Background: an optimization exercise with open tools, aiming at small area. Do not read the settings as production practice. The RTL was checked by simulation tests, not by an equivalence proof against the original design. Not every run is shown, and edits may drop behaviour that the tests do not exercise. Power figures rest on the tool's default switching activity, not on a simulated workload.

[design/flow/design.v]
`default_nettype none
module sd_crc16(
  input  wire       CLK,    
  input  wire       RST,   
  input  wire       IN,  
  input  wire       SH, 
  input  wire       EN,  
  output reg [15:0] CRC
); 
wire         xor15;
assign xor15 = IN ^ CRC[15];  
always @(posedge CLK or posedge RST) 
    if (RST) CRC = 16'd0;  
    else if (EN || SH) 
        begin                                        
            CRC[15]=        CRC[14];                 
            CRC[14]=        CRC[13];                 
            CRC[13]=        CRC[12];                 
            CRC[12]= SH?    CRC[11] : xor15 ^ CRC[11];           
            CRC[11]=        CRC[10];
            CRC[10]=        CRC[9];
            CRC[9] =        CRC[8];
            CRC[8] =        CRC[7];
            CRC[7] =        CRC[6];
            CRC[6] =        CRC[5];
            CRC[5] = SH?    CRC[4] : xor15 ^ CRC[4];
            CRC[4] =        CRC[3];
            CRC[3] =        CRC[2];
            CRC[2] =        CRC[1];
            CRC[1] =        CRC[0];
            CRC[0] = SH?      1'b1 : xor15         ;  
        end
endmodule
`default_nettype none
`timescale 1ns / 1ns                            
module sd_data_form
#(
parameter  [31:0] AVAIL_DATA_BITS      =  32'd4       
)
(                  
input  wire        SD_CLK,             
input  wire        RST,            
input  wire        SD_I_TRG,  
output wire        SD_I_DONE,
input  wire        SD_I_PKT_RDY, 
input  wire [ 63:0]SD_I_DAT,   
output wire        SD_I_ACK,
input  wire        SD_I_FIRST,  
input  wire        SD_I_LAST, 
output wire [(AVAIL_DATA_BITS-'d1):0]SD_O_DAT,
output wire        SD_OE
);                                                                                                  
localparam IDLE                     =  32'h00000000;
localparam WAIT_PKT                 =  32'h00000001;
localparam SEND_START               =  32'h00000002;
localparam SEND_DATA                =  32'h00000004;
localparam SEND_CRC                 =  32'h00000008;
localparam SEND_END                 =  32'h00000010;
integer     state;
wire        state_idle_f;      
wire        state_wait_pkt_f;    
wire        state_send_start_f;   
wire        state_send_data_f;   
wire        state_send_crc_f;   
wire        state_send_end_f;    
reg         o0_data_load; 
reg  [  6:0]o0_64nib_ptr;
wire        o0_64nib_last; 
wire        o0_64nib_1blast;
wire        o0_512nib_last;
wire        o0_crc_last;
reg         o1_en;      
reg  [ 63:0]o1_data; 
reg         o1_last_dw;
reg  [  1:0]o1_mux_ctrl;
wire        o1_crc_rst;                                                                             
reg         o1_crc_en; 
wire [  3:0]o1_crc_data;                                     
reg         o2_en;
reg  [(AVAIL_DATA_BITS-'d1):0]o2_data;
reg  [  1:0]o2_mux_ctrl;
reg         o2_crc_sh; 
wire [ 15:0]o2_crc_out[0:3];                        
wire [  3:0]o2_crc_out_4msb;                        
wire        o2_crc_out_1msb;      
wire [(AVAIL_DATA_BITS-'d1):0]o2_crc_out_mux;  
reg         o2_endbit_f;
reg         o3_en;
reg  [(AVAIL_DATA_BITS-'d1):0]o3_data_mux; 
reg         o3_endbit_f;
assign state_idle_f         =                                             (state == IDLE         );
assign state_wait_pkt_f     =                                             (state == WAIT_PKT     );
assign state_send_start_f   =                                             (state == SEND_START   );
assign state_send_data_f    =                                             (state == SEND_DATA    );
assign state_send_crc_f     =                                             (state == SEND_CRC     );
assign state_send_end_f     =                                             (state == SEND_END     );
always@(posedge SD_CLK or posedge RST)
 if(RST)                                                state   <=                          IDLE;
 else case(state)                                                  
 IDLE:          if(SD_I_TRG                           ) state   <=                      WAIT_PKT; 
           else                                         state   <=                          IDLE;
 WAIT_PKT:      if(SD_I_PKT_RDY                       ) state   <=                    SEND_START; 
           else                                         state   <=                      WAIT_PKT;                                                                 
 SEND_START:                                            state   <=                     SEND_DATA;                                                                 
 SEND_DATA:     if(o0_512nib_last                     ) state   <=                      SEND_CRC;                                                                 
           else                                         state   <=                     SEND_DATA;                                                                 
 SEND_CRC:      if(o0_crc_last                        ) state   <=                      SEND_END;                                                                
           else                                         state   <=                      SEND_CRC;   
 SEND_END:                                              state   <=                          IDLE;                                                                 
 endcase   
always@(posedge SD_CLK or posedge RST)
if(RST)                                      o0_data_load  <=                                 1'b0;        
else if(state_send_start_f                 ) o0_data_load  <=                                 1'b1;      
else if(state_send_data_f & o0_64nib_1blast) o0_data_load  <=                          !o1_last_dw; 
else                                         o0_data_load  <=                                 1'b0; 
always@(posedge SD_CLK or posedge RST)
if(RST)                                      o0_64nib_ptr  <=                                 7'd0;      
else if(state_send_start_f                 ) o0_64nib_ptr  <= (AVAIL_DATA_BITS=='d4)?7'd15 : 7'd63;      
else if(      o1_last_dw && o0_64nib_last  ) o0_64nib_ptr  <=                        7'd14        ;  
else if(                    o0_64nib_last  ) o0_64nib_ptr  <= (AVAIL_DATA_BITS=='d4)?7'd14 : 7'd62;  
else                                         o0_64nib_ptr  <=                  o0_64nib_ptr - 7'd1; 
assign o0_64nib_last   =                                                           o0_64nib_ptr[6]; 
assign o0_64nib_1blast =                                                 o0_64nib_ptr[5:0] == 6'd0; 
assign o0_512nib_last  =                                               o1_last_dw && o0_64nib_last;
assign o0_crc_last     =                                         state_send_crc_f && o0_64nib_last;
assign SD_I_ACK       =                                                               o0_data_load;
always@(posedge SD_CLK or posedge RST)
if(RST)                                      o1_en         <=                                 1'd0;        
else if(state_send_start_f                 ) o1_en         <=                                 1'b1;        
else if(state_send_data_f                  ) o1_en         <=                                 1'b1;        
else if(state_send_crc_f                   ) o1_en         <=                                 1'b1; 
else                                         o1_en         <=                                 1'b0; 
always@(posedge SD_CLK)
     if(o0_data_load                    ) o1_data <= {SD_I_DAT[7:0], SD_I_DAT[15:8], SD_I_DAT[23:16], SD_I_DAT[31:24], SD_I_DAT[39:32], SD_I_DAT[47:40], SD_I_DAT[55:48], SD_I_DAT[63:56]};      
else if(state_send_data_f               ) o1_data <= (AVAIL_DATA_BITS=='d4)? {o1_data[59:0], 4'hF}: 
                                                                             {o1_data[62:0], 1'h1}; 
else                                      o1_data <=                                       o1_data;
always@(posedge SD_CLK or posedge RST)
if(RST)                                      o1_last_dw    <=                                 1'd0;        
else if(o0_data_load                       ) o1_last_dw    <=                            SD_I_LAST;        
else if(state_send_end_f                   ) o1_last_dw    <=                                 1'b0; 
else                                         o1_last_dw    <=                           o1_last_dw; 
always@(posedge SD_CLK or posedge RST)
if(RST)                                      o1_mux_ctrl   <=                                 2'd3;      
else if(state_send_start_f                 ) o1_mux_ctrl   <=                                 2'd0;      
else if(state_send_data_f                  ) o1_mux_ctrl   <= (o0_512nib_last)?        2'd2 : 2'd1;      
else if(state_send_crc_f                   ) o1_mux_ctrl   <= (o0_64nib_last )?        2'd3 : 2'd2; 
else                                         o1_mux_ctrl   <=                                 2'd3; 
always@(posedge SD_CLK or posedge RST)
if(RST)                                      o1_crc_en     <=                                 1'd0;    
else if(state_send_data_f                  ) o1_crc_en     <= (o0_512nib_last)?        1'b0 : 1'b1; 
else                                         o1_crc_en     <=                                 1'b0; 
assign o1_crc_rst =                                                             state_send_start_f;
assign o1_crc_data= (AVAIL_DATA_BITS=='d4)?                    o1_data[63:60]: {3'd0, o1_data[63]}; 
sd_crc16 dat_crc3(
  .CLK  (SD_CLK),    
  .RST  ((AVAIL_DATA_BITS=='d4)? o1_crc_rst     : 1'b0),   
  .IN   ((AVAIL_DATA_BITS=='d4)? o1_crc_data[3] : 1'b0), 
  .SH   ((AVAIL_DATA_BITS=='d4)? o2_crc_sh      : 1'b0),  
  .EN   ((AVAIL_DATA_BITS=='d4)? o1_crc_en      : 1'b0),
  .CRC  (o2_crc_out[3])
);                                                                                             
sd_crc16 dat_crc2(
  .CLK  (SD_CLK),    
  .RST  ((AVAIL_DATA_BITS=='d4)? o1_crc_rst     : 1'b0),   
  .IN   ((AVAIL_DATA_BITS=='d4)? o1_crc_data[2] : 1'b0), 
  .SH   ((AVAIL_DATA_BITS=='d4)? o2_crc_sh      : 1'b0),  
  .EN   ((AVAIL_DATA_BITS=='d4)? o1_crc_en      : 1'b0),
  .CRC  (o2_crc_out[2])
);                                                                                             
sd_crc16 dat_crc1(
  .CLK  (SD_CLK),    
  .RST  ((AVAIL_DATA_BITS=='d4)? o1_crc_rst     : 1'b0),   
  .IN   ((AVAIL_DATA_BITS=='d4)? o1_crc_data[1] : 1'b0), 
  .SH   ((AVAIL_DATA_BITS=='d4)? o2_crc_sh      : 1'b0),  
  .EN   ((AVAIL_DATA_BITS=='d4)? o1_crc_en      : 1'b0),
  .CRC  (o2_crc_out[1])
);                                                                                             
sd_crc16 dat_crc0(
  .CLK  (SD_CLK),    
  .RST  (o1_crc_rst),   
  .IN   (o1_crc_data[0]), 
  .SH   (o2_crc_sh),  
  .EN   (o1_crc_en),
  .CRC  (o2_crc_out[0])
);                                                                                             
always@(posedge SD_CLK or posedge RST)
if(RST)                                      o2_crc_sh     <=                                 1'd0;    
else if(o1_mux_ctrl == 2'd2                ) o2_crc_sh     <=                                 1'b1; 
else                                         o2_crc_sh     <=                                 1'b0; 
assign o2_crc_out_4msb = {o2_crc_out[3][15], o2_crc_out[2][15], o2_crc_out[1][15], o2_crc_out[0][15]};
assign o2_crc_out_1msb =                                                           o2_crc_out[0][15];
assign o2_crc_out_mux  = (AVAIL_DATA_BITS=='d4)?                 o2_crc_out_4msb : o2_crc_out_1msb;
always@(posedge SD_CLK or posedge RST)
if(RST)                                      o2_mux_ctrl    <=                                1'd0; 
else                                         o2_mux_ctrl    <=                         o1_mux_ctrl; 
always@(posedge SD_CLK or posedge RST)
if(RST)                                      o2_data     <=                                     -1;        
else                                         o2_data     <= (AVAIL_DATA_BITS=='d4)? o1_data[63:60]:
                                                                                    o1_data[63   ];
always@(posedge SD_CLK or posedge RST)
if(RST)                                      o2_en         <=                                 1'b0;
else                                         o2_en         <=                                o1_en;
always@(posedge SD_CLK or posedge RST)
if(RST)                                      o2_endbit_f   <=                                 1'b0;
else                                         o2_endbit_f   <=                     state_send_end_f;  
always@(posedge SD_CLK)
     if(o2_mux_ctrl == 2'd0    ) o3_data_mux <=                                                'd0;  
else if(o2_mux_ctrl == 2'd1    ) o3_data_mux <=                                            o2_data;  
else if(o2_mux_ctrl == 2'd2    ) o3_data_mux <=                                     o2_crc_out_mux;  
else   o3_data_mux <=                                                 -1;  
always@(posedge SD_CLK or posedge RST)
if(RST)                                      o3_en         <=                                 1'b0;
else                                         o3_en         <=                                o2_en; 
always@(posedge SD_CLK or posedge RST)
if(RST)                                      o3_endbit_f   <=                                 1'b0;
else                                         o3_endbit_f   <=                          o2_endbit_f; 
assign SD_O_DAT   =                                                                    o3_data_mux;
assign SD_OE      =                                                                          o3_en;
assign SD_I_DONE  =                                                                    o3_endbit_f;
endmodule
[design/flow/run.sh]
#!/bin/bash
# synth_recipe.tcl (not shown) runs the flow's synth.tcl, then flattens the netlist and writes it again
# the make line also repeats each setting of config.mk as NAME=value (left out here)
make -C /OpenROAD-flow-scripts/flow DESIGN_CONFIG=/design/flow/config.mk WORK_HOME=/design/flow/orfs CLKGATE_MAP_FILE= SYNTH_SCRIPT=/design/flow/synth_recipe.tcl finish
[design/flow/config.mk]
export PLATFORM = sky130hd
export DESIGN_NAME = sd_data_form
export DESIGN_NICKNAME = sd_data_form
export VERILOG_FILES = /design/flow/design.v
export SDC_FILE = /design/flow/constraint.sdc
export NUM_CORES = 4
export LEC_CHECK = 0
export CAP_MARGIN = 20
export CORE_MARGIN = 2
export CORE_UTILIZATION = 40
export SLEW_MARGIN = 20
[design/flow/constraint.sdc]
create_clock -name core_clock -period 5.0 [get_ports {SD_CLK}]
set_input_delay 1.0000 -clock core_clock [delete_from_list [all_inputs] [get_ports {SD_CLK}]]
set_output_delay 1.0000 -clock core_clock [all_outputs]
set_load 0.01 [all_outputs]
**Run 1: register map, names as in the netlist**

Other sequential cells in the stronger grey, the rest of the logic in the fainter grey.
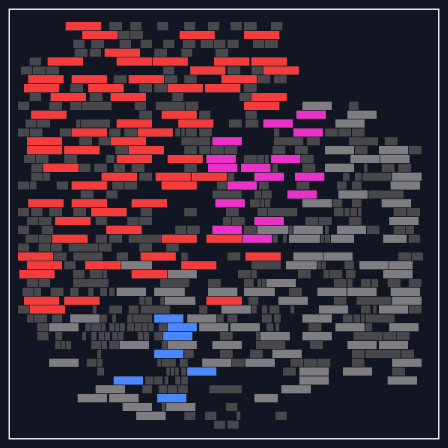
| netlist name | colour | flops |
|---|---|---|
| `dat_crc3.CRC` | magenta | 16 |
| `o1_data` | red | 64 |
| `o0_64nib_ptr` | blue | 7 |

**Run 1: routed metal per tile**

26 x 26 tiles, from dark purple (low) to yellow (high), scaled to the fullest tile. Values are wire area over tile area, all layers added.
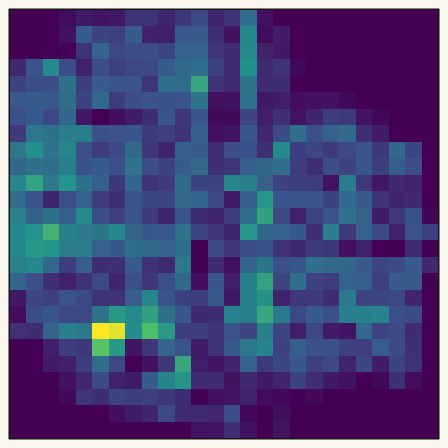
fullest tile: 0.54
tiles over half the peak: 3.6%
mean over tiles: 0.10
nearly empty tiles: 21%
emptiest ninth of the die: top right
densest ninth of the die: left middle
total number of vias: 3559
gr usage total: 13.5%
DR WL/cell: 14.9 um
final wirelength: 10.8 mm

**Run 1: clock network drawn from the DEF**

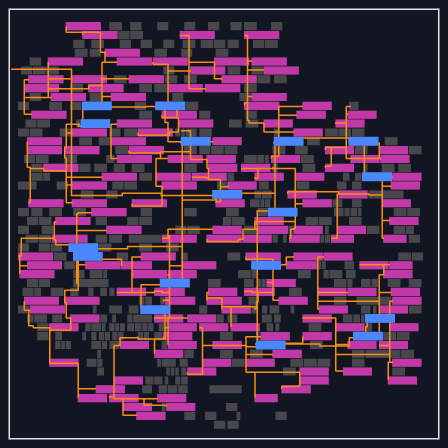
[flip-flops] magenta | count: 161
[clock-net drivers] blue | count: 17
[clock wires] orange | length: 1850 um
routed clock nets: 18

[run 1: placed cells by master (no fill, tap or decap), types with 5 or more instances in the layout]
cell               n
nand2b_1           6
xor2_1             6
o22a_1             8
a31oi_1           10
clkdlybuf4s50_1   75
xnor2_1            6
nor2_1            20
clkbuf_16         17
nor2b_1            6
mux2_2           111
dfstp_2            6
inv_1              6
clkinv_2           5
nor3_1             5
dfrtp_1           86
edfxtp_1          64
a21oi_1           16
nand2_1            5
o21ai_0            7
buf_4              5
[run 1: cells in the mapped netlist (2+ instances only)]
cell type	count	share of area, %
nor2_1	20	1.2
xnor2_1	6	0.81
edfxtp_1	64	30
dfrtp_1	87	34
clkbuf_1	2	0.12
o22a_1	8	1.1
nand3_1	2	0.15
mux2_2	111	19
nor3b_1	2	0.23
a21oi_1	16	1.2
nor2b_1	6	0.58
a31oi_1	10	0.96
nand2b_1	7	0.67
a211o_1	4	0.54
xor2_1	6	0.81
dfxtp_1	4	1.2
buf_2	13	1.0
dfstp_2	6	2.4
buf_4	6	0.69
nand2_1	6	0.35
o21ai_0	7	0.54
nor3_1	5	0.39
inv_1	6	0.35
[run 1: worst max-delay path by stage]
stage,slack [ns],end,depth (start not counted),startpoint
2_1_floorplan,2.12,o1_data[0],3,o0_data_load
3_3_place_gp,2.16,SD_I_ACK,2,o0_data_load
3_5_place_dp,2.14,SD_I_ACK,2,o0_data_load
4_1_cts,1.67,SD_I_ACK,2,o0_data_load
5_1_grt,1.56,SD_I_ACK,2,o0_data_load
6_report,1.72,SD_I_ACK,2,o0_data_load
[run 1: cell families after synthesis]
| family | count (synthesis) | share of synthesized area, % |
|---|---|---|
| flops | 161 | 66.8 |
| buf+inv | 28 | 2.33 |
| xor+xnor | 12 | 1.62 |
| compound gates | 50 | 5.10 |
| mux | 112 | 19.4 |
| fa+ha+maj | 1 | 0.193 |
| simple gates | 56 | 4.58 |
[run 1: metal layers]
layer / track usage (%) / wire, um / vias up
met1: 16.1 / 4650 / 1773
met5: 0 / 0 / -
li1: - / - / 1693
met3: 6.25 / 767 / 18
met4: 5.68 / 214 / 0
met2: 21.0 / 5180 / 75
[run 1: through the flow]
stage / hold WS (ns) / cell area (um^2)
4_1_cts: 0.355 / 8060
6_report: 0.350 / 8090
3_3_place_gp: 0.339 / 7430
5_1_grt: 0.367 / 8090
3_5_place_dp: 0.341 / 7460
2_1_floorplan: 0.331 / 6500
[run 1: state kept, by name (all words and copies together), names as in the netlist]
| name | cells |
|---|---|
| o2_en | 1 |
| o1_last_dw | 1 |
| o1_en | 1 |
| o2_data | 4 |
| o3_endbit_f | 1 |
| state | 5 |
| dat_crc0.CRC | 16 |
| o1_data | 64 |
| o3_en | 1 |
| dat_crc3.CRC | 16 |
| o2_crc_sh | 1 |
| o1_crc_en | 1 |
| dat_crc2.CRC | 16 |
| dat_crc1.CRC | 16 |
| o0_64nib_ptr | 7 |
| o2_mux_ctrl | 2 |
| o0_data_load | 1 |
| o2_endbit_f | 1 |
| o3_data_mux | 4 |
| o1_mux_ctrl | 2 |
[run 1: critical path, stage by stage (launching register included)]
cell	delay, ns
dfrtp_2	0.57
buf_4	0.60
clkdlybuf4s50_1	0.66
[run 1: cell type report]
class | count | area (um^2)
clock inverter | 12 | 165
timing repair buffer | 82 | 843
inverter | 6 | 22.5
multi-input combinational | 231 | 2010
tap | 216 | 270
sequential | 161 | 4340
fill | 1342 | 7800
clock buffer | 20 | 437
[run 1: power groups by stage]
stage | Clock, mW | Sequential [mW] | Combinational (mW)
floorplan | 0 | 2.23 | 1.17
global placement | 0 | 2.32 | 1.31
detailed placement | 0 | 2.34 | 1.37
CTS | 1.36 | 2.32 | 1.38
global route | 1.42 | 2.38 | 1.53
finish | 1.32 | 2.31 | 1.37
==> results.toml, run 1 <==
[status]
outcome = "no timing/DRC/antenna violations"

[min_path]
hold_depth = 0
hold_path_class = "reg2reg"
hold_path.startpoint = "o2_endbit_f"
holdPathEnd = "o3_endbit_f"

[timing]
fin_skew_ns = 0.00708
fin_tns_setup_ns = 0
slew_violations = 0
fmax_mhz = 305
finalCritPeriodShare_pct = 65.6
finalSetupViolCount = 0
hold_viol_final = 0
timing.final.ws_setup_ns = 1.72
rsz0062_at_grt = "false"
worst_pin_slew_ns = 0.821
post-route-min-period_ns = 3.28

[power]
power_mw = 4.99
p_comb_share_pct = 27.4
p_int_mw = 3.61
seqPwrFrac_pct = 46.2
swShare_pct = 27.7
p_clk_share_pct = 26.3
power_density_nw_per_um2 = 617
p_leak_nw = 2.95
p_sw_mw = 1.38
vdd_drop_max_mv = 0.345

[clock_network]
cts_root_buf = "clkbuf_16"
postCtsHoldBufs = 0
clock-sinks = 161
ctsResizeCount = 0
cts_buffers = 17
cts_tree = "yes"
cts_setup_buffers = 0
htreeDepth = 4
clockBufferDepth = 2

[floorplan]
initial_utilization_pct = 40.9
rows = 46
ioPinCount = 77
core_area_um2 = 15900
die-area_um2 = 17300
die_h_um = 131

[cells_and_area]
final_core_util_pct = 50.9
area_delta_synth_final_pct = 24.5
drive_above_1_share_pct = 31.1
final_cells = 728
diodes = 0
final_nets = 570

[placement]
post-place-cells = 695
place_congestion = 0.790
pre_cts_slack_ns = 2.14
dp_hpwl_mm = 7.05

[grt]
antenna_found_initial = 1
grt_max_degree = 67
globalRouteOverflowTotal = 0
grt_pass1_vias = 3723
grt_pass1_wl_mm = 18.3

[synth]
ys_warn_count = 2
async_flop_share_pct = 57.8
synth-edff-count = 64
yosys_register_bits = 161
postSynthAreaPerCell_um2 = 15.5
synthDistinctLibCells = 39
synth_fp_nets = 491
synth-seq-area-share_pct = 66.8
syn_area_um2 = 6500
synth_cells = 420

[setup_path]
r2r_cells = 5
rrSetupSlack_ns = 2.51
rr_endpoint = "o1_data[54]"
r2r-start = "state[0]"
critPathKind = "reg2out"
cp.required_ns = 4.00
path_max_fanout = 52
endpoint_kind = "output pin"

[flow_run]
cap_violations = 0

[detailed_routing]
viasPerCell = 4.89
first_pass_iters = 4
drcViolationCount = 0
drt_iter0_drc = 226
antenna_left = 0
## Run 2: what changed since run 1
==> design/flow/design.v (replaced) <==
`default_nettype none
module sd_crc16(
  input  wire       CLK,
  input  wire       IN,
  input  wire       DAT,
  input  wire       CS,
  output reg [15:0] CRC
);
wire fb  = DAT & (IN ^ CRC[15]);
wire clr = ~(DAT | CS);
always @(posedge CLK)
  CRC <= {CRC[14:12], (CRC[11] ^ fb) & ~clr, CRC[10:8], CRC[7] & ~clr,
          CRC[6:5], CRC[4] ^ fb, CRC[3] & ~clr, CRC[2:0], fb | CS};
endmodule
`default_nettype none
`timescale 1ns / 1ns
module sd_data_form
#(
parameter  [31:0] AVAIL_DATA_BITS      =  32'd4       
)
(
input  wire        SD_CLK,
input  wire        RST,
input  wire        SD_I_TRG,
output wire        SD_I_DONE,
input  wire        SD_I_PKT_RDY,
input  wire [ 63:0]SD_I_DAT,
output wire        SD_I_ACK,
input  wire        SD_I_FIRST,
input  wire        SD_I_LAST,
output wire [(AVAIL_DATA_BITS-'d1):0]SD_O_DAT,
output wire        SD_OE
);
reg         s_wait;      
reg         s_pre;       
reg         s_data;      
reg         s_crc;       
reg         s_end;       
reg  [  3:0]cnt;         
wire        c15  = &cnt;
wire        idle = ~(s_wait | s_pre | s_data | s_crc) | (s_crc & c15);
always @(posedge SD_CLK or posedge RST)
if (RST) begin
  s_wait <= 1'b0; s_pre <= 1'b0; s_data <= 1'b0; s_crc <= 1'b0; s_end <= 1'b0;
end else begin
  s_wait <= (idle & SD_I_TRG) | (s_wait & ~SD_I_PKT_RDY);
  s_pre  <= (s_wait & SD_I_PKT_RDY) | (s_pre & ~c15);
  s_data <= (s_pre & c15) | (s_data & ~(c15 & SD_I_LAST));
  s_crc  <= (s_data & c15 & SD_I_LAST) | (s_crc & ~c15);
  s_end  <= s_crc & c15;
end
always @(posedge SD_CLK)
  cnt <= (s_pre | s_data | s_crc) ? cnt + 4'd1 : 4'd12;
wire [  3:0]nib = SD_I_DAT[{cnt[3:1], ~cnt[0], 2'b00} +: 4];
wire [ 15:0]crc[0:3];
genvar i;
generate for (i = 0; i < 4; i = i + 1) begin : lane
  sd_crc16 dat_crc(.CLK(SD_CLK), .IN(nib[i]), .DAT(s_data), .CS(s_crc), .CRC(crc[i]));
end endgenerate
wire [  3:0]crc_msb = {crc[3][15], crc[2][15], crc[1][15], crc[0][15]};
assign SD_O_DAT  = s_data ? nib : crc_msb;
assign SD_OE     = (s_pre & c15) | s_data | s_crc | s_end;
assign SD_I_DONE = s_end;
assign SD_I_ACK  = s_data & c15;
endmodule
==> design/flow/flow/run.sh (new file) <==
#!/bin/bash
# Standard layout, but with the smallest buffer on the ports.
set -euo pipefail
bash standard.sh finish BUFFER_PORTS_ARGS="-buffer_cell sky130_fd_sc_hd__buf_1" > standard.log 2>&1
==> design/flow/standard.sh (new file) <==
#!/bin/bash
# synth_recipe.tcl (not shown) runs the flow's synth.tcl, then flattens the netlist and writes it again
# the make line also repeats each setting of config.mk as NAME=value (left out here)
make -C /OpenROAD-flow-scripts/flow DESIGN_CONFIG=/design/flow/config.mk WORK_HOME=/design/flow/orfs CLKGATE_MAP_FILE= SYNTH_SCRIPT=/design/flow/synth_recipe.tcl "${@:-finish}"
removed: design/flow/run.sh
**Run 2: routed metal per tile**

18 x 18 tiles, from dark purple (low) to yellow (high), scaled to the fullest tile. Values are wire area over tile area, all layers added.
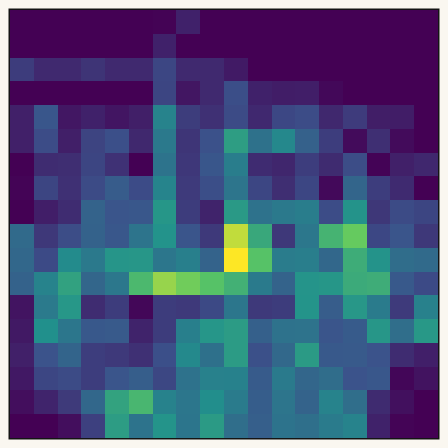
fullest tile: 0.48
densest ninth of the die: middle
mean over tiles: 0.11
emptiest ninth of the die: top right
total number of vias: 2180
final wirelength: 5.90 mm
DR WL/cell: 13.7 um
gr usage total: 15.9%

**Run 2: routing view**

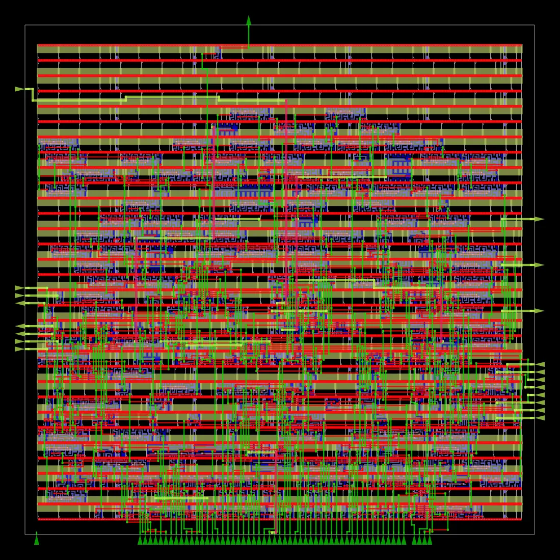
Max Used Layer: met4
WL met1: 2.74 mm
DR WL met2: 2.79 mm
met3 WL post-DR: 247 um

==> results.toml, run 2 <==
[status]
outcome = "no timing/DRC/antenna violations"

[power]
p_leak_nw = 1.41
power_density_nw_per_um2 = 706
vdd_drop_max_mv = 0.452

[placement]
io_buffers = 75
pre_cts_slack_ns = 1.52
place_congestion = 0.757
dp_hpwl_mm = 4.35

[setup_path]
slowest_delay_ns = 0.93
rr_endpoint = "lane[3].dat_crc.CRC[0]"
cp.required_ns = 4.00
cp-startpoint = "cnt[1]"
crit_chain = "mux4_2 > mux2i_1 > and2_1 > or2_2 > o21ai_0 > buf_1"
rrSetupSlack_ns = 2.34
path_max_fanout = 17
cp.depth = 6
startpoint_type = "register"
critPathKind = "reg2out"
cp_slowest_cell = "dfxtp_1"
endpoint_kind = "output pin"
crit_family = "multiplexers"
r2r-start = "cnt[1]"
crit_end = "SD_O_DAT[1]"
cp.arrival_ns = 2.79
r2r_cells = 5
cp.buffers_inverters = 1

[cells_and_area]
diodes = 0
largest_register = "lane.dat_crc.CRC"
drive_above_1_share_pct = 12.3
final_nets = 399
area_delta_synth_final_pct = 17.9
final_cell_mix = "75 x buf_1, 68 x dfxtp_1, 17 x mux2i_1, 15 x nand2_1"
largestRegisters = "lane.dat_crc.CRC: 64 flops, cnt: 4 flops"
layout_commonest_cell = "buf_1"
largest_reg_flops = 64

[synth]
ys_warn_count = 2
async_flop_share_pct = 6.85
synth_cells = 254
syn_area_um2 = 3000
yosys_register_bits = 73
synth-seq-area-share_pct = 49.5
yosysMostFrequentCell = "dfxtp_1"
ys_top_cells_by_count = "68 x dfxtp_1, 17 x mux2i_1, 15 x nand2_1, 14 x nand3_1, 14 x nor2b_1"
synth-edff-count = 0
yosys-top-cells-area = "dfxtp_1 45%, mux4_2 9.8%, mux2i_1 5.7%, dfrtp_1 4.2%, nor2b_1 2.9%"
synthDistinctLibCells = 49
synth_ff_type = "dfxtp_1"
yosysTopAreaCell = "dfxtp_1"
synth_fp_nets = 325
synth_top_cell_area_share_pct = 45.4
postSynthAreaPerCell_um2 = 11.8

[grt]
antenna_found_initial = 0
use_met2_pct = 25.4
grt_pass1_wl_mm = 10.2
grt_max_degree = 25
grt_pass1_vias = 2239
use_met3_pct = 4.34
globalRouteOverflowTotal = 0
use_met1_pct = 19.9
grt-busiest-layer = "met2"

[timing]
post-route-min-period_ns = 3.79
slew_headroom_pct = 38.7
fin_tns_setup_ns = 0
timing.final.ws_setup_ns = 1.21
finalSetupViolCount = 0
slew_violations = 0
fin_skew_ns = 0.0125
finalCritPeriodShare_pct = 75.8
hold_ws_ns = 0.319
worst_pin_slew_ns = 0.918
rsz0062_at_grt = "false"
fmax_mhz = 264
hold_viol_final = 0

[clock_network]
postCtsHoldBufs = 0
clk_latency_ns = 0.35
cts_root_buf = "clkbuf_8"
cts_buffers = 9
cts.clk_slew.worst_paths_ns = 0.08
htreeDepth = 3
clock-sinks = 73
cts_tree = "yes"
cts_setup_buffers = 0
clockBufferDepth = 2
ctsResizeCount = 0

[floorplan]
die_h_um = 90.6
die-area_um2 = 8210
initial_utilization_pct = 41.4
ioPinCount = 77
dieWidth_um = 90.6
core_area_um2 = 7250
rows = 31

[detailed_routing]
antenna_left = 0
drt_iter0_drc = 105
first_pass_iters = 4
viasPerCell = 5.05
drcViolationCount = 0

[flow_run]
cap_violations = 0

[min_path]
hold_path_class = "reg2reg"
==> run 2: changes by cell type after synthesis, moves of 9 or more <==
| cell | previous run | this run |
|---|---|---|
| a21oi_1 | 16 | 4 |
| nand3_1 | 2 | 14 |
| mux2_2 | 111 | 2 |
| nor2_1 | 20 | 9 |
| mux4_2 | 0 | 13 |
| buf_2 | 13 | 2 |
| dfxtp_1 | 4 | 68 |
| mux2i_1 | 0 | 17 |
| nand2_1 | 6 | 15 |
| edfxtp_1 | 64 | 0 |
| dfrtp_1 | 87 | 5 |
==> run 2: cell families after synthesis <==
| family | synth area share [%] |
|---|---|
| XOR/XNOR | 2.63 |
| multiplexers | 21.5 |
| buffers and inverters | 3.58 |
| AND/OR/NAND/NOR | 15.2 |
| flip-flops | 49.5 |
| AO/OA/AOI/OAI | 7.17 |
| adder cells (fa/ha/maj) | 0.417 |
==> run 2: where the power goes <==
group	switching, mW	leakage (nW)	internal (mW)	total, mW
registers	0.216	0.633	0.861	1.08
logic	0.462	0.676	0.505	0.967
clock network	0.211	0.103	0.245	0.455
total	0.889	1.41	1.61	2.50
==> run 2: worst min path at each step <==
stage,depth (start not counted),from,slack (ns),end
floorplan,0,lane[0].dat_crc.CRC[9],0.31,lane[0].dat_crc.CRC[10]
global placement,0,lane[3].dat_crc.CRC[2],0.31,lane[3].dat_crc.CRC[3]
detailed placement,0,lane[0].dat_crc.CRC[14],0.31,lane[0].dat_crc.CRC[15]
CTS,0,lane[0].dat_crc.CRC[13],0.32,lane[0].dat_crc.CRC[14]
global route,0,lane[0].dat_crc.CRC[13],0.32,lane[0].dat_crc.CRC[14]
finish,0,lane[0].dat_crc.CRC[13],0.32,lane[0].dat_crc.CRC[14]
==> run 2: cell type report <==
| type | count | area [um^2] |
|---|---|---|
| multi-input cells | 161 | 1410 |
| well taps | 99 | 124 |
| flip-flops and latches | 73 | 1490 |
| fillers | 707 | 3710 |
| clock buffers | 10 | 138 |
| clock inverters | 6 | 65.1 |
| repair buffers | 77 | 297 |
| inverters | 6 | 22.5 |
==> run 2: metal layers <==
layer	routed length, um	share of wire (%)	up-vias
li1	-	-	1074
met1	2740	46	1050
met5	0	0	-
met4	121	2.1	0
met3	247	4.2	16
met2	2790	47	40
==> run 2: per-stage QoR <==
| step | cells | instance area (um^2) | utilization (%) | power [mW] |
|---|---|---|---|---|
| after floorplan | 254 | 3000 | - | 1.85 |
| after global placement | 416 | 3340 | 46.0 | 2.05 |
| after detailed placement | 416 | 3340 | 46.0 | 2.07 |
| after CTS | 432 | 3540 | 48.8 | 2.54 |
| after global routing | 432 | 3540 | 48.8 | 2.69 |
| final | 432 | 3540 | 48.8 | 2.50 |
## Run 3: what changed since run 2
--- a/design/flow/config.mk
+++ b/design/flow/config.mk
@@ -7,2 +7,3 @@
 export LEC_CHECK = 0
+export ABC_AREA = 1
 export CAP_MARGIN = 20
**Run 3: routed metal per tile**

18 x 18 tiles, from dark purple (low) to yellow (high), scaled to the fullest tile. Values are wire area over tile area, all layers added.
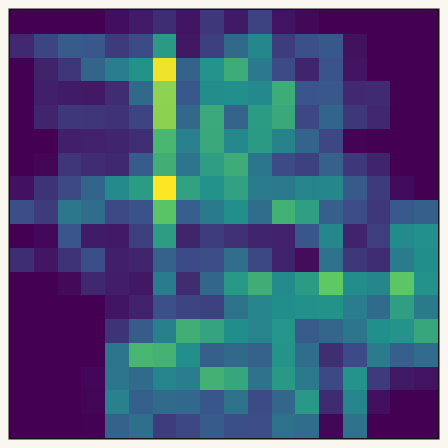
total number of vias: 2486
DR WL/cell: 10.5 um

**Run 3: register map, names as in the netlist**

Other sequential cells in the stronger grey, the rest of the logic in the fainter grey.
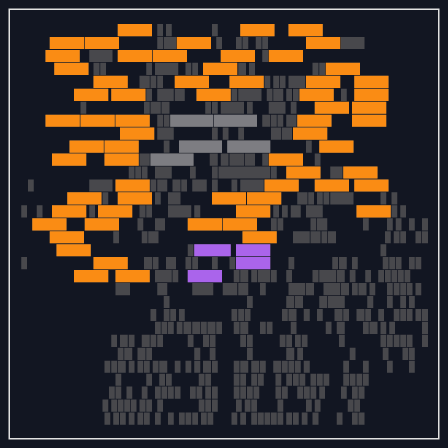
final core utilization: 47.5%
register area: 1490 um^2
P_seq: 1.07 mW

==> results.toml, run 3 <==
[status]
outcome = "no timing/DRC/antenna violations"

[cells_and_area]
largest_reg_flops = 64
largest_register = "lane.dat_crc.CRC"
diodes = 0
area_delta_synth_final_pct = 16.1
final_cells = 568
final_nets = 536
nFillCells = 751
multi_input_area_um2 = 1050
drive_above_1_share_pct = 8.96
layout_commonest_cell = "nand2_1"
final_cell_mix = "142 x nand2_1, 75 x buf_1, 71 x inv_1, 67 x dfxtp_1, 31 x nand3_1"

[timing]
rsz0062_at_grt = "false"
finalSetupViolCount = 0
worst_pin_slew_ns = 0.784
hold_viol_final = 0
post-route-min-period_ns = 3.27
fmax_mhz = 306
slew_violations = 0
fin_skew_ns = 0.00823
fin_tns_setup_ns = 0
finalCritPeriodShare_pct = 65.5
slew_headroom_pct = 47.8

[power]
p_comb_share_pct = 38.1
power_density_nw_per_um2 = 705
seqPwrFrac_pct = 44.1
swShare_pct = 40.6
vdd_drop_max_mv = 0.274
p_sw_mw = 0.981
p_int_mw = 1.43
p_leak_nw = 1.78

[grt]
grt_max_degree = 37
grt_pass1_wl_mm = 10.1
antenna_found_initial = 0
track_usage_pct = 15.5
grt_pass1_vias = 2395
globalRouteOverflowTotal = 0

[clock_network]
htreeDepth = 3
ctsResizeCount = 0
clock-sinks = 73
clockBufferDepth = 2
cts_root_buf = "clkbuf_8"
cts_tree = "yes"
cts_buffers = 9
postCtsHoldBufs = 0
cts_setup_buffers = 0
clk_latency_ns = 0.34
cts.clk_slew.worst_paths_ns = 0.07

[synth]
synth-seq-area-share_pct = 50.4
synth_ff_type = "dfxtp_1"
async_flop_share_pct = 6.85
syn_area_um2 = 2950
yosysTopAreaCell = "dfxtp_1"
yosys_register_bits = 73
ys_warn_count = 2
synthDistinctLibCells = 23
synth_fp_nets = 463
synth_cells = 392
yosysMostFrequentCell = "nand2_1"
postSynthAreaPerCell_um2 = 7.53
synth-edff-count = 0
synth_top_cell_area_share_pct = 46.1
ys_top_cells_by_count = "142 x nand2_1, 71 x inv_1, 68 x dfxtp_1, 31 x nand3_1, 15 x nor2_1"

[placement]
io_buffers = 75
post-place-cells = 553
dp_hpwl_mm = 4.38
place_congestion = 0.765

[flow_run]
cap_violations = 0

[floorplan]
die_h_um = 89.9
die-area_um2 = 8080
initial_utilization_pct = 40.9
dieWidth_um = 89.9
ioPinCount = 77
rows = 31
core_area_um2 = 7210

[detailed_routing]
first_pass_iters = 4
viasPerCell = 4.38
antenna_left = 0
drcViolationCount = 0
drt_iter0_drc = 72

[setup_path]
endpoint_kind = "output pin"
startpoint_type = "register"
path_max_fanout = 36
critPathKind = "reg2out"
cp.required_ns = 4.00
cp.arrival_ns = 2.27

[min_path]
hold_path_class = "reg2reg"
-- run 3: logic make-up after synthesis --
kind of cell / after synthesis / share of synthesized area, %
AOI/OAI and AO/OA: 9 / 1.91
adders and majority gates: 1 / 0.424
xor gates and xnor gates: 1 / 0.297
DFF: 73 / 50.4
buffers and inverters: 90 / 13.9
and+or+nand+nor: 218 / 33.1
-- run 3: critical path: stages (launching register included) --
cell and delay [ns]:
dfxtp_2 0.77, inv_6 0.21, nand2_1 0.12, nand3_1 0.08, nand2_1 0.11, nand2_1 0.05
nand2_1 0.10, inv_2 0.06, nand2_2 0.08, nand2_1 0.05, o21ai_0 0.12, buf_1 0.18
-- run 3: metal layers --
layer | vias up | part of all wire, % | global-route usage (%)
met3 | 10 | 4.9 | 5.70
met1 | 1111 | 47 | 18.9
met4 | 0 | 0.94 | 4.49
met2 | 48 | 47 | 25.8
met5 | - | 0 | 0
li1 | 1317 | - | -
-- run 3: per-stage QoR --
step	cell area, um^2	hold WS (ns)	setup slack [ns]	power (mW)
after global routing	3430	0.334	1.50	2.64
after floorplan	2950	0.310	2.42	1.83
after CTS	3430	0.329	1.70	2.44
after global placement	3240	0.310	1.65	1.98
final	3430	0.324	1.73	2.42
after detailed placement	3240	0.312	2.00	2.01
-- run 3: power groups by stage --
stage / clock network (mW) / logic (mW) / registers [mW]
after global routing: 0.468 / 1.07 / 1.10
final: 0.429 / 0.921 / 1.07
after CTS: 0.438 / 0.938 / 1.07
after global placement: 0 / 0.915 / 1.07
after detailed placement: 0 / 0.927 / 1.08
after floorplan: 0 / 0.867 / 0.959
-- run 3: layout make-up --
| class | instances | area share (%) |
|---|---|---|
| flip-flops and latches | 73 | 43.4 |
| multi-input cells | 229 | 30.8 |
| inverters | 77 | 8.58 |
| repair buffers | 75 | 8.21 |
| clock buffers | 10 | 3.72 |
| well taps | 99 | 3.61 |
| clock inverters | 5 | 1.68 |
-- run 3: worst paths after layout --
check	from	end	slack (ns)	cells past startpoint
setup / recovery	cnt[0]	SD_O_DAT[2]	1.73	11
hold / removal	lane[0].dat_crc.CRC[0]	lane[0].dat_crc.CRC[1]	0.32	0
setup reg to reg	s_data	s_wait	2.94	5
hold reg to reg	lane[0].dat_crc.CRC[0]	lane[0].dat_crc.CRC[1]	0.32	0
max in group asynchronous	RST	s_crc	4.30	2
min in group asynchronous	RST	s_data	0.52	2
## Run 4: what changed since run 3
--- a/design/flow/config.mk
+++ b/design/flow/config.mk
@@ -7,3 +7,2 @@
 export LEC_CHECK = 0
-export ABC_AREA = 1
 export CAP_MARGIN = 20
@@ -11,2 +10,5 @@
 export CORE_UTILIZATION = 40
+export CTS_BUF_LIST = sky130_fd_sc_hd__clkbuf_16 sky130_fd_sc_hd__clkbuf_8
+export CTS_CLUSTER_DIAMETER = 500
+export CTS_CLUSTER_SIZE = 100
 export SLEW_MARGIN = 20
**Run 4: the metal 2 layer**

Bar = 20 um.
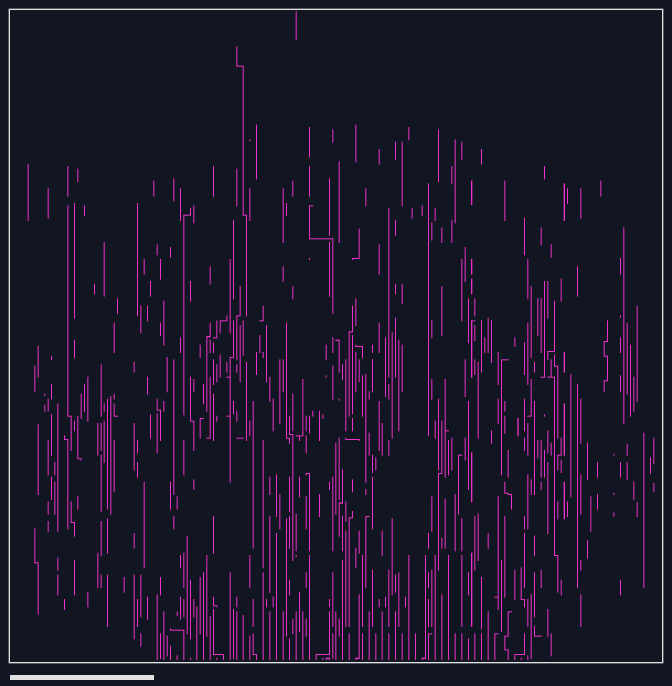
nets with wire on the layer: 354
wire length on this layer: 2790 um
longest straight run: 35.0 um
grt met2 use: 25.4%
total number of vias: 2180

**Run 4: clock network drawn from the DEF**

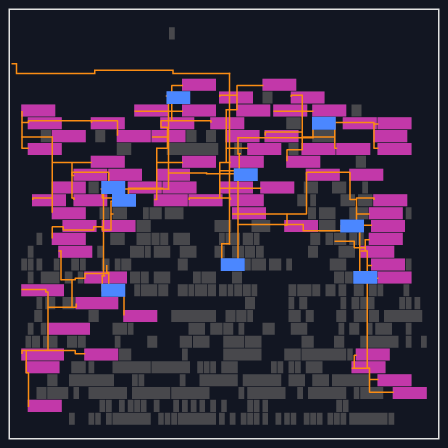
[clock wires] orange | length: 792 um
[clock-net drivers] blue | count: 9
[flip-flops] magenta | count: 73
routed clock nets: 10
clock latency (worst-skew pair): 0.35 ns
clk pwr: 0.455 mW
Clock power frac: 18.2%
final clock skew: 0.0125 ns

==> results.toml, run 4 <==
[status]
outcome = "no timing/DRC/antenna violations"

[min_path]
hold_path.startpoint = "lane[0].dat_crc.CRC[13]"
hold_depth = 0
holdPathEnd = "lane[0].dat_crc.CRC[14]"
hold_path_class = "reg2reg"

[detailed_routing]
wl_per_cell_um = 13.7
first_pass_iters = 4
viasPerCell = 5.05
wl_mm = 5.90
drt_iter0_drc = 105
antenna_left = 0
drcViolationCount = 0

[clock_network]
clock-sinks = 73
cts_root_buf = "clkbuf_8"
cts_setup_buffers = 0
cts_tree = "yes"
ctsResizeCount = 0
cts_buffers = 9
postCtsHoldBufs = 0
clockBufferDepth = 2
htreeDepth = 3
cts.clk_slew.worst_paths_ns = 0.08

[cells_and_area]
diodes = 0
sequential_cell_area_um2 = 1490
area_delta_synth_final_pct = 17.9
layout_commonest_cell = "buf_1"
largest_reg_flops = 64
drive_above_1_share_pct = 12.3
nFillCells = 707
largestRegisters = "lane.dat_crc.CRC: 64 flops, cnt: 4 flops"
final_nets = 399
final_cells = 432
multi_input_area_um2 = 1410
final_cell_mix = "75 x buf_1, 68 x dfxtp_1, 17 x mux2i_1, 15 x nand2_1"
largest_register = "lane.dat_crc.CRC"
stdcell_area_um2 = 3540

[synth]
ys_warn_count = 2
synthDistinctLibCells = 49
syn_area_um2 = 3000
synth_cells = 254
yosys_register_bits = 73
synth_fp_nets = 325
async_flop_share_pct = 6.85
ys_top_cells_by_count = "68 x dfxtp_1, 17 x mux2i_1, 15 x nand2_1, 14 x nand3_1, 14 x nor2b_1"
synth-edff-count = 0
synth_ff_type = "dfxtp_1"
yosysMostFrequentCell = "dfxtp_1"
yosys-top-cells-area = "dfxtp_1 45%, mux4_2 9.8%, mux2i_1 5.7%, dfrtp_1 4.2%, nor2b_1 2.9%"
synth_top_cell_area_share_pct = 45.4
synth-seq-area-share_pct = 49.5
yosysTopAreaCell = "dfxtp_1"
postSynthAreaPerCell_um2 = 11.8

[power]
power_density_nw_per_um2 = 706
vdd_drop_max_mv = 0.452
p_leak_nw = 1.41

[setup_path]
critPathKind = "reg2out"
r2r_cells = 5
rr_endpoint = "lane[3].dat_crc.CRC[0]"
endpoint_kind = "output pin"
cp.arrival_ns = 2.79
r2r-start = "cnt[1]"
rrSetupSlack_ns = 2.34
startpoint_type = "register"
cp.required_ns = 4.00
path_max_fanout = 17

[grt]
globalRouteOverflowTotal = 0
grt-busiest-layer = "met2"
antenna_found_initial = 0
use_met3_pct = 4.34
use_met1_pct = 19.9
grt_pass1_wl_mm = 10.2
track_usage_pct = 15.9
grt_max_degree = 25
grt_pass1_vias = 2239

[floorplan]
dieWidth_um = 90.6
die-area_um2 = 8210
ioPinCount = 77
rows = 31
initial_utilization_pct = 41.4
core_area_um2 = 7250
die_h_um = 90.6

[timing]
finalSetupViolCount = 0
fmax_mhz = 264
finalCritPeriodShare_pct = 75.8
hold_viol_final = 0
rsz0062_at_grt = "false"
slew_violations = 0
post-route-min-period_ns = 3.79
slew_headroom_pct = 38.7
timing.final.ws_setup_ns = 1.21
worst_pin_slew_ns = 0.918
fin_tns_setup_ns = 0

[placement]
post-place-cells = 416
dp_hpwl_mm = 4.35
io_buffers = 75
place_congestion = 0.757
pre_cts_slack_ns = 1.52
post_dp_cell_area_um2 = 3340

[flow_run]
cap_violations = 0
[run 4: cell count changes in the layout (fill, tap and decap cells not counted), moves of 6 or more]
| cell | previous run | this run |
|---|---|---|
| nand2_2 | 8 | 0 |
| nand2_1 | 142 | 15 |
| nand4_1 | 9 | 0 |
| nor2_1 | 15 | 9 |
| mux4_2 | 0 | 13 |
| nand3_1 | 31 | 14 |
| mux2i_1 | 0 | 17 |
| nand3_2 | 12 | 0 |
| or3_1 | 0 | 6 |
| nor2b_1 | 0 | 14 |
| inv_1 | 71 | 6 |
[run 4: per-stage QoR]
step                hold slack (ns)  power, mW  util, %
floorplan                     0.310       1.85        -
global placement              0.311       2.05     46.0
detailed placement            0.312       2.07     46.0
CTS                           0.320       2.54     48.8
global route                  0.323       2.69     48.8
finish                        0.319       2.50     48.8
[run 4: cell type report]
type / count / share of cell area [%]
flip-flops and latches: 73 / 42.0
repair buffers: 77 / 8.38
well taps: 99 / 3.50
multi-input cells: 161 / 39.8
inverters: 6 / 0.636
clock inverters: 6 / 1.84
clock buffers: 10 / 3.89
[run 4: kinds of logic (layout without fill, tap and decap cells)]
group / after synthesis / count (layout) / share of synthesized area [%]
xor+xnor: 9 / 9 / 2.63
buf+inv: 20 / 99 / 3.58
simple gates: 84 / 84 / 15.2
mux: 39 / 39 / 21.5
fa+ha+maj: 1 / 1 / 0.417
compound gates: 28 / 28 / 7.17
flops: 73 / 73 / 49.5
[run 4: critical path, cell delays in order, from the launching register on]
cell and delay (ns):
dfxtp_1 0.93, mux4_2 0.59, mux2i_1 0.38, and2_1 0.20
or2_2 0.11, o21ai_0 0.08, buf_1 0.15
[run 4: report_power, final]
| part | switching, mW | leakage, nW | total, mW | internal (mW) |
|---|---|---|---|---|
| registers | 0.216 | 0.633 | 1.08 | 0.861 |
| logic | 0.462 | 0.676 | 0.967 | 0.505 |
| clock network | 0.211 | 0.103 | 0.455 | 0.245 |
| total | 0.889 | 1.41 | 2.50 | 1.61 |
[run 4: worst max path at each step]
| stage | startpoint | to | slack, ns | depth (start not counted) |
|---|---|---|---|---|
| floorplan | SD_I_DAT[25] | SD_O_DAT[1] | 1.90 | 5 |
| global placement | cnt[1] | SD_O_DAT[1] | 1.55 | 6 |
| CTS | cnt[1] | SD_O_DAT[1] | 1.13 | 6 |
| detailed placement | cnt[1] | SD_O_DAT[1] | 1.52 | 6 |
| global route | cnt[1] | SD_O_DAT[1] | 0.95 | 6 |
| finish | cnt[1] | SD_O_DAT[1] | 1.21 | 6 |
[run 4: per-layer routing]
layer	share of wire (%)	vias to the layer above
met5	0	-
met4	2.1	0
met3	4.2	16
met2	47	40
met1	46	1050
li1	-	1074
## Run 5: what changed since run 4
==> design/flow/run.sh (new file) <==
#!/bin/bash
# synth_recipe.tcl (not shown) runs the flow's synth.tcl, then flattens the netlist and writes it again
# the make line also repeats each setting of config.mk as NAME=value (left out here)
make -C /OpenROAD-flow-scripts/flow DESIGN_CONFIG=/design/flow/config.mk WORK_HOME=/design/flow/orfs CLKGATE_MAP_FILE= SYNTH_SCRIPT=/design/flow/synth_recipe.tcl finish
--- a/design/flow/config.mk
+++ b/design/flow/config.mk
@@ -10,5 +10,2 @@
 export CORE_UTILIZATION = 40
-export CTS_BUF_LIST = sky130_fd_sc_hd__clkbuf_16 sky130_fd_sc_hd__clkbuf_8
-export CTS_CLUSTER_DIAMETER = 500
-export CTS_CLUSTER_SIZE = 100
 export SLEW_MARGIN = 20
removed: design/flow/flow/run.sh
removed: design/flow/standard.sh
**Run 5: clock network drawn from the DEF**

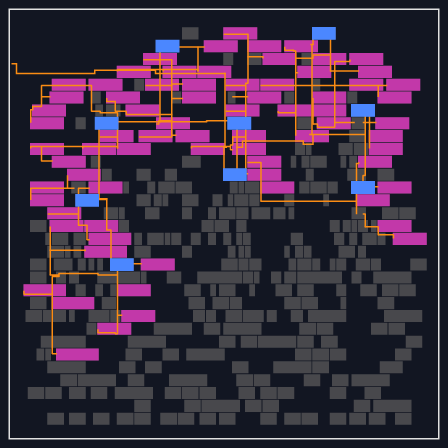
final clock skew: 0.0106 ns
clk pwr: 0.420 mW
Clock power frac: 16.5%

**Run 5: routed metal per tile**

18 x 18 tiles, from dark purple (low) to yellow (high), scaled to the fullest tile. Values are wire area over tile area, all layers added.
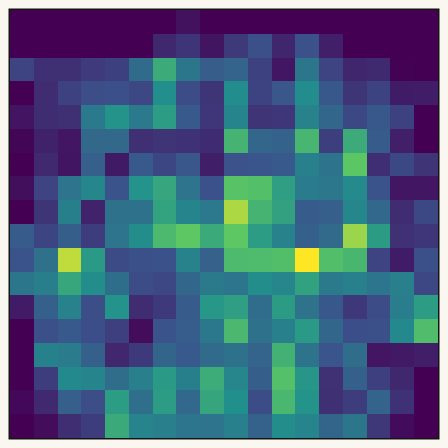
tiles over half the peak: 16%
mean over tiles: 0.12
nearly empty tiles: 13%
fullest tile: 0.42
emptiest ninth of the die: top left
densest ninth of the die: middle

==> results.toml, run 5 <==
[timing]
fmax_mhz = 243
finalCritPeriodShare_pct = 82.2
hold_viol_final = 0
slew_headroom_pct = 42.7
fin_tns_setup_ns = 0
finalSetupViolCount = 0
slew_violations = 0
post-route-min-period_ns = 4.11
worst_pin_slew_ns = 0.858
rsz0062_at_grt = "false"

[cells_and_area]
largestRegisters = "lane.dat_crc.CRC: 64 flops, cnt: 4 flops"
largest_reg_flops = 64
diodes = 0
drive_above_1_share_pct = 12.3
final_nets = 399
nFillCells = 645
final_core_util_pct = 55.1
area_delta_synth_final_pct = 33.1
final_cell_mix = "75 x clkdlybuf4s50_1, 68 x dfxtp_1, 17 x mux2i_1, 15 x nand2_1"
largest_register = "lane.dat_crc.CRC"
multi_input_area_um2 = 1410
sequential_cell_area_um2 = 1490
layout_commonest_cell = "clkdlybuf4s50_1"

[clock_network]
cts_root_buf = "clkbuf_8"
cts_setup_buffers = 0
ctsResizeCount = 0
clock-sinks = 73
cts_buffers = 9
postCtsHoldBufs = 0
cts.clk_slew.worst_paths_ns = 0.07
clk_latency_ns = 0.34
cts_tree = "yes"
clockBufferDepth = 2
htreeDepth = 3

[detailed_routing]
vias = 2169
wl_per_cell_um = 14.7
viasPerCell = 5.02
first_pass_iters = 4
antenna_left = 0
wl_mm = 6.36
drcViolationCount = 0
drt_iter0_drc = 126

[setup_path]
rr_endpoint = "lane[1].dat_crc.CRC[0]"
crit_end = "SD_O_DAT[1]"
startpoint_type = "primary input"
endpoint_kind = "output pin"
rrSetupSlack_ns = 2.35
path_max_fanout = 5
cp.depth = 7
cp_slowest_cell = "clkdlybuf4s50_1"
cp.required_ns = 4.00
slowest_delay_ns = 0.50
r2r_cells = 5
r2r-start = "cnt[1]"
crit_family = "buffers and inverters"
cp.buffers_inverters = 2
cpMostUsedCell = "clkdlybuf4s50_1"
cp.arrival_ns = 3.11
cp-startpoint = "SD_I_DAT[25]"
critPathKind = "in2out"
crit_chain = "clkdlybuf4s50_1 > mux4_2 > mux2i_1 > and2_1 > or2_2 > o21ai_0 > clkdlybuf4s50_1"

[synth]
postSynthAreaPerCell_um2 = 11.8
ys_top_cells_by_count = "68 x dfxtp_1, 17 x mux2i_1, 15 x nand2_1, 14 x nand3_1, 14 x nor2b_1"
syn_area_um2 = 3000
synth_cells = 254
synthDistinctLibCells = 49
yosysMostFrequentCell = "dfxtp_1"
synth_ff_type = "dfxtp_1"
yosys-top-cells-area = "dfxtp_1 45%, mux4_2 9.8%, mux2i_1 5.7%, dfrtp_1 4.2%, nor2b_1 2.9%"
synth_fp_nets = 325
synth_top_cell_area_share_pct = 45.4
synth-edff-count = 0
ys_warn_count = 2
synth-seq-area-share_pct = 49.5
yosysTopAreaCell = "dfxtp_1"
yosys_register_bits = 73
async_flop_share_pct = 6.85

[placement]
dp_hpwl_mm = 4.75
place_congestion = 0.754
io_buffers = 75

[floorplan]
die_h_um = 90.6
dieWidth_um = 90.6
ioPinCount = 77
core_area_um2 = 7250
rows = 31
initial_utilization_pct = 41.4
die-area_um2 = 8210

[flow_run]
cap_violations = 0

[power]
p_leak_nw = 1.61
power_density_nw_per_um2 = 636
vdd_drop_max_mv = 0.288

[grt]
antenna_found_initial = 0
grt_pass1_wl_mm = 10.6
grt_max_degree = 24
track_usage_pct = 16.5
globalRouteOverflowTotal = 0
grt_pass1_vias = 2203

[min_path]
hold_path_class = "reg2reg"

[status]
outcome = "no timing/DRC/antenna violations"
run 5: cells by family (layout without fill, tap and decap cells):
family          after synthesis  count (layout)  synth area share (%)
flops                        73              73                  49.5
mux                          39              39                  21.5
simple gates                 84              84                  15.2
compound gates               28              28                  7.17
buf+inv                      20              99                  3.58
fa+ha+maj                     1               1                 0.417
xor+xnor                      9               9                  2.63
run 5: worst min path at each step:
stage                                  startpoint                 endpoint  slack [ns]  cells after the start
after global placement    lane[2].dat_crc.CRC[12]  lane[2].dat_crc.CRC[13]        0.31                      0
after CTS                 lane[1].dat_crc.CRC[10]  lane[1].dat_crc.CRC[11]        0.33                      0
final                     lane[1].dat_crc.CRC[10]  lane[1].dat_crc.CRC[11]        0.32                      0
after detailed placement  lane[0].dat_crc.CRC[10]  lane[0].dat_crc.CRC[11]        0.31                      0
after floorplan            lane[0].dat_crc.CRC[9]  lane[0].dat_crc.CRC[10]        0.31                      0
after global routing      lane[1].dat_crc.CRC[12]  lane[1].dat_crc.CRC[13]        0.33                      0
run 5: metrics by stage:
| step | cell area, um^2 | power (mW) | hold WS, ns | setup WS (ns) | std cells |
|---|---|---|---|---|---|
| final | 4000 | 2.54 | 0.325 | 0.889 | 432 |
| after global routing | 4000 | 2.74 | 0.333 | 0.620 | 432 |
| after CTS | 4000 | 2.59 | 0.326 | 0.826 | 432 |
| after detailed placement | 3810 | 2.15 | 0.312 | 0.864 | 416 |
| after global placement | 3810 | 2.14 | 0.310 | 0.891 | 416 |
| after floorplan | 3000 | 1.85 | 0.310 | 1.90 | 254 |
run 5: cell type report:
type | count | share of cell area (%)
inverter | 6 | 0.564
tap | 99 | 3.10
clock buffer | 10 | 3.73
timing repair buffer | 77 | 19.2
multi-input combinational | 161 | 35.2
clock inverter | 6 | 1.03
sequential | 73 | 37.2
run 5: report_power, final:
| part | total, mW | switching, mW | internal [mW] | leakage, nW |
|---|---|---|---|---|
| Sequential | 1.08 | 0.219 | 0.861 | 0.633 |
| Clock | 0.420 | 0.210 | 0.210 | 0.101 |
| Combinational | 1.04 | 0.455 | 0.588 | 0.879 |
| Total | 2.54 | 0.883 | 1.66 | 1.61 |
run 5: routing by layer:
metal  vias to the layer above  routed length (um)  part of all wire [%]  global-route usage (%)
met3                        16                 326                   5.1                    4.42
met2                        54                3080                    48                    25.7
li1                       1072                   -                     -                       -
met5                         -                   0                     0                       0
met1                      1027                2800                    44                    21.0
met4                         0                 161                   2.5                    8.33
## Run 6: what changed since run 5
==> design/flow/flow/run.sh (new file) <==
#!/bin/bash
# The standard layout (standard.sh), with two changes:
#  - synthesis maps the logic with an area-oriented ABC script (flow/area.abc)
#    instead of ORFS's; everything else in the standard flow's synthesis script is kept,
#    so the registers are the standard synthesis's;
#  - the port buffers are the smallest buffer, sky130_fd_sc_hd__buf_1.
set -euo pipefail
W=$(pwd)
{
  printf 'proc abc {args} {\n'
  printf '  set i [lsearch -exact $args -script]\n'
  printf '  if {$i >= 0} { lset args [expr {$i + 1}] %s }\n' "$W/flow/area.abc"
  printf '  yosys abc {*}$args\n'
  printf '}\n'
  cat synth_recipe.tcl
} > flow_synth.tcl
bash standard.sh finish SYNTH_SCRIPT="$W/flow_synth.tcl" \
  BUFFER_PORTS_ARGS="-buffer_cell sky130_fd_sc_hd__buf_1" > standard.log 2>&1
==> design/flow/flow/area.abc (new file) <==
&get -n
&deepsyn -T 30
&put
dch -f
amap
==> design/flow/standard.sh (new file) <==
#!/bin/bash
# synth_recipe.tcl (not shown) runs the flow's synth.tcl, then flattens the netlist and writes it again
# the make line also repeats each setting of config.mk as NAME=value (left out here)
make -C /OpenROAD-flow-scripts/flow DESIGN_CONFIG=/design/flow/config.mk WORK_HOME=/design/flow/orfs CLKGATE_MAP_FILE= SYNTH_SCRIPT=/design/flow/synth_recipe.tcl "${@:-finish}"
removed: design/flow/run.sh
**Run 6: routing view**

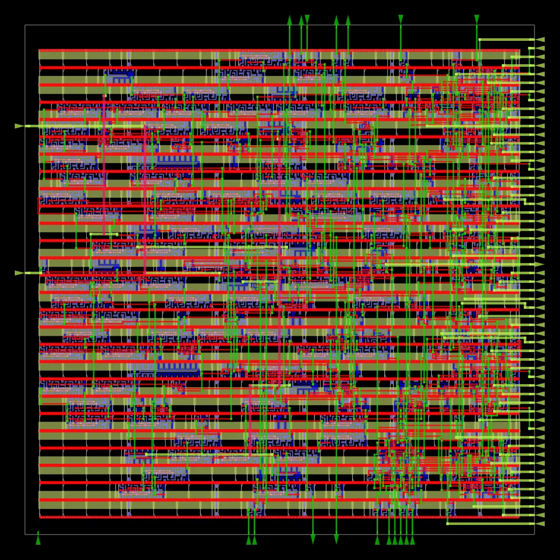
gr usage total: 15.4%
total number of vias: 1841
WL met1: 2.14 mm

**Run 6: clock network drawn from the DEF**

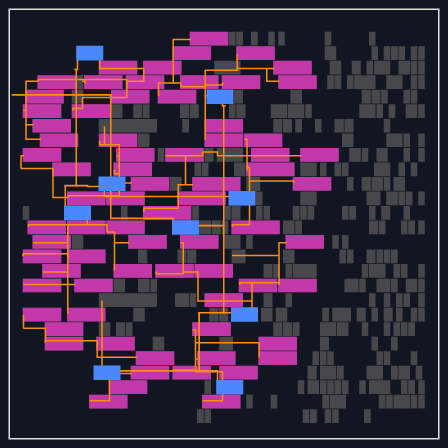
final clock skew: 0.00802 ns
clock latency (worst-skew pair): 0.33 ns
clk pwr: 0.502 mW
Clock power frac: 22.6%

==> results.toml, run 6 <==
[clock_network]
cts_root_buf = "clkbuf_8"
clock-sinks = 73
ctsResizeCount = 0
clockBufferDepth = 2
cts.clk_slew.worst_paths_ns = 0.07
cts_buffers = 9
cts_setup_buffers = 0
htreeDepth = 3

[timing]
fin_tns_setup_ns = 0
finalSetupViolCount = 0
slew_headroom_pct = 65.6
hold_viol_final = 0
hold_ws_ns = 0.322
post-route-min-period_ns = 3.69
slew_violations = 0
finalCritPeriodShare_pct = 73.8
rsz0062_at_grt = "false"
worst_pin_slew_ns = 0.511

[synth]
synth_cells = 230
synth_fp_nets = 301
yosys-top-cells-area = "dfxtp_1 59%, nor2_1 6.0%, dfrtp_1 5.4%, clkinv_1 3.7%, o21ai_0 3.0%"
async_flop_share_pct = 6.85
synthAdderAreaFrac_pct = 0.539
postSynthAreaPerCell_um2 = 10.1
synth_top_family_by_area = "compound AO/OA/AOI/OAI gates"
yosysMostFrequentCell = "dfxtp_1"
synth-edff-count = 0
syn_area_um2 = 2320
yosysTopAreaCell = "dfxtp_1"
synth-seq-area-share_pct = 64.1

[detailed_routing]
viasPerCell = 4.67
wl_per_cell_um = 12.1
drcViolationCount = 0
antenna_left = 0
first_pass_iters = 4
wl_mm = 4.76

[placement]
dp_hpwl_mm = 3.60
post-place-cells = 378
io_buffers = 75
place_congestion = 0.714

[cells_and_area]
diodes = 0
area_delta_synth_final_pct = 26.3
multi_input_area_um2 = 747
nFillCells = 540
largestRegisters = "lane.dat_crc.CRC: 64 flops, cnt: 4 flops"
final_cell_mix = "75 x buf_1, 68 x dfxtp_1, 37 x nor2_1, 23 x clkinv_1, 14 x o21ai_0"
final_nets = 388
final_core_util_pct = 52.9
final_cells = 394
largest_reg_flops = 64
sequential_cell_area_um2 = 1490
largest_register = "lane.dat_crc.CRC"
drive_above_1_share_pct = 4.97

[status]
outcome = "no timing/DRC/antenna violations"

[floorplan]
ioPinCount = 77
die-area_um2 = 6420
core_area_um2 = 5540
rows = 27
die_h_um = 80.2
initial_utilization_pct = 41.9
dieWidth_um = 80.2

[setup_path]
critPathKind = "reg2out"
cp-startpoint = "cnt[0]"
endpoint_kind = "output pin"
path_max_fanout = 15
r2r_cells = 10
startpoint_type = "register"
cp.required_ns = 4.00
cp.arrival_ns = 2.69

[grt]
globalRouteOverflowTotal = 0
grt_max_degree = 16
antenna_found_initial = 0
grt_pass1_vias = 1693

[flow_run]
cap_violations = 0

[power]
power_density_nw_per_um2 = 757
vdd_drop_max_mv = 0.319
p_leak_nw = 1.12

[min_path]
hold_path.startpoint = "lane[2].dat_crc.CRC[2]"
hold_path_class = "reg2reg"
-- run 6: changes by cell type after synthesis, sizes merged, moves of 6 or more --
cell / previous run / this run
nor2: 9 / 37
clkinv: 0 / 23
mux2i: 21 / 0
mux4: 16 / 0
nand3: 14 / 3
o21ai: 4 / 14
o22ai: 0 / 9
a21oi: 4 / 12
buf: 8 / 0
clkbuf: 6 / 0
inv: 6 / 0
nand2: 15 / 9
-- run 6: critical path, cell delays in order, from the launching register on --
cell and delay, ns:
dfxtp_1 0.41, clkinv_1 0.19, nor2_1 0.22, clkinv_1 0.38, o221ai_1 0.33, o41ai_1 0.12, a222oi_1 0.41, o22ai_1 0.15
buf_1 0.15
-- run 6: layout make-up --
class / instances / area share, %
clock buffers: 12 / 5.30
clock inverters: 4 / 2.56
inverters: 23 / 2.95
multi-input cells: 134 / 25.5
flip-flops and latches: 73 / 50.7
well taps: 72 / 3.08
repair buffers: 76 / 9.87
-- run 6: final timing paths --
path                       slack [ns]                      to
max                              1.31             SD_O_DAT[0]
min                              0.32  lane[2].dat_crc.CRC[3]
max reg2reg                      2.14  lane[0].dat_crc.CRC[5]
min reg2reg                      0.32  lane[2].dat_crc.CRC[3]
max in group asynchronous        4.34                   s_pre
min in group asynchronous        0.52                   s_crc
-- run 6: routing by layer --
metal	track usage (%)	vias to the layer above	share of wire [%]
li1	-	977	-
met1	16.5	783	45
met2	26.4	71	44
met3	5.62	10	9.4
met4	8.14	0	2.0
met5	0	-	0
-- run 6: logic make-up after synthesis --
group           Yosys count
simple gates             70
flops                    73
fa+ha+maj                 1
buf+inv                  23
compound gates           63
-- run 6: stage by stage --
stage	cell area (um^2)	power, mW	worst slack (ns)
6_report	2930	2.22	1.31
5_1_grt	2930	2.40	0.998
4_1_cts	2930	2.25	1.26
3_5_place_dp	2700	1.74	1.65
3_3_place_gp	2700	1.72	1.67
2_1_floorplan	2320	1.50	2.09
-- run 6: where the power goes --
group          leakage, nW  switching, mW  internal, mW
clock network        0.109          0.194         0.308
logic                0.375          0.451         0.278
registers            0.635          0.101         0.886
total                 1.12          0.745          1.47
## Run 7: what changed since run 6
--- a/design/flow/flow/run.sh
+++ b/design/flow/flow/run.sh
@@ -17,2 +17,2 @@
 bash standard.sh finish SYNTH_SCRIPT="$W/flow_synth.tcl" \
-  BUFFER_PORTS_ARGS="-buffer_cell sky130_fd_sc_hd__buf_1" > standard.log 2>&1
+  BUFFER_PORTS_ARGS="-buffer_cell sky130_fd_sc_hd__buf_1" CTS_ARGS="-sink_clustering_enable -repair_clock_nets -dont_use_dummy_load -buf_list sky130_fd_sc_hd__clkbuf_4" > standard.log 2>&1
**Run 7: register map, names as in the netlist**

Other sequential cells in the stronger grey, the rest of the logic in the fainter grey.
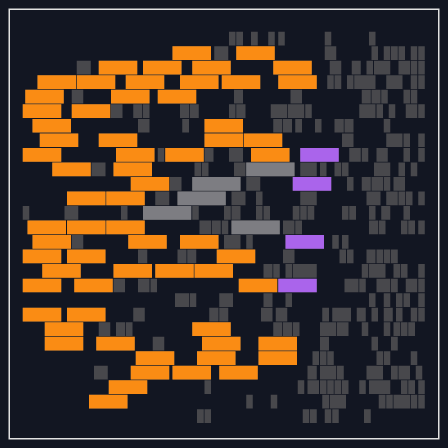
| netlist name | colour | flops |
|---|---|---|
| `lane.dat_crc.CRC` | orange | 64 |
| `cnt` | purple | 4 |
not coloured: 5

**Run 7: clock network drawn from the DEF**

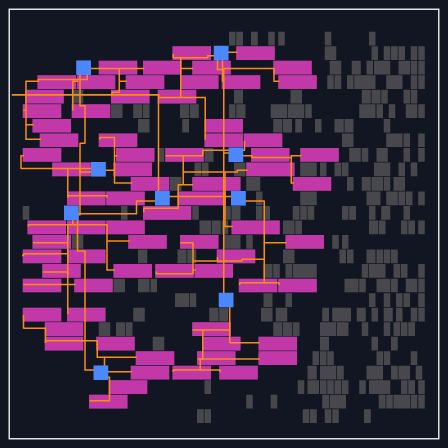
[flip-flops] magenta | count: 73
[clock-net drivers] blue | count: 9
[clock wires] orange | length: 669 um
routed clock nets: 10
Clock power frac: 12.1%
final clock skew: 0.0272 ns
clk pwr: 0.237 mW
clock latency (worst-skew pair): 0.39 ns

==> results.toml, run 7 <==
[clock_network]
clock-sinks = 73
cts.clk_slew.worst_paths_ns = 0.11
cts_setup_buffers = 0
htreeDepth = 3
cts_buffers = 9
clockBufferDepth = 2
cts_root_buf = "clkbuf_4"
ctsResizeCount = 0

[detailed_routing]
viasPerCell = 4.70
wl_per_cell_um = 12.2
vias = 1820
drcViolationCount = 0
wl_mm = 4.72
antenna_left = 0
first_pass_iters = 4

[timing]
hold_viol_final = 0
slew_headroom_pct = 64.0
fin_tns_setup_ns = 0
slew_violations = 0
rsz0062_at_grt = "false"
finalSetupViolCount = 0
finalCritPeriodShare_pct = 74.6
worst_pin_slew_ns = 0.534
post-route-min-period_ns = 3.73

[grt]
globalRouteOverflowTotal = 0
grt_pass1_vias = 1682
grt_max_degree = 16
antenna_found_initial = 0
track_usage_pct = 15.3

[synth]
postSynthAreaPerCell_um2 = 10.1
synth_fp_nets = 301
yosys_register_bits = 73
async_flop_share_pct = 6.85
yosys-top-cells-area = "dfxtp_1 59%, nor2_1 6.0%, dfrtp_1 5.4%, clkinv_1 3.7%, o21ai_0 3.0%"
yosysTopAreaCell = "dfxtp_1"
synth_cells = 230
syn_area_um2 = 2320
synth-seq-area-share_pct = 64.1
yosysMostFrequentCell = "dfxtp_1"

[floorplan]
ioPinCount = 77
die_h_um = 80.2
initial_utilization_pct = 41.9
die-area_um2 = 6420
dieWidth_um = 80.2
core_area_um2 = 5540

[power]
vdd_drop_max_mv = 0.271
p_leak_nw = 1.05
power_density_nw_per_um2 = 705
power_mw = 1.95

[cells_and_area]
final_core_util_pct = 49.9
final_cell_mix = "75 x buf_1, 68 x dfxtp_1, 37 x nor2_1, 23 x clkinv_1, 14 x o21ai_0"
largestRegisters = "lane.dat_crc.CRC: 64 flops, cnt: 4 flops"
largest_reg_flops = 64
largest_register = "lane.dat_crc.CRC"
diodes = 0
sequential_cell_area_um2 = 1490
drive_above_1_share_pct = 3.17
multi_input_area_um2 = 747
final_nets = 388
area_delta_synth_final_pct = 19.3
nFillCells = 563

[setup_path]
path_max_fanout = 15
cpMostUsedCell = "clkinv_1"
rrSetupSlack_ns = 2.17
crit_chain = "clkinv_1 > nor2_1 > clkinv_1 > o221ai_1 > o41ai_1 > a222oi_1 > o22ai_1 > buf_1"
r2r_cells = 10
endpoint_kind = "output pin"
critPathKind = "reg2out"
cp.required_ns = 4.00
slowest_delay_ns = 0.41
cp_slowest_cell = "dfxtp_1"
cp.arrival_ns = 2.73
startpoint_type = "register"
rr_endpoint = "lane[0].dat_crc.CRC[5]"

[status]
outcome = "no timing/DRC/antenna violations"

[min_path]
hold_path_class = "reg2reg"
holdPathEnd = "lane[2].dat_crc.CRC[3]"
hold_path.startpoint = "lane[2].dat_crc.CRC[2]"

[placement]
place_congestion = 0.714
dp_hpwl_mm = 3.60
io_buffers = 75

[flow_run]
cap_violations = 0
-- run 7: cell counts after synthesis --
Identical to the previous run, type by type.
-- run 7: how the worst max path moves through the flow --
stage | from | slack [ns] | cells past startpoint | endpoint
final | cnt[0] | 1.27 | 8 | SD_O_DAT[0]
after floorplan | SD_I_DAT[29] | 2.09 | 6 | SD_O_DAT[1]
after CTS | cnt[0] | 1.21 | 8 | SD_O_DAT[0]
after global routing | cnt[0] | 0.94 | 8 | SD_O_DAT[0]
after global placement | cnt[0] | 1.67 | 8 | SD_O_DAT[0]
after detailed placement | cnt[0] | 1.65 | 8 | SD_O_DAT[0]
-- run 7: critical path, delay by kind of cell, from the launching register on --
kind | cells | cell delay (ns)
and+or+nand+nor | 1 | 0.22
buffers and inverters | 3 | 0.72
DFF | 1 | 0.41
AOI/OAI and AO/OA | 4 | 1.01
-- run 7: cells by family after synthesis --
group                    synth area share (%)
flip-flops                               64.1
AND/OR/NAND/NOR                          13.5
AO/OA/AOI/OAI                            18.1
buffers and inverters                    3.72
adder cells (fa/ha/maj)                 0.539
-- run 7: final cells by class --
class	count	area share [%]
sequential	73	53.7
tap	72	3.26
clock buffer	9	2.44
inverter	23	3.12
multi-input combinational	134	27.0
timing repair buffer	76	10.4
-- run 7: report_power, final --
part / total [mW] / internal [mW] / switching (mW)
combinational: 0.728 / 0.278 / 0.450
sequential: 0.985 / 0.885 / 0.100
clock: 0.237 / 0.0838 / 0.153
total: 1.95 / 1.25 / 0.703
-- run 7: metal layers --
layer  GRT usage (%)  wire length [um]
met3            5.96               400
met5               0                 0
met1            16.4              2170
met4            7.63                43
met2            25.9              2110
-- run 7: per-stage QoR --
step,instance area [um^2],cells,hold slack (ns),setup slack [ns]
2_1_floorplan,2320,230,0.310,2.09
3_3_place_gp,2700,378,0.310,1.67
3_5_place_dp,2700,378,0.312,1.65
4_1_cts,2770,387,0.308,1.21
5_1_grt,2770,387,0.323,0.935
6_report,2770,387,0.300,1.27
## Run 8: what changed since run 7
--- a/design/flow/flow/run.sh
+++ b/design/flow/flow/run.sh
@@ -17,2 +17,2 @@
 bash standard.sh finish SYNTH_SCRIPT="$W/flow_synth.tcl" \
-  BUFFER_PORTS_ARGS="-buffer_cell sky130_fd_sc_hd__buf_1" CTS_ARGS="-sink_clustering_enable -repair_clock_nets -dont_use_dummy_load -buf_list sky130_fd_sc_hd__clkbuf_4" > standard.log 2>&1
+  BUFFER_PORTS_ARGS="-buffer_cell sky130_fd_sc_hd__buf_1" CTS_ARGS="-repair_clock_nets -dont_use_dummy_load -buf_list {sky130_fd_sc_hd__clkbuf_16}" > standard.log 2>&1
**Run 8: routed metal per tile**

16 x 16 tiles, from dark purple (low) to yellow (high), scaled to the fullest tile. Values are wire area over tile area, all layers added.
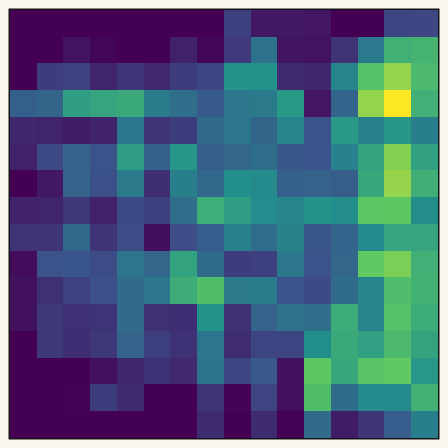
total number of vias: 1836
final wirelength: 4.79 mm

**Run 8: routing view**

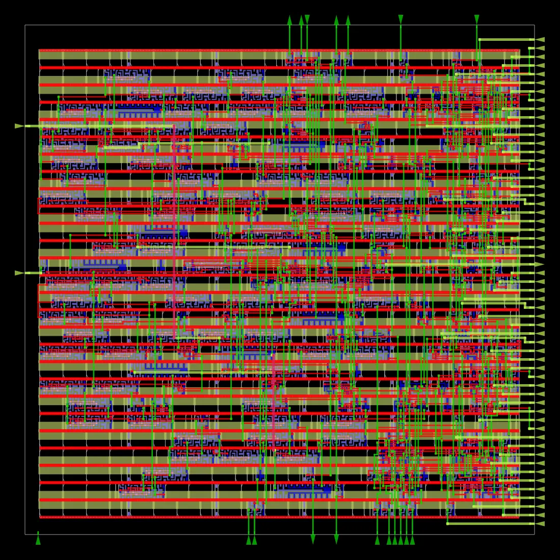
gr usage total: 15.7%
DR WL met2: 2.13 mm

==> results.toml, run 8 <==
[synth]
yosysMostFrequentCell = "dfxtp_1"
synth_fp_nets = 301
yosys-top-cells-area = "dfxtp_1 59%, nor2_1 6.0%, dfrtp_1 5.4%, clkinv_1 3.7%, o21ai_0 3.0%"
synth_cells = 230
yosysTopAreaCell = "dfxtp_1"
synth-seq-area-share_pct = 64.1
yosys_register_bits = 73
synthDistinctLibCells = 29
async_flop_share_pct = 6.85
synth_top_cell_area_share_pct = 58.7
postSynthAreaPerCell_um2 = 10.1
syn_area_um2 = 2320

[setup_path]
cpMostUsedCell = "clkinv_1"
cp_slowest_cell = "a222oi_1"
startpoint_type = "register"
critPathKind = "reg2out"
crit_family = "compound AO/OA/AOI/OAI gates"
path_max_fanout = 15
slowest_delay_ns = 0.41
crit_chain = "clkinv_1 > nor2_1 > clkinv_1 > o221ai_1 > o41ai_1 > a222oi_1 > o22ai_1 > buf_1"
cp.required_ns = 4.00
endpoint_kind = "output pin"
cp.arrival_ns = 2.66

[power]
swShare_pct = 33.2
seqPwrFrac_pct = 44.7
p_int_mw = 1.48
p_comb_share_pct = 32.9
vdd_drop_max_mv = 0.380
power_density_nw_per_um2 = 758
p_clk_share_pct = 22.5
p_leak_nw = 1.12

[grt]
grt_max_degree = 16
antenna_found_initial = 0
globalRouteOverflowTotal = 0
grt_pass1_wl_mm = 7.46
grt_pass1_vias = 1703

[clock_network]
cts_setup_buffers = 0
clockBufferDepth = 2
ctsResizeCount = 0
cts_root_buf = "clkbuf_16"
cts_buffers = 9
clock-sinks = 73
clk_latency_ns = 0.32

[placement]
place_congestion = 0.714
post-place-cells = 378
dp_hpwl_mm = 3.60
io_buffers = 75
post_dp_cell_area_um2 = 2700

[cells_and_area]
area_delta_synth_final_pct = 26.1
stdcell_area_um2 = 2920
nFillCells = 537
sequential_cell_area_um2 = 1490
drive_above_1_share_pct = 3.17
largestRegisters = "lane.dat_crc.CRC: 64 flops, cnt: 4 flops"
final_nets = 388
final_cells = 387
diodes = 0
final_cell_mix = "75 x buf_1, 68 x dfxtp_1, 37 x nor2_1, 23 x clkinv_1, 14 x o21ai_0"

[floorplan]
ioPinCount = 77
initial_utilization_pct = 41.9
die_h_um = 80.2
core_area_um2 = 5540
dieWidth_um = 80.2

[detailed_routing]
viasPerCell = 4.74
wl_per_cell_um = 12.4
antenna_left = 0
first_pass_iters = 4
drcViolationCount = 0

[min_path]
hold_path_class = "reg2reg"

[timing]
fin_tns_setup_ns = 0
finalSetupViolCount = 0
fin_skew_ns = 0.0147
hold_viol_final = 0
rsz0062_at_grt = "false"
finalCritPeriodShare_pct = 73.3
post-route-min-period_ns = 3.66
worst_pin_slew_ns = 0.516
slew_violations = 0

[status]
outcome = "no timing/DRC/antenna violations"

[flow_run]
cap_violations = 0
[run 8: stage by stage]
step	util (%)	hold WS (ns)	power, mW	setup slack (ns)
2_1_floorplan	-	0.310	1.50	2.09
3_3_place_gp	48.7	0.310	1.72	1.67
3_5_place_dp	48.7	0.312	1.74	1.65
4_1_cts	52.8	0.318	2.25	1.31
5_1_grt	52.8	0.325	2.41	1.04
6_report	52.8	0.309	2.22	1.34
[run 8: layer usage]
layer | global-route usage [%] | vias to the layer above | wire (um)
met5 | 0 | - | 0
met4 | 6.61 | 0 | 48
met3 | 6.97 | 5 | 459
met2 | 26.8 | 68 | 2130
met1 | 16.7 | 792 | 2150
li1 | - | 971 | -
[run 8: area by class of cell]
class,instances,area share [%]
clock buffer,9,7.70
multi-input combinational,134,25.5
inverter,23,2.95
tap,72,3.08
timing repair buffer,76,9.88
sequential,73,50.8
[run 8: power groups by stage]
stage | combinational (mW) | clock, mW | sequential (mW)
floorplan | 0.533 | 0 | 0.970
global placement | 0.729 | 0 | 0.993
detailed placement | 0.735 | 0 | 1.00
CTS | 0.742 | 0.512 | 0.995
global route | 0.844 | 0.542 | 1.02
finish | 0.728 | 0.498 | 0.990
[run 8: final timing paths]
check	start	end	slack, ns	cells past startpoint
min in group asynchronous	RST	s_crc	0.54	2
max in group asynchronous	RST	s_data	4.31	2
max reg2reg	cnt[0]	lane[0].dat_crc.CRC[5]	2.17	10
max	cnt[0]	SD_O_DAT[0]	1.34	8
min reg2reg	lane[2].dat_crc.CRC[2]	lane[2].dat_crc.CRC[3]	0.31	0
min	lane[2].dat_crc.CRC[2]	lane[2].dat_crc.CRC[3]	0.31	0
[run 8: cells by family after synthesis]
kind of cell | synth area share [%]
buffers and inverters | 3.72
DFF | 64.1
AOI/OAI and AO/OA | 18.1
adders and majority gates | 0.539
and+or+nand+nor | 13.5
## Run 9: what changed since run 8
--- a/design/flow/flow/run.sh
+++ b/design/flow/flow/run.sh
@@ -17,2 +17,2 @@
 bash standard.sh finish SYNTH_SCRIPT="$W/flow_synth.tcl" \
-  BUFFER_PORTS_ARGS="-buffer_cell sky130_fd_sc_hd__buf_1" CTS_ARGS="-repair_clock_nets -dont_use_dummy_load -buf_list {sky130_fd_sc_hd__clkbuf_16}" > standard.log 2>&1
+  BUFFER_PORTS_ARGS="-buffer_cell sky130_fd_sc_hd__buf_1" CTS_ARGS="-sink_clustering_enable -repair_clock_nets -dont_use_dummy_load -sink_clustering_size 40 -sink_clustering_max_diameter 200 -buf_list {sky130_fd_sc_hd__clkbuf_8 sky130_fd_sc_hd__clkbuf_16}" > standard.log 2>&1
**Run 9: the metal 2 layer**

Bar = 20 um.
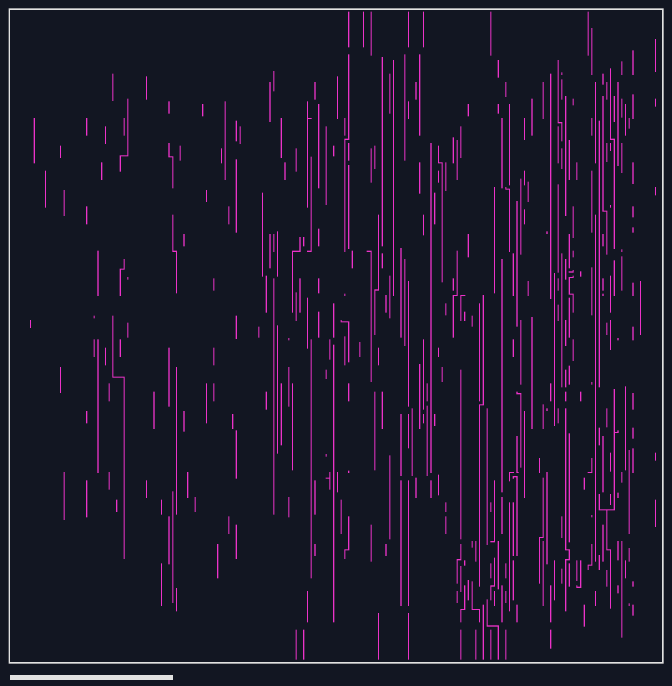
share of all routed wire: 44%
main direction: vertical
longest straight run: 42.5 um
wire length on this layer: 2060 um
nets with wire on the layer: 294

**Run 9: clock network drawn from the DEF**

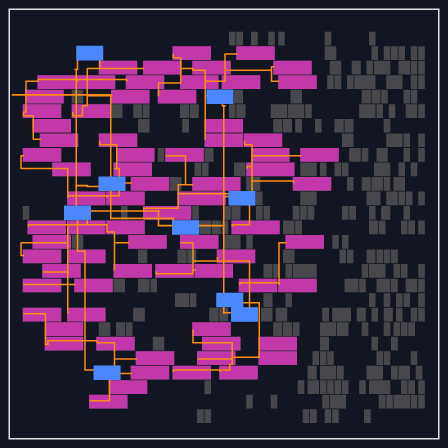
[clock wires] orange | length: 673 um
[flip-flops] magenta | count: 73
[clock-net drivers] blue | count: 9
routed clock nets: 10
clk pwr: 0.324 mW
Clock power frac: 15.9%

==> results.toml, run 9 <==
[setup_path]
critPathKind = "reg2out"
r2r_cells = 10
path_max_fanout = 15
cp.required_ns = 4.00
crit_end = "SD_O_DAT[0]"
cp_slowest_cell = "dfxtp_1"
endpoint_kind = "output pin"
cpMostUsedCell = "clkinv_1"
cp.depth = 8
rr_endpoint = "lane[0].dat_crc.CRC[5]"
startpoint_type = "register"
crit_chain = "clkinv_1 > nor2_1 > clkinv_1 > o221ai_1 > o41ai_1 > a222oi_1 > o22ai_1 > buf_1"
slowest_delay_ns = 0.41
r2r-start = "cnt[0]"

[floorplan]
core_area_um2 = 5540
initial_utilization_pct = 41.9
ioPinCount = 77

[synth]
synth_cells = 230
yosys_register_bits = 73
syn_area_um2 = 2320
synth_top_cell_area_share_pct = 58.7
synthAdderAreaFrac_pct = 0.539
synth_top_family_by_area = "compound AO/OA/AOI/OAI gates"
synth-seq-area-share_pct = 64.1
synth_compound_area_share_pct = 18.1
yosys-top-cells-area = "dfxtp_1 59%, nor2_1 6.0%, dfrtp_1 5.4%, clkinv_1 3.7%, o21ai_0 3.0%"
synth_mux_area_share_pct = 0
postSynthAreaPerCell_um2 = 10.1
synth_fp_nets = 301
synth_xor_area_share_pct = 0
async_flop_share_pct = 6.85
synthDistinctLibCells = 29

[grt]
globalRouteOverflowTotal = 0
antenna_found_initial = 0
grt_pass1_vias = 1688

[clock_network]
ctsResizeCount = 0
clockBufferDepth = 2
clock-sinks = 73
clk_latency_ns = 0.33
cts_buffers = 9

[timing]
slew_violations = 0
fin_tns_setup_ns = 0
finalCritPeriodShare_pct = 73.5
hold_viol_final = 0
fin_skew_ns = 0.0143
rsz0062_at_grt = "false"
timing.final.ws_setup_ns = 1.32

[cells_and_area]
diodes = 0
stdcell_area_um2 = 2820
final_nets = 388
final_cells = 387
drive_above_1_share_pct = 3.17

[placement]
post_dp_cell_area_um2 = 2700
dp_hpwl_mm = 3.60
io_buffers = 75
post-place-cells = 378
place_congestion = 0.714

[detailed_routing]
wl_per_cell_um = 12.1
wl_mm = 4.70
viasPerCell = 4.72
drcViolationCount = 0
antenna_left = 0

[power]
seqPwrFrac_pct = 48.4
vdd_drop_max_mv = 0.307
power_density_nw_per_um2 = 721
power_mw = 2.04

[min_path]
hold_path_class = "reg2reg"

[status]
outcome = "no timing/DRC/antenna violations"

[flow_run]
cap_violations = 0
run 9: kinds of logic (layout without fill, tap and decap cells):
kind of cell,Yosys count,in the layout
and+or+nand+nor,70,70
buffers and inverters,23,108
adders and majority gates,1,1
DFF,73,73
AOI/OAI and AO/OA,63,63
run 9: cell type report:
cell class	instances	area, um^2	area share (%)
Clock buffer	9	124	4.39
Tap cell	72	90.1	3.19
Multi-Input combinational cell	134	747	26.5
Inverter	23	86.3	3.06
Sequential cell	73	1490	52.7
Timing Repair Buffer	76	289	10.2
run 9: worst min path at each step:
stage	from	to	depth (start not counted)
CTS	lane[2].dat_crc.CRC[2]	lane[2].dat_crc.CRC[3]	0
global placement	lane[0].dat_crc.CRC[12]	lane[0].dat_crc.CRC[13]	0
global route	lane[1].dat_crc.CRC[1]	lane[1].dat_crc.CRC[2]	0
detailed placement	lane[0].dat_crc.CRC[8]	lane[0].dat_crc.CRC[9]	0
floorplan	lane[0].dat_crc.CRC[9]	lane[0].dat_crc.CRC[10]	0
finish	lane[2].dat_crc.CRC[2]	lane[2].dat_crc.CRC[3]	0
run 9: worst register-to-register path, stage by stage (launching register included):
cell      delay (ns)
dfxtp_1         0.41
clkinv_1        0.19
nor2_1          0.22
clkinv_1        0.38
o221ai_1        0.33
o41ai_1         0.12
a222oi_1        0.41
o21ai_0         0.14
a21oi_1         0.34
nor2_1          0.08
a21oi_1         0.14
run 9: through the flow:
step | util, % | hold slack [ns]
global placement | 48.7 | 0.310
global route | 50.9 | 0.328
finish | 50.9 | 0.310
CTS | 50.9 | 0.313
detailed placement | 48.7 | 0.312
floorplan | - | 0.310
run 9: power groups by stage:
stage | clock [mW] | sequential, mW | combinational [mW]
2_1_floorplan | 0 | 0.970 | 0.533
3_3_place_gp | 0 | 0.993 | 0.729
3_5_place_dp | 0 | 1.00 | 0.735
4_1_cts | 0.337 | 0.992 | 0.740
5_1_grt | 0.360 | 1.02 | 0.842
6_report | 0.324 | 0.986 | 0.726
run 9: metal layers:
layer  GRT usage [%]  routed length (um)
met4            8.14                  88
met2            26.0                2060
met5               0                   0
met3            5.62                 429
met1            16.3                2120
## Run 10: what changed since run 9
==> design/flow/design.v (replaced) <==
`default_nettype none
module sd_crc16(
  input  wire       CLK,
  input  wire       IN,
  input  wire       DAT,
  input  wire       RUN,
  input  wire       END,
  output wire       OUT
);
reg  [15:0] crc;
assign OUT = DAT ? IN : crc[15];
wire fb = OUT ^ crc[15];
always @(posedge CLK)
  crc <= {crc[14] | END, crc[13], crc[12], (crc[11] ^ fb) & RUN, crc[10:6],
          crc[5] & RUN, crc[4] ^ fb, crc[3:0], fb};
endmodule
`default_nettype none
`timescale 1ns / 1ns
module sd_data_form
#(
parameter  [31:0] AVAIL_DATA_BITS      =  32'd4       
)
(
input  wire        SD_CLK,
input  wire        RST,
input  wire        SD_I_TRG,
output wire        SD_I_DONE,
input  wire        SD_I_PKT_RDY,
input  wire [ 63:0]SD_I_DAT,
output wire        SD_I_ACK,
input  wire        SD_I_FIRST,
input  wire        SD_I_LAST,
output wire [(AVAIL_DATA_BITS-'d1):0]SD_O_DAT,
output wire        SD_OE
);
reg         x, y, z;
reg  [  3:0]cnt;
wire        c15  = &cnt;
wire        s_data = x & y & ~z;
wire        s_crc  = x & z;
always @(posedge SD_CLK or posedge RST)
if (RST) begin
  x <= 1'b0; y <= 1'b0; z <= 1'b0;
end else begin
  x <= x ? ~(z & c15) : (z & SD_I_PKT_RDY);
  y <= x & (y | c15);
  z <= x ? (y & (z ? (~c15 | SD_I_TRG) : (c15 & SD_I_LAST)))
         : (z ? ~SD_I_PKT_RDY : SD_I_TRG);
end
always @(posedge SD_CLK)
  cnt <= x ? cnt + 4'd1 : 4'd12;
wire [  3:0]nib = SD_I_DAT[{cnt[3:1], ~cnt[0], 2'b00} +: 4];
genvar i;
generate for (i = 0; i < 4; i = i + 1) begin : lane
  sd_crc16 dat_crc(.CLK(SD_CLK), .IN(nib[i]), .DAT(s_data), .RUN(x & y),
                   .END(s_crc & c15), .OUT(SD_O_DAT[i]));
end endgenerate
assign SD_OE     = y | (x & c15);
assign SD_I_DONE = ~x & y;
assign SD_I_ACK  = s_data & c15;
endmodule
--- a/design/flow/flow/run.sh
+++ b/design/flow/flow/run.sh
@@ -17,2 +17,2 @@
 bash standard.sh finish SYNTH_SCRIPT="$W/flow_synth.tcl" \
-  BUFFER_PORTS_ARGS="-buffer_cell sky130_fd_sc_hd__buf_1" CTS_ARGS="-sink_clustering_enable -repair_clock_nets -dont_use_dummy_load -sink_clustering_size 40 -sink_clustering_max_diameter 200 -buf_list {sky130_fd_sc_hd__clkbuf_8 sky130_fd_sc_hd__clkbuf_16}" > standard.log 2>&1
+  BUFFER_PORTS_ARGS="-buffer_cell sky130_fd_sc_hd__buf_1" CTS_ARGS="-sink_clustering_enable -repair_clock_nets -dont_use_dummy_load -buf_list sky130_fd_sc_hd__clkbuf_4" > standard.log 2>&1
**Run 10: the metal 2 layer**

Bar = 20 um.
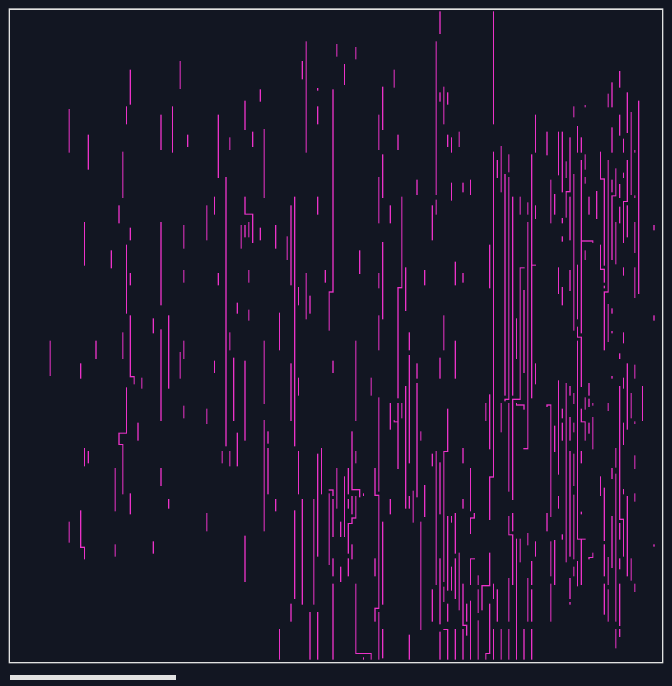
final wirelength: 4.30 mm
grt met2 use: 22.8%
total number of vias: 1748

**Run 10: routing view**

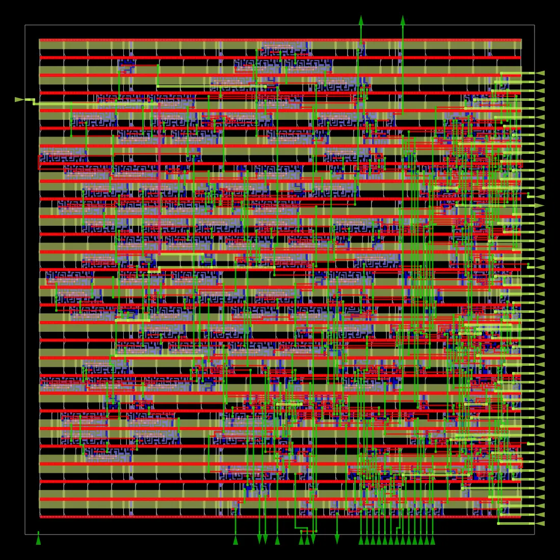
DR WL met2: 1.91 mm
WL met1: 1.98 mm
gr usage total: 14.2%

==> results.toml, run 10 <==
[timing]
slew_headroom_pct = 50.4
finalCritPeriodShare_pct = 77.7
fmax_mhz = 257
finalSetupViolCount = 0
hold_viol_final = 0
post-route-min-period_ns = 3.88
fin_skew_ns = 0.0287
fin_tns_setup_ns = 0
timing.final.ws_setup_ns = 1.12
worst_pin_slew_ns = 0.741
slew_violations = 0
rsz0062_at_grt = "false"
hold_ws_ns = 0.313

[synth]
postSynthAreaPerCell_um2 = 10.7
synth_top_cell_area_share_pct = 61.4
synth_ff_type = "dfxtp_1"
ys_warn_count = 2
syn_area_um2 = 2220
ys_top_cells_by_count = "68 x dfxtp_1, 23 x nor2_1, 19 x nand2_1, 14 x a21oi_1, 14 x clkinv_1"
synth-edff-count = 0
yosys-top-cells-area = "dfxtp_1 61%, a222oi_1 4.5%, nor2_1 3.9%, dfrtp_1 3.4%, nand2_1 3.2%"
yosysTopAreaCell = "dfxtp_1"
synth_cells = 208
synth_fp_nets = 279
synth-seq-area-share_pct = 64.7
yosys_register_bits = 71
synthDistinctLibCells = 24
yosysMostFrequentCell = "dfxtp_1"
async_flop_share_pct = 4.23

[setup_path]
cpMostUsedCell = "clkinv_1"
slowest_delay_ns = 0.43
path_max_fanout = 7
cp.buffers_inverters = 4
cp_slowest_cell = "dfrtp_1"
critPathKind = "reg2out"
startpoint_type = "register"
cp.arrival_ns = 2.88
crit_family = "buffers and inverters"
crit_chain = "clkinv_1 > nor2_1 > clkinv_1 > nor2_1 > clkinv_1 > a311oi_1 > o21ai_0 > o21ai_0 > buf_1"
endpoint_kind = "output pin"
cp.required_ns = 4.00

[grt]
use_met1_pct = 17.3
grt_pass1_vias = 1548
grt_max_degree = 13
antenna_found_initial = 0
grt-busiest-layer = "met2"
grt_pass1_wl_mm = 6.77
use_met3_pct = 4.94
globalRouteOverflowTotal = 0

[clock_network]
ctsResizeCount = 0
cts_tree = "yes"
cts_buffers = 9
clock-sinks = 71
cts_root_buf = "clkbuf_4"
cts_setup_buffers = 0
clk_latency_ns = 0.38
postCtsHoldBufs = 0
cts.clk_slew.worst_paths_ns = 0.11
htreeDepth = 3
clockBufferDepth = 2

[detailed_routing]
drcViolationCount = 0
antenna_left = 0
first_pass_iters = 4
viasPerCell = 4.86
drt_iter0_drc = 96
wl_per_cell_um = 11.9

[floorplan]
ioPinCount = 77
die_h_um = 78.5
die-area_um2 = 6160
rows = 27
initial_utilization_pct = 40.8
core_area_um2 = 5440
dieWidth_um = 78.5

[status]
outcome = "no timing/DRC/antenna violations"

[cells_and_area]
layout_commonest_cell = "buf_1"
final_cell_mix = "75 x buf_1, 68 x dfxtp_1, 23 x nor2_1, 19 x nand2_1"
final_nets = 361
drive_above_1_share_pct = 3.13
largestRegisters = "lane.dat_crc.crc: 64 flops, cnt: 4 flops"
largest_reg_flops = 64
largest_register = "lane.dat_crc.crc"
final_cells = 360
stdcell_area_um2 = 2630
area_delta_synth_final_pct = 18.4
final_core_util_pct = 48.3
diodes = 0

[power]
p_leak_nw = 1.01
vdd_drop_max_mv = 0.235
power_density_nw_per_um2 = 578
power_mw = 1.52

[placement]
pre_cts_slack_ns = 1.44
place_congestion = 0.740
io_buffers = 75
post-place-cells = 351
dp_hpwl_mm = 3.24
post_dp_cell_area_um2 = 2560

[min_path]
hold_path_class = "reg2reg"

[flow_run]
cap_violations = 0
[run 10: cell count changes after synthesis, moves of 6 or more]
cell,delta
nor2_1,-14
o22ai_1,-6
clkinv_1,-9
nand2_1,+10
a222oi_1,+9
o21ai_0,-7
[run 10: cell families (layout without fill, tap and decap cells)]
kind of cell	after synthesis	in the layout	synth area share [%]
adders and majority gates	1	1	0.564
AOI/OAI and AO/OA	57	57	18.6
DFF	71	71	64.7
and+or+nand+nor	61	61	12.4
buffers and inverters	18	98	3.72
[run 10: area by class of cell]
type | instances | area [um^2]
multi-input combinational | 119 | 699
tap | 72 | 90.1
sequential | 71 | 1440
clock buffer | 9 | 67.6
inverter | 14 | 52.6
timing repair buffer | 75 | 282
fill | 552 | 2810
[run 10: per-layer routing]
layer	routed length, um	vias up
met5	0	-
li1	-	901
met1	1980	768
met2	1910	77
met4	23	0
met3	377	2
[run 10: path summary, 6_finish.rpt]
kind	from	to	slack, ns	cells after the start
hold reg to reg	lane[1].dat_crc.crc[9]	lane[1].dat_crc.crc[10]	0.31	0
setup reg to reg	x	lane[2].dat_crc.crc[12]	2.06	11
min in group asynchronous	RST	z	0.46	2
hold / removal	lane[1].dat_crc.crc[9]	lane[1].dat_crc.crc[10]	0.31	0
max in group asynchronous	RST	y	4.44	2
setup / recovery	x	SD_O_DAT[2]	1.12	9
[run 10: where the power goes]
| group | internal, mW | switching (mW) | leakage, nW |
|---|---|---|---|
| logic | 0.195 | 0.317 | 0.377 |
| clock network | 0.0838 | 0.146 | 0.0414 |
| registers | 0.715 | 0.0613 | 0.592 |
## Run 11: what changed since run 10
==> design/flow/flow/area.abc (replaced) <==
&get -n
&deepsyn -T 10
&put
dch -f
amap -F 4 -A 10
**Run 11: register map, names as in the netlist**

Other sequential cells in the stronger grey, the rest of the logic in the fainter grey.
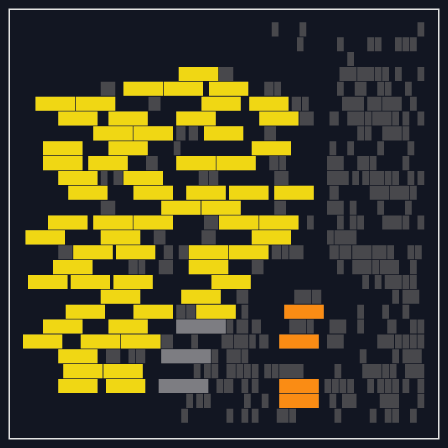
| netlist name | colour | flops |
|---|---|---|
| `cnt` | orange | 4 |
| `lane.dat_crc.crc` | yellow | 64 |

**Run 11: clock network drawn from the DEF**

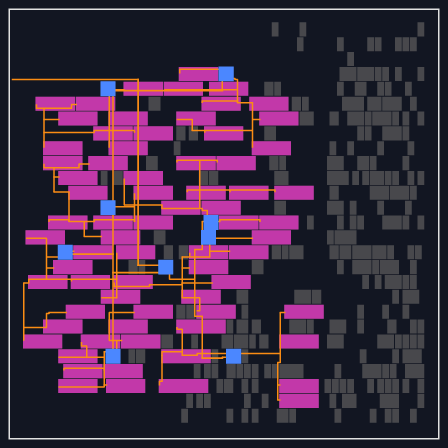
[clock wires] orange | length: 658 um
[clock-net drivers] blue | count: 9
[flip-flops] magenta | count: 71
routed clock nets: 10

==> results.toml, run 11 <==
[status]
outcome = "no timing/DRC/antenna violations"

[detailed_routing]
drcViolationCount = 0
vias = 1758
wl_mm = 4.61
wl_per_cell_um = 12.9

[cells_and_area]
largest_reg_flops = 64
multi_input_area_um2 = 684
sequential_cell_area_um2 = 1440
nFillCells = 536
area_delta_synth_final_pct = 18.8
diodes = 0
final_nets = 357
largestRegisters = "lane.dat_crc.crc: 64 flops, cnt: 4 flops"
final_cell_mix = "75 x buf_1, 68 x dfxtp_1, 26 x nor2_1, 16 x clkinv_1, 13 x a21oi_1"

[grt]
antenna_found_initial = 0
track_usage_pct = 15.4
grt_pass1_wl_mm = 7.20
globalRouteOverflowTotal = 0

[synth]
yosys_register_bits = 71
ys_top_cells_by_count = "68 x dfxtp_1, 26 x nor2_1, 16 x clkinv_1, 13 x a21oi_1, 12 x nand2_1"
synthDistinctLibCells = 25
synth_cells = 203
yosysTopAreaCell = "dfxtp_1"
syn_area_um2 = 2210
synth-edff-count = 0
yosysMostFrequentCell = "dfxtp_1"
synth_top_cell_area_share_pct = 61.6
postSynthAreaPerCell_um2 = 10.9
async_flop_share_pct = 4.23

[floorplan]
die-area_um2 = 6140
initial_utilization_pct = 40.9
core_area_um2 = 5410
dieWidth_um = 78.3
die_h_um = 78.3
ioPinCount = 77

[clock_network]
clk_latency_ns = 0.37
ctsResizeCount = 0
clock-sinks = 71
htreeDepth = 3
clockBufferDepth = 2
cts.clk_slew.worst_paths_ns = 0.09
cts_tree = "yes"
cts_root_buf = "clkbuf_4"
postCtsHoldBufs = 0
cts_setup_buffers = 0

[setup_path]
cp.required_ns = 4.00
startpoint_type = "register"
endpoint_kind = "output pin"
cp.arrival_ns = 2.78
path_max_fanout = 8
critPathKind = "reg2out"

[timing]
slew_headroom_pct = 41.3
slew_violations = 0
worst_pin_slew_ns = 0.877
fmax_mhz = 265
fin_tns_setup_ns = 0
finalSetupViolCount = 0
rsz0062_at_grt = "false"
post-route-min-period_ns = 3.78

[power]
power_mw = 1.53
vdd_drop_max_mv = 0.273
p_leak_nw = 0.996
power_density_nw_per_um2 = 584

[placement]
dp_hpwl_mm = 3.51
place_congestion = 0.751
[run 11: cell count changes after synthesis, moves of 4 or more]
cell / delta
a31oi_1: -6
nor2b_1: -4
and3_1: -4
nand2_1: -7
[run 11: area by class of cell]
type	count	area share, %
sequential	71	54.7
multi-input combinational	112	26.0
timing repair buffer	76	11.0
tap	72	3.43
clock buffer	9	2.57
inverter	16	2.29
[run 11: critical path, stage by stage (launching register included)]
cell	delay [ns]
dfrtp_1	0.45
clkinv_1	0.18
nor2_1	0.30
clkinv_1	0.29
nor2_1	0.20
clkinv_1	0.25
a41oi_1	0.23
o221ai_1	0.17
o21ai_0	0.16
buf_1	0.18
[run 11: per-stage QoR]
step	util, %	instance area, um^2	instances	setup WS, ns
global route	48.6	2630	356	0.959
CTS	48.6	2630	356	1.14
finish	48.6	2630	356	1.22
global placement	47.4	2560	347	1.60
detailed placement	47.4	2560	347	1.56
floorplan	-	2210	203	2.08
[run 11: logic make-up (layout without fill, tap and decap cells)]
family,count (synthesis),in the layout,synth area share [%]
flip-flops,71,71,65.0
AO/OA/AOI/OAI,59,59,20.2
AND/OR/NAND/NOR,52,52,10.2
buffers and inverters,20,101,4.07
adder cells (fa/ha/maj),1,1,0.566
[run 11: worst paths after layout]
path                                                end               startpoint  depth (start not counted)  slack [ns]
min in group asynchronous                             z                      RST                          2        0.44
worst max-delay path                        SD_O_DAT[2]                        x                          9        1.22
worst min register to register  lane[3].dat_crc.crc[14]  lane[3].dat_crc.crc[13]                          0        0.32
worst min-delay path            lane[3].dat_crc.crc[14]  lane[3].dat_crc.crc[13]                          0        0.32
worst max register to register  lane[3].dat_crc.crc[12]                   cnt[0]                         10        2.02
max in group asynchronous                             x                      RST                          2        4.45
[run 11: metal layers]
| metal | up-vias | track usage [%] | part of all wire [%] |
|---|---|---|---|
| met3 | 7 | 5.40 | 11 |
| li1 | 902 | - | - |
| met4 | 0 | 7.89 | 1.8 |
| met1 | 756 | 17.1 | 42 |
| met2 | 93 | 26.1 | 45 |
| met5 | - | 0 | 0 |
[run 11: report_power, final]
group | switching [mW] | total, mW | internal (mW)
sequential | 0.0657 | 0.781 | 0.715
combinational | 0.317 | 0.518 | 0.201
clock | 0.151 | 0.235 | 0.0837
## Run 12: what changed since run 11
--- a/design/flow/flow/run.sh
+++ b/design/flow/flow/run.sh
@@ -17,2 +17,2 @@
 bash standard.sh finish SYNTH_SCRIPT="$W/flow_synth.tcl" \
-  BUFFER_PORTS_ARGS="-buffer_cell sky130_fd_sc_hd__buf_1" CTS_ARGS="-sink_clustering_enable -repair_clock_nets -dont_use_dummy_load -buf_list sky130_fd_sc_hd__clkbuf_4" > standard.log 2>&1
+  BUFFER_PORTS_ARGS="-buffer_cell sky130_fd_sc_hd__buf_1" CTS_ARGS="-sink_clustering_enable -repair_clock_nets -dont_use_dummy_load -sink_buffer_max_cap_derate 1.0 -buf_list sky130_fd_sc_hd__clkbuf_4" > standard.log 2>&1
==> design/flow/flow/area.abc (replaced) <==
&get -n
&deepsyn -T 30
&put
dch -f
amap
**Run 12: register map, names as in the netlist**

Other sequential cells in the stronger grey, the rest of the logic in the fainter grey.
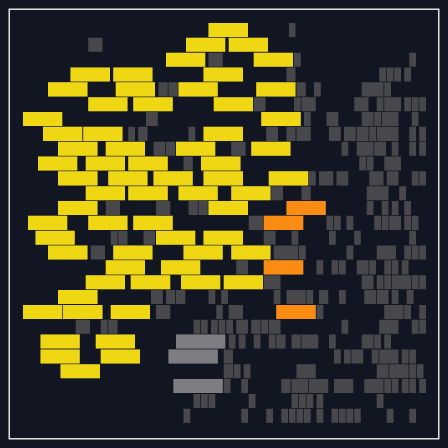
sequential share of cell area: 54.7%
final core utilization: 48.3%
P_seq: 0.776 mW
register area: 1440 um^2

**Run 12: routed metal per tile**

16 x 16 tiles, from dark purple (low) to yellow (high), scaled to the fullest tile. Values are wire area over tile area, all layers added.
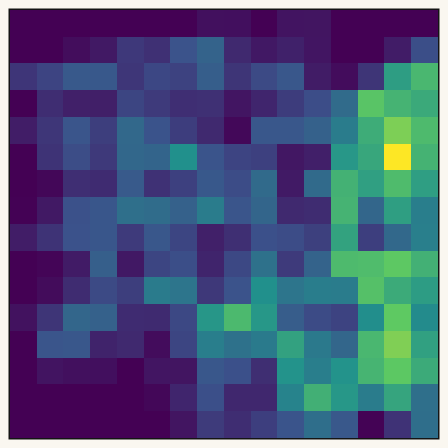
emptiest ninth of the die: bottom left
nearly empty tiles: 16%
fullest tile: 0.45
tiles over half the peak: 16%
mean over tiles: 0.11

==> results.toml, run 12 <==
[power]
vdd_drop_max_mv = 0.235
power_mw = 1.52
p_int_mw = 0.993
seqPwrFrac_pct = 51.1
power_density_nw_per_um2 = 578
p_clk_share_pct = 15.1
swShare_pct = 34.6
p_leak_nw = 1.01
p_comb_share_pct = 33.7
p_sw_mw = 0.524

[detailed_routing]
wl_mm = 4.30
wl_per_cell_um = 11.9
first_pass_iters = 4
viasPerCell = 4.86
drt_iter0_drc = 96
drcViolationCount = 0
vias = 1748
antenna_left = 0

[clock_network]
cts_tree = "yes"
postCtsHoldBufs = 0
clk_latency_ns = 0.38
clock-sinks = 71
ctsResizeCount = 0
htreeDepth = 3
cts_setup_buffers = 0
cts_root_buf = "clkbuf_4"
clockBufferDepth = 2
cts.clk_slew.worst_paths_ns = 0.11
cts_buffers = 9

[grt]
globalRouteOverflowTotal = 0
grt_pass1_vias = 1548
grt_pass1_wl_mm = 6.77
grt_max_degree = 13
track_usage_pct = 14.2
antenna_found_initial = 0

[min_path]
hold_path_class = "reg2reg"
hold_depth = 0
hold_path.startpoint = "lane[1].dat_crc.crc[9]"
holdPathEnd = "lane[1].dat_crc.crc[10]"

[synth]
synth-seq-area-share_pct = 64.7
yosysMostFrequentCell = "dfxtp_1"
synth_ff_type = "dfxtp_1"
async_flop_share_pct = 4.23
syn_area_um2 = 2220
ys_top_cells_by_count = "68 x dfxtp_1, 23 x nor2_1, 19 x nand2_1, 14 x a21oi_1, 14 x clkinv_1"
synth_fp_nets = 279
synth-edff-count = 0
synthDistinctLibCells = 24
yosys_register_bits = 71
postSynthAreaPerCell_um2 = 10.7
ys_warn_count = 2
synth_cells = 208
synth_top_cell_area_share_pct = 61.4
yosys-top-cells-area = "dfxtp_1 61%, a222oi_1 4.5%, nor2_1 3.9%, dfrtp_1 3.4%, nand2_1 3.2%"
yosysTopAreaCell = "dfxtp_1"

[timing]
finalCritPeriodShare_pct = 77.7
rsz0062_at_grt = "false"
post-route-min-period_ns = 3.88
finalSetupViolCount = 0
worst_pin_slew_ns = 0.741
fin_tns_setup_ns = 0
slew_violations = 0
hold_viol_final = 0
fin_skew_ns = 0.0287
fmax_mhz = 257
slew_headroom_pct = 50.4

[cells_and_area]
diodes = 0
largestRegisters = "lane.dat_crc.crc: 64 flops, cnt: 4 flops"
layout_commonest_cell = "buf_1"
area_delta_synth_final_pct = 18.4
stdcell_area_um2 = 2630
final_cell_mix = "75 x buf_1, 68 x dfxtp_1, 23 x nor2_1, 19 x nand2_1"
largest_register = "lane.dat_crc.crc"
final_nets = 361
drive_above_1_share_pct = 3.13
final_cells = 360
largest_reg_flops = 64

[setup_path]
r2r_cells = 11
rrSetupSlack_ns = 2.06
path_max_fanout = 7
critPathKind = "reg2out"
rr_endpoint = "lane[2].dat_crc.crc[12]"
startpoint_type = "register"
cp.arrival_ns = 2.88
cp.required_ns = 4.00
endpoint_kind = "output pin"
r2r-start = "x"

[floorplan]
rows = 27
initial_utilization_pct = 40.8
core_area_um2 = 5440
ioPinCount = 77
die-area_um2 = 6160
die_h_um = 78.5
dieWidth_um = 78.5

[flow_run]
cap_violations = 0

[placement]
dp_hpwl_mm = 3.24
place_congestion = 0.740
post-place-cells = 351
io_buffers = 75
post_dp_cell_area_um2 = 2560

[status]
outcome = "no timing/DRC/antenna violations"
[run 12: cell types whose count changed after synthesis, moves of 2 or more]
cell	change
nand2_1	+7
a31oi_1	+6
clkinv_1	-2
a32o_1	-3
nor2_1	-3
a211oi_1	-3
o211ai_1	+2
nor2b_1	+4
o221ai_1	-3
nor3_1	-3
and3_1	+4
[run 12: final cells by class]
type	instances	area, um^2
well taps	72	90.1
repair buffers	75	282
clock buffers	9	67.6
multi-input cells	119	699
flip-flops and latches	71	1440
inverters	14	52.6
fillers	552	2810
[run 12: power groups by stage]
stage               combinational [mW]  clock (mW)  sequential [mW]
CTS                              0.517       0.246            0.777
global placement                 0.514           0            0.784
floorplan                        0.404           0            0.772
finish                           0.512       0.230            0.776
global route                     0.588       0.266            0.794
detailed placement               0.513           0            0.790
[run 12: worst max path at each step]
stage,startpoint,end,slack (ns),depth (start not counted)
3_5_place_dp,x,SD_O_DAT[2],1.44,9
4_1_cts,x,SD_O_DAT[2],1.01,9
5_1_grt,x,SD_O_DAT[2],0.73,9
3_3_place_gp,x,SD_O_DAT[2],1.45,9
6_report,x,SD_O_DAT[2],1.12,9
2_1_floorplan,x,SD_O_DAT[2],2.10,9
[run 12: critical path, cell delays in order (launching register included)]
cell	delay, ns
dfrtp_1	0.43
clkinv_1	0.18
nor2_1	0.29
clkinv_1	0.27
nor2_1	0.35
clkinv_1	0.26
a311oi_1	0.29
o21ai_0	0.15
o21ai_0	0.14
buf_1	0.18
[run 12: through the flow]
| step | hold slack, ns | setup WS (ns) |
|---|---|---|
| after CTS | 0.317 | 1.01 |
| after global placement | 0.310 | 1.45 |
| final | 0.313 | 1.12 |
| after floorplan | 0.310 | 2.10 |
| after global routing | 0.324 | 0.732 |
| after detailed placement | 0.312 | 1.44 |
[run 12: routing by layer]
layer	vias to the layer above	GRT usage, %	share of wire, %
li1	901	-	-
met1	768	17.3	46
met2	77	22.8	45
met3	2	4.94	8.8
met4	0	6.32	0.54
met5	-	0	0
[run 12: kinds of logic (layout without fill, tap and decap cells)]
group	Yosys count	count (layout)	synth area share (%)
DFF	71	71	64.7
and+or+nand+nor	61	61	12.4
AOI/OAI and AO/OA	57	57	18.6
buffers and inverters	18	98	3.72
adders and majority gates	1	1	0.564
## Run 13: what changed since run 12
--- a/design/flow/flow/run.sh
+++ b/design/flow/flow/run.sh
@@ -17,2 +17,2 @@
 bash standard.sh finish SYNTH_SCRIPT="$W/flow_synth.tcl" \
-  BUFFER_PORTS_ARGS="-buffer_cell sky130_fd_sc_hd__buf_1" CTS_ARGS="-sink_clustering_enable -repair_clock_nets -dont_use_dummy_load -sink_buffer_max_cap_derate 1.0 -buf_list sky130_fd_sc_hd__clkbuf_4" > standard.log 2>&1
+  BUFFER_PORTS_ARGS="-buffer_cell sky130_fd_sc_hd__buf_1" CTS_ARGS="-sink_clustering_enable -repair_clock_nets -dont_use_dummy_load -sink_clustering_size 30 -sink_clustering_max_diameter 150 -buf_list sky130_fd_sc_hd__clkbuf_4" > standard.log 2>&1
**Run 13: clock network drawn from the DEF**

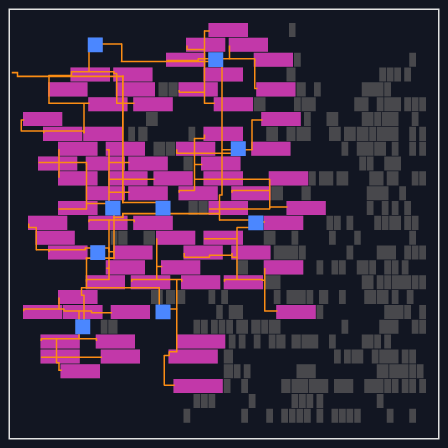
final clock skew: 0.0287 ns
clock latency (worst-skew pair): 0.38 ns
Clock power frac: 15.1%
clk pwr: 0.230 mW

==> results.toml, run 13 <==
[cells_and_area]
final_nets = 361
diodes = 0
largest_register = "lane.dat_crc.crc"
layout_commonest_cell = "buf_1"
largestRegisters = "lane.dat_crc.crc: 64 flops, cnt: 4 flops"
drive_above_1_share_pct = 3.13
largest_reg_flops = 64
nFillCells = 552
stdcell_area_um2 = 2630
area_delta_synth_final_pct = 18.4
final_cell_mix = "75 x buf_1, 68 x dfxtp_1, 23 x nor2_1, 19 x nand2_1"

[grt]
use_met3_pct = 4.94
track_usage_pct = 14.2
grt_pass1_vias = 1548
grt-busiest-layer = "met2"
antenna_found_initial = 0
globalRouteOverflowTotal = 0
grt_pass1_wl_mm = 6.77
use_met1_pct = 17.3
use_met2_pct = 22.8
grt_max_degree = 13

[detailed_routing]
first_pass_iters = 4
antenna_left = 0
wl_mm = 4.30
drt_iter0_drc = 96
viasPerCell = 4.86
wl_per_cell_um = 11.9
vias = 1748
drcViolationCount = 0

[setup_path]
startpoint_type = "register"
endpoint_kind = "output pin"
cp.arrival_ns = 2.88
cp.buffers_inverters = 4
slowest_delay_ns = 0.43
crit_family = "buffers and inverters"
critPathKind = "reg2out"
path_max_fanout = 7
crit_chain = "clkinv_1 > nor2_1 > clkinv_1 > nor2_1 > clkinv_1 > a311oi_1 > o21ai_0 > o21ai_0 > buf_1"
cpMostUsedCell = "clkinv_1"
cp_slowest_cell = "dfrtp_1"
cp.required_ns = 4.00

[timing]
fmax_mhz = 257
finalSetupViolCount = 0
fin_tns_setup_ns = 0
finalCritPeriodShare_pct = 77.7
worst_pin_slew_ns = 0.741
hold_viol_final = 0
rsz0062_at_grt = "false"
slew_headroom_pct = 50.4
post-route-min-period_ns = 3.88
slew_violations = 0

[synth]
yosys_register_bits = 71
synth_fp_nets = 279
yosysMostFrequentCell = "dfxtp_1"
syn_area_um2 = 2220
async_flop_share_pct = 4.23
synth-seq-area-share_pct = 64.7
synth_ff_type = "dfxtp_1"
synthDistinctLibCells = 24
yosys-top-cells-area = "dfxtp_1 61%, a222oi_1 4.5%, nor2_1 3.9%, dfrtp_1 3.4%, nand2_1 3.2%"
ys_warn_count = 2
synth_cells = 208
synth-edff-count = 0
postSynthAreaPerCell_um2 = 10.7
yosysTopAreaCell = "dfxtp_1"
ys_top_cells_by_count = "68 x dfxtp_1, 23 x nor2_1, 19 x nand2_1, 14 x a21oi_1, 14 x clkinv_1"
synth_top_cell_area_share_pct = 61.4

[placement]
post_dp_cell_area_um2 = 2560
place_congestion = 0.740
dp_hpwl_mm = 3.24
io_buffers = 75

[power]
seqPwrFrac_pct = 51.1
p_int_mw = 0.993
swShare_pct = 34.6
p_comb_share_pct = 33.7
p_leak_nw = 1.01
p_sw_mw = 0.524
power_density_nw_per_um2 = 578
vdd_drop_max_mv = 0.235

[status]
outcome = "no timing/DRC/antenna violations"

[clock_network]
cts.clk_slew.worst_paths_ns = 0.11
cts_tree = "yes"
ctsResizeCount = 0
htreeDepth = 3
postCtsHoldBufs = 0
cts_setup_buffers = 0
clockBufferDepth = 2
cts_buffers = 9
clock-sinks = 71
cts_root_buf = "clkbuf_4"

[floorplan]
rows = 27
dieWidth_um = 78.5
die-area_um2 = 6160
die_h_um = 78.5
core_area_um2 = 5440
initial_utilization_pct = 40.8
ioPinCount = 77

[flow_run]
cap_violations = 0

[min_path]
hold_path_class = "reg2reg"
-- run 13: cell counts after synthesis --
No cell type changed its count.
-- run 13: cell type report --
| class | instances | area, um^2 | area share [%] |
|---|---|---|---|
| multi-input combinational | 119 | 699 | 26.6 |
| sequential | 71 | 1440 | 54.7 |
| timing repair buffer | 75 | 282 | 10.7 |
| clock buffer | 9 | 67.6 | 2.57 |
| tap | 72 | 90.1 | 3.43 |
| inverter | 14 | 52.6 | 2.00 |
-- run 13: routing by layer --
layer	wire length [um]	vias up
met1	1980	768
met2	1910	77
li1	-	901
met4	23	0
met3	377	2
met5	0	-
-- run 13: final timing paths --
check                                       startpoint                       to  slack [ns]  cells after the start
worst max-delay path                                 x              SD_O_DAT[2]        1.12                      9
worst min-delay path            lane[1].dat_crc.crc[9]  lane[1].dat_crc.crc[10]        0.31                      0
worst max register to register                       x  lane[2].dat_crc.crc[12]        2.06                     11
worst min register to register  lane[1].dat_crc.crc[9]  lane[1].dat_crc.crc[10]        0.31                      0
max in group asynchronous                          RST                        y        4.44                      2
min in group asynchronous                          RST                        z        0.46                      2
-- run 13: power by group through the flow --
stage          combinational [mW]  clock, mW  sequential [mW]
4_1_cts                     0.517      0.246            0.777
3_3_place_gp                0.514          0            0.784
3_5_place_dp                0.513          0            0.790
6_report                    0.512      0.230            0.776
2_1_floorplan               0.404          0            0.772
5_1_grt                     0.588      0.266            0.794
-- run 13: cells by family after synthesis --
family	Yosys count	synth area share [%]
DFF	71	64.7
and+or+nand+nor	61	12.4
AOI/OAI and AO/OA	57	18.6
buffers and inverters	18	3.72
adders and majority gates	1	0.564
-- run 13: per-stage QoR --
| stage | instances | util [%] | setup slack [ns] | hold slack [ns] | power [mW] |
|---|---|---|---|---|---|
| finish | 360 | 48.3 | 1.12 | 0.313 | 1.52 |
| global route | 360 | 48.3 | 0.732 | 0.324 | 1.65 |
| CTS | 360 | 48.3 | 1.01 | 0.317 | 1.54 |
| detailed placement | 351 | 47.1 | 1.44 | 0.312 | 1.30 |
| global placement | 351 | 47.1 | 1.45 | 0.310 | 1.30 |
| floorplan | 208 | - | 2.10 | 0.310 | 1.18 |

## Gallery

Routing view.
Plate I
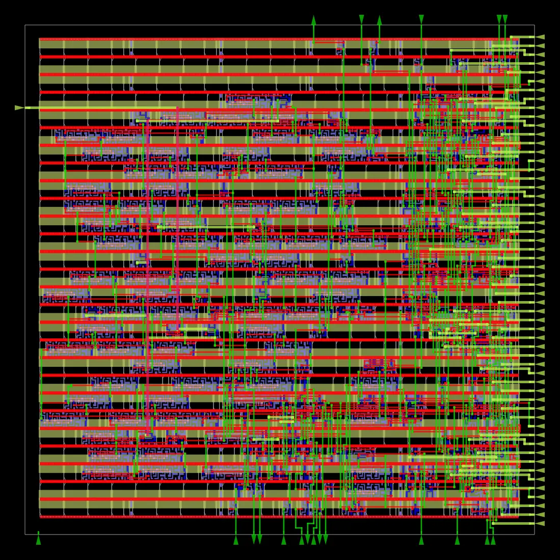
Plate II
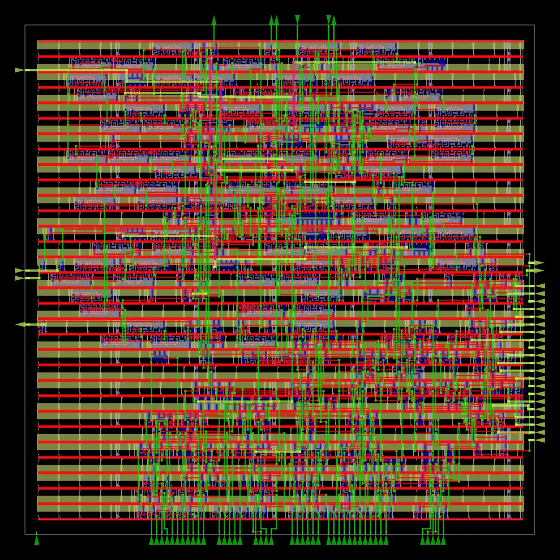
Plate III
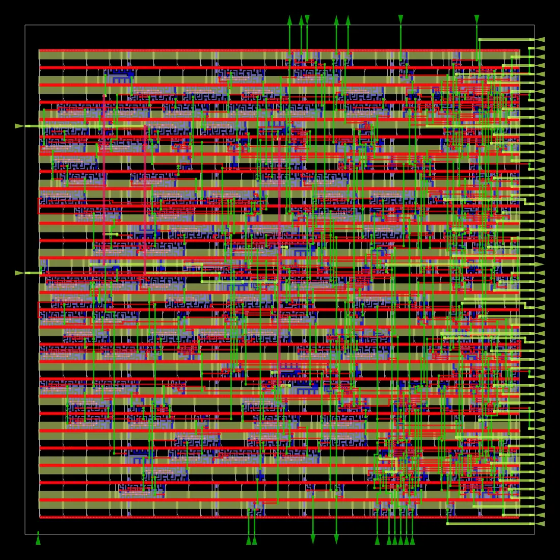
Plate IV
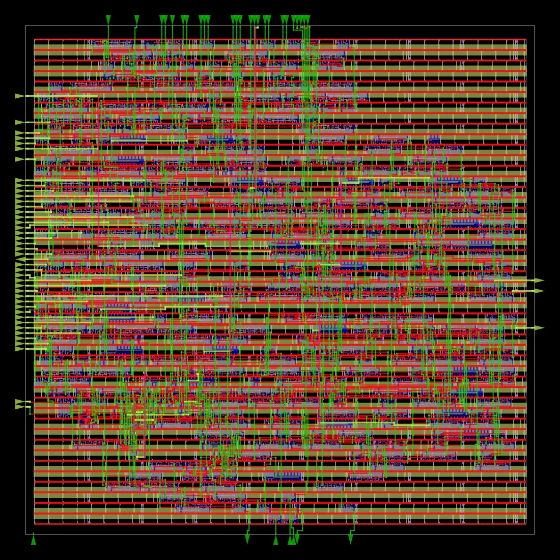
Plate V
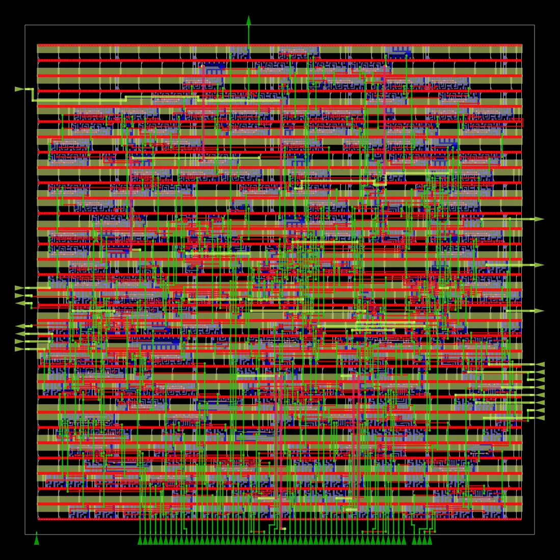
For run 1, see Plate IV.
For run 9, see Plate III.
For run 5, see Plate V.
For run 11, see Plate I.
For run 3, see Plate II.
The one with the least wire per cell is Plate II.
The one with the most wire is Plate IV.


==> notes/layouts.md <==
Pictures saved along the way, in no particular order.

The metal 2 layer.
picture 1
Bar = 20 um.
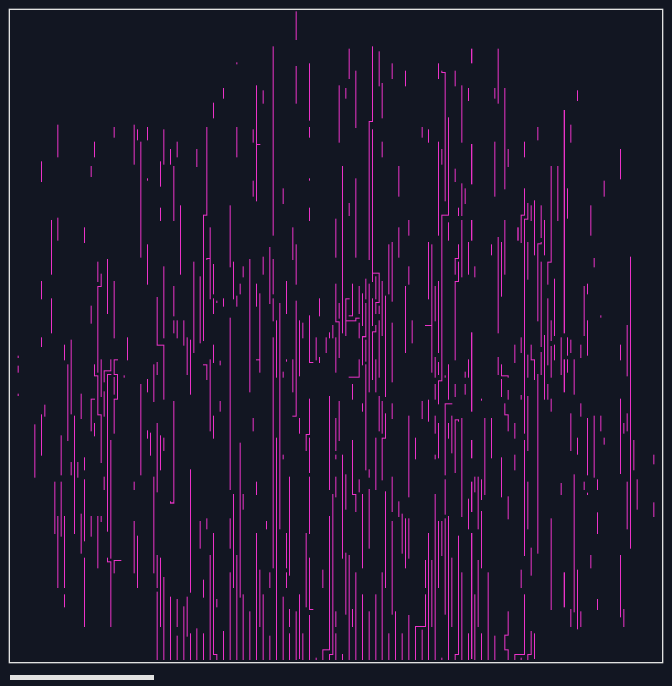
picture 2
Bar = 50 um.
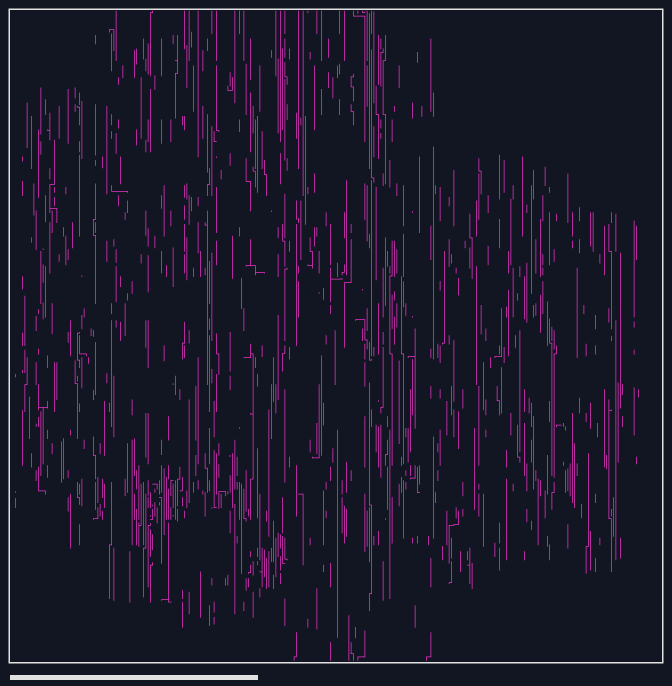
picture 3
Bar = 20 um.
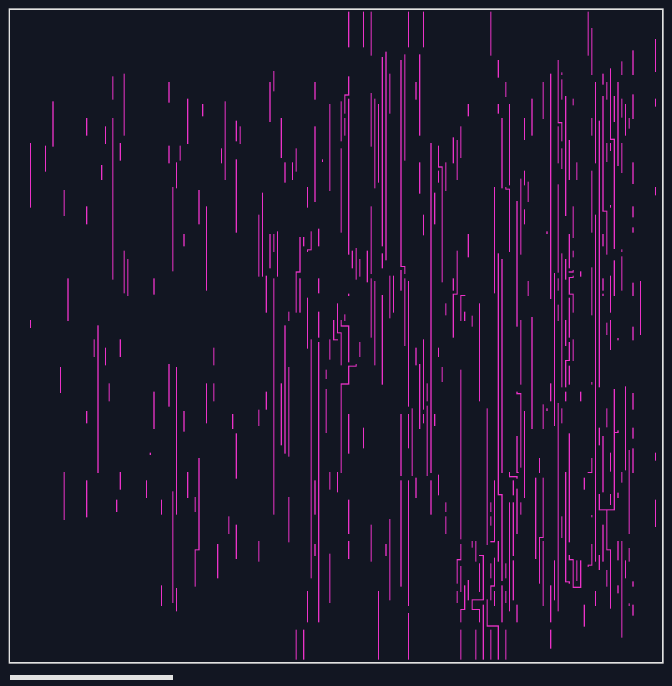
picture 4
Bar = 20 um.
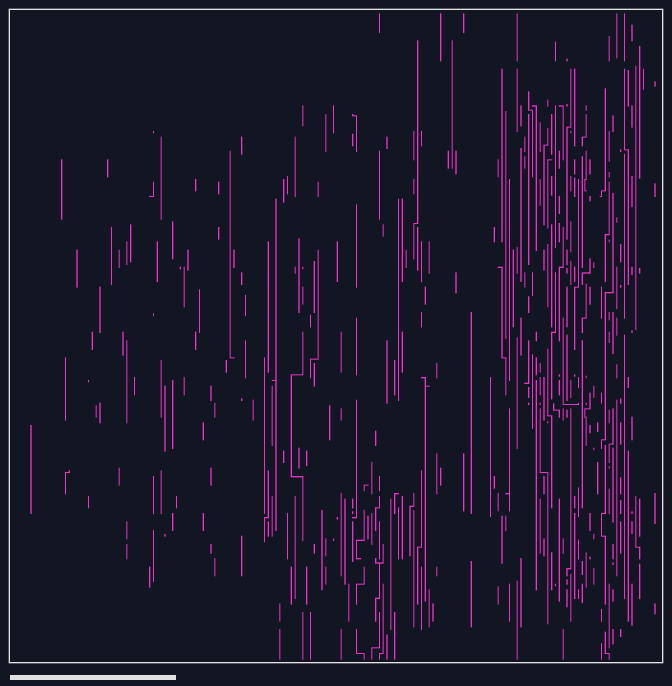
picture 5
Bar = 20 um.
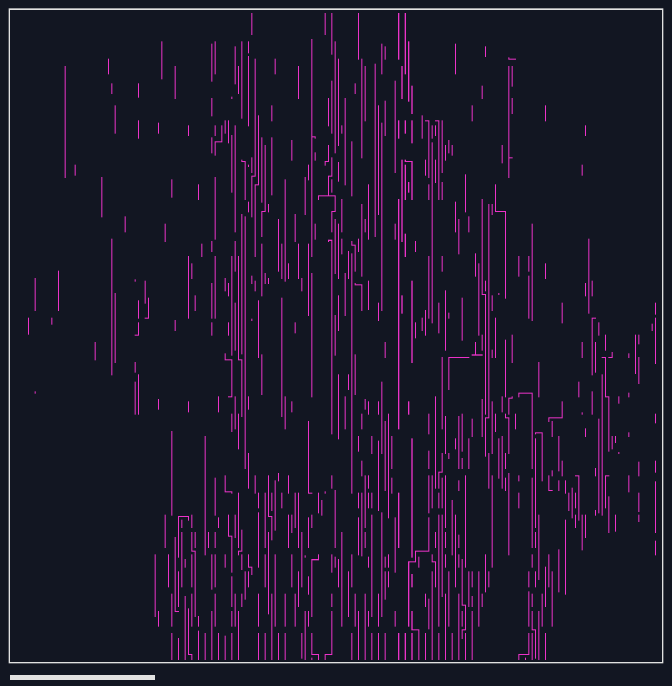
run 3: picture 5
run 5: picture 1
run 8: picture 3
run 11: picture 4
run 1: picture 2
The one with the largest die is picture 2.

[what the ideal ports hide]
The flow's constraints put no driver on any port. The routed layouts listed below were extracted and timed again, unchanged, in two steps. Step 1 (the two cells are an assumption about what drives the block):
set clk [get_ports {SD_CLK}]
set_driving_cell -lib_cell sky130_fd_sc_hd__clkbuf_16 $clk
set_driving_cell -lib_cell sky130_fd_sc_hd__buf_2 [delete_from_list [all_inputs] $clk]
Step 2 times the ports against the registers' clock, not the clock port: input delays grow and output delays shrink by t, the midpoint of the rising clock arrivals with the driver on. Slacks: ideal / step 1 / step 2; pairs: ideal / step 1.
| run | t, ns | slack for setup (ns) | worst setup path after step 2 | worst slew at a driven data input, ns | cell pins on the clock port's net |
|---|---|---|---|---|---|
| run 1 | 0.446 | 1.722 / 1.684 / 2.130 | register to output | 0.06 | 1 |
| run 2 | 0.368 | 1.209 / 1.179 / 1.542 | input to output | 0.04 | 1 |
| run 3 | 0.364 | 1.727 / 1.700 / 1.970 | input to output | 0.03 | 1 |
| run 4 | 0.368 | 1.209 / 1.179 / 1.542 | input to output | 0.04 | 1 |
| run 5 | 0.362 | 0.889 / 0.868 / 0.868 | input to output | 0.06 | 1 |
| run 6 | 0.353 | 1.308 / 1.282 / 1.635 | register to output | 0.04 | 1 |
| run 7 | 0.391 | 1.271 / 1.251 / 1.641 | register to output | 0.04 | 1 |
| run 8 | 0.342 | 1.336 / 1.305 / 1.647 | register to output | 0.04 | 1 |
| run 9 | 0.345 | 1.323 / 1.297 / 1.642 | register to output | 0.04 | 1 |
| run 10 | 0.384 | 1.115 / 1.093 / 1.477 | register to output | 0.04 | 1 |
| run 11 | 0.393 | 1.219 / 1.196 / 1.589 | register to output | 0.04 | 1 |
| run 12 | 0.384 | 1.115 / 1.093 / 1.477 | register to output | 0.04 | 1 |
| run 13 | 0.384 | 1.115 / 1.093 / 1.477 | register to output | 0.04 | 1 |
After both steps setup and hold are still met in every run listed. The setup slack of run 5, which loses most, moves by -0.021 ns with the drivers and by -0.021 ns with both steps.
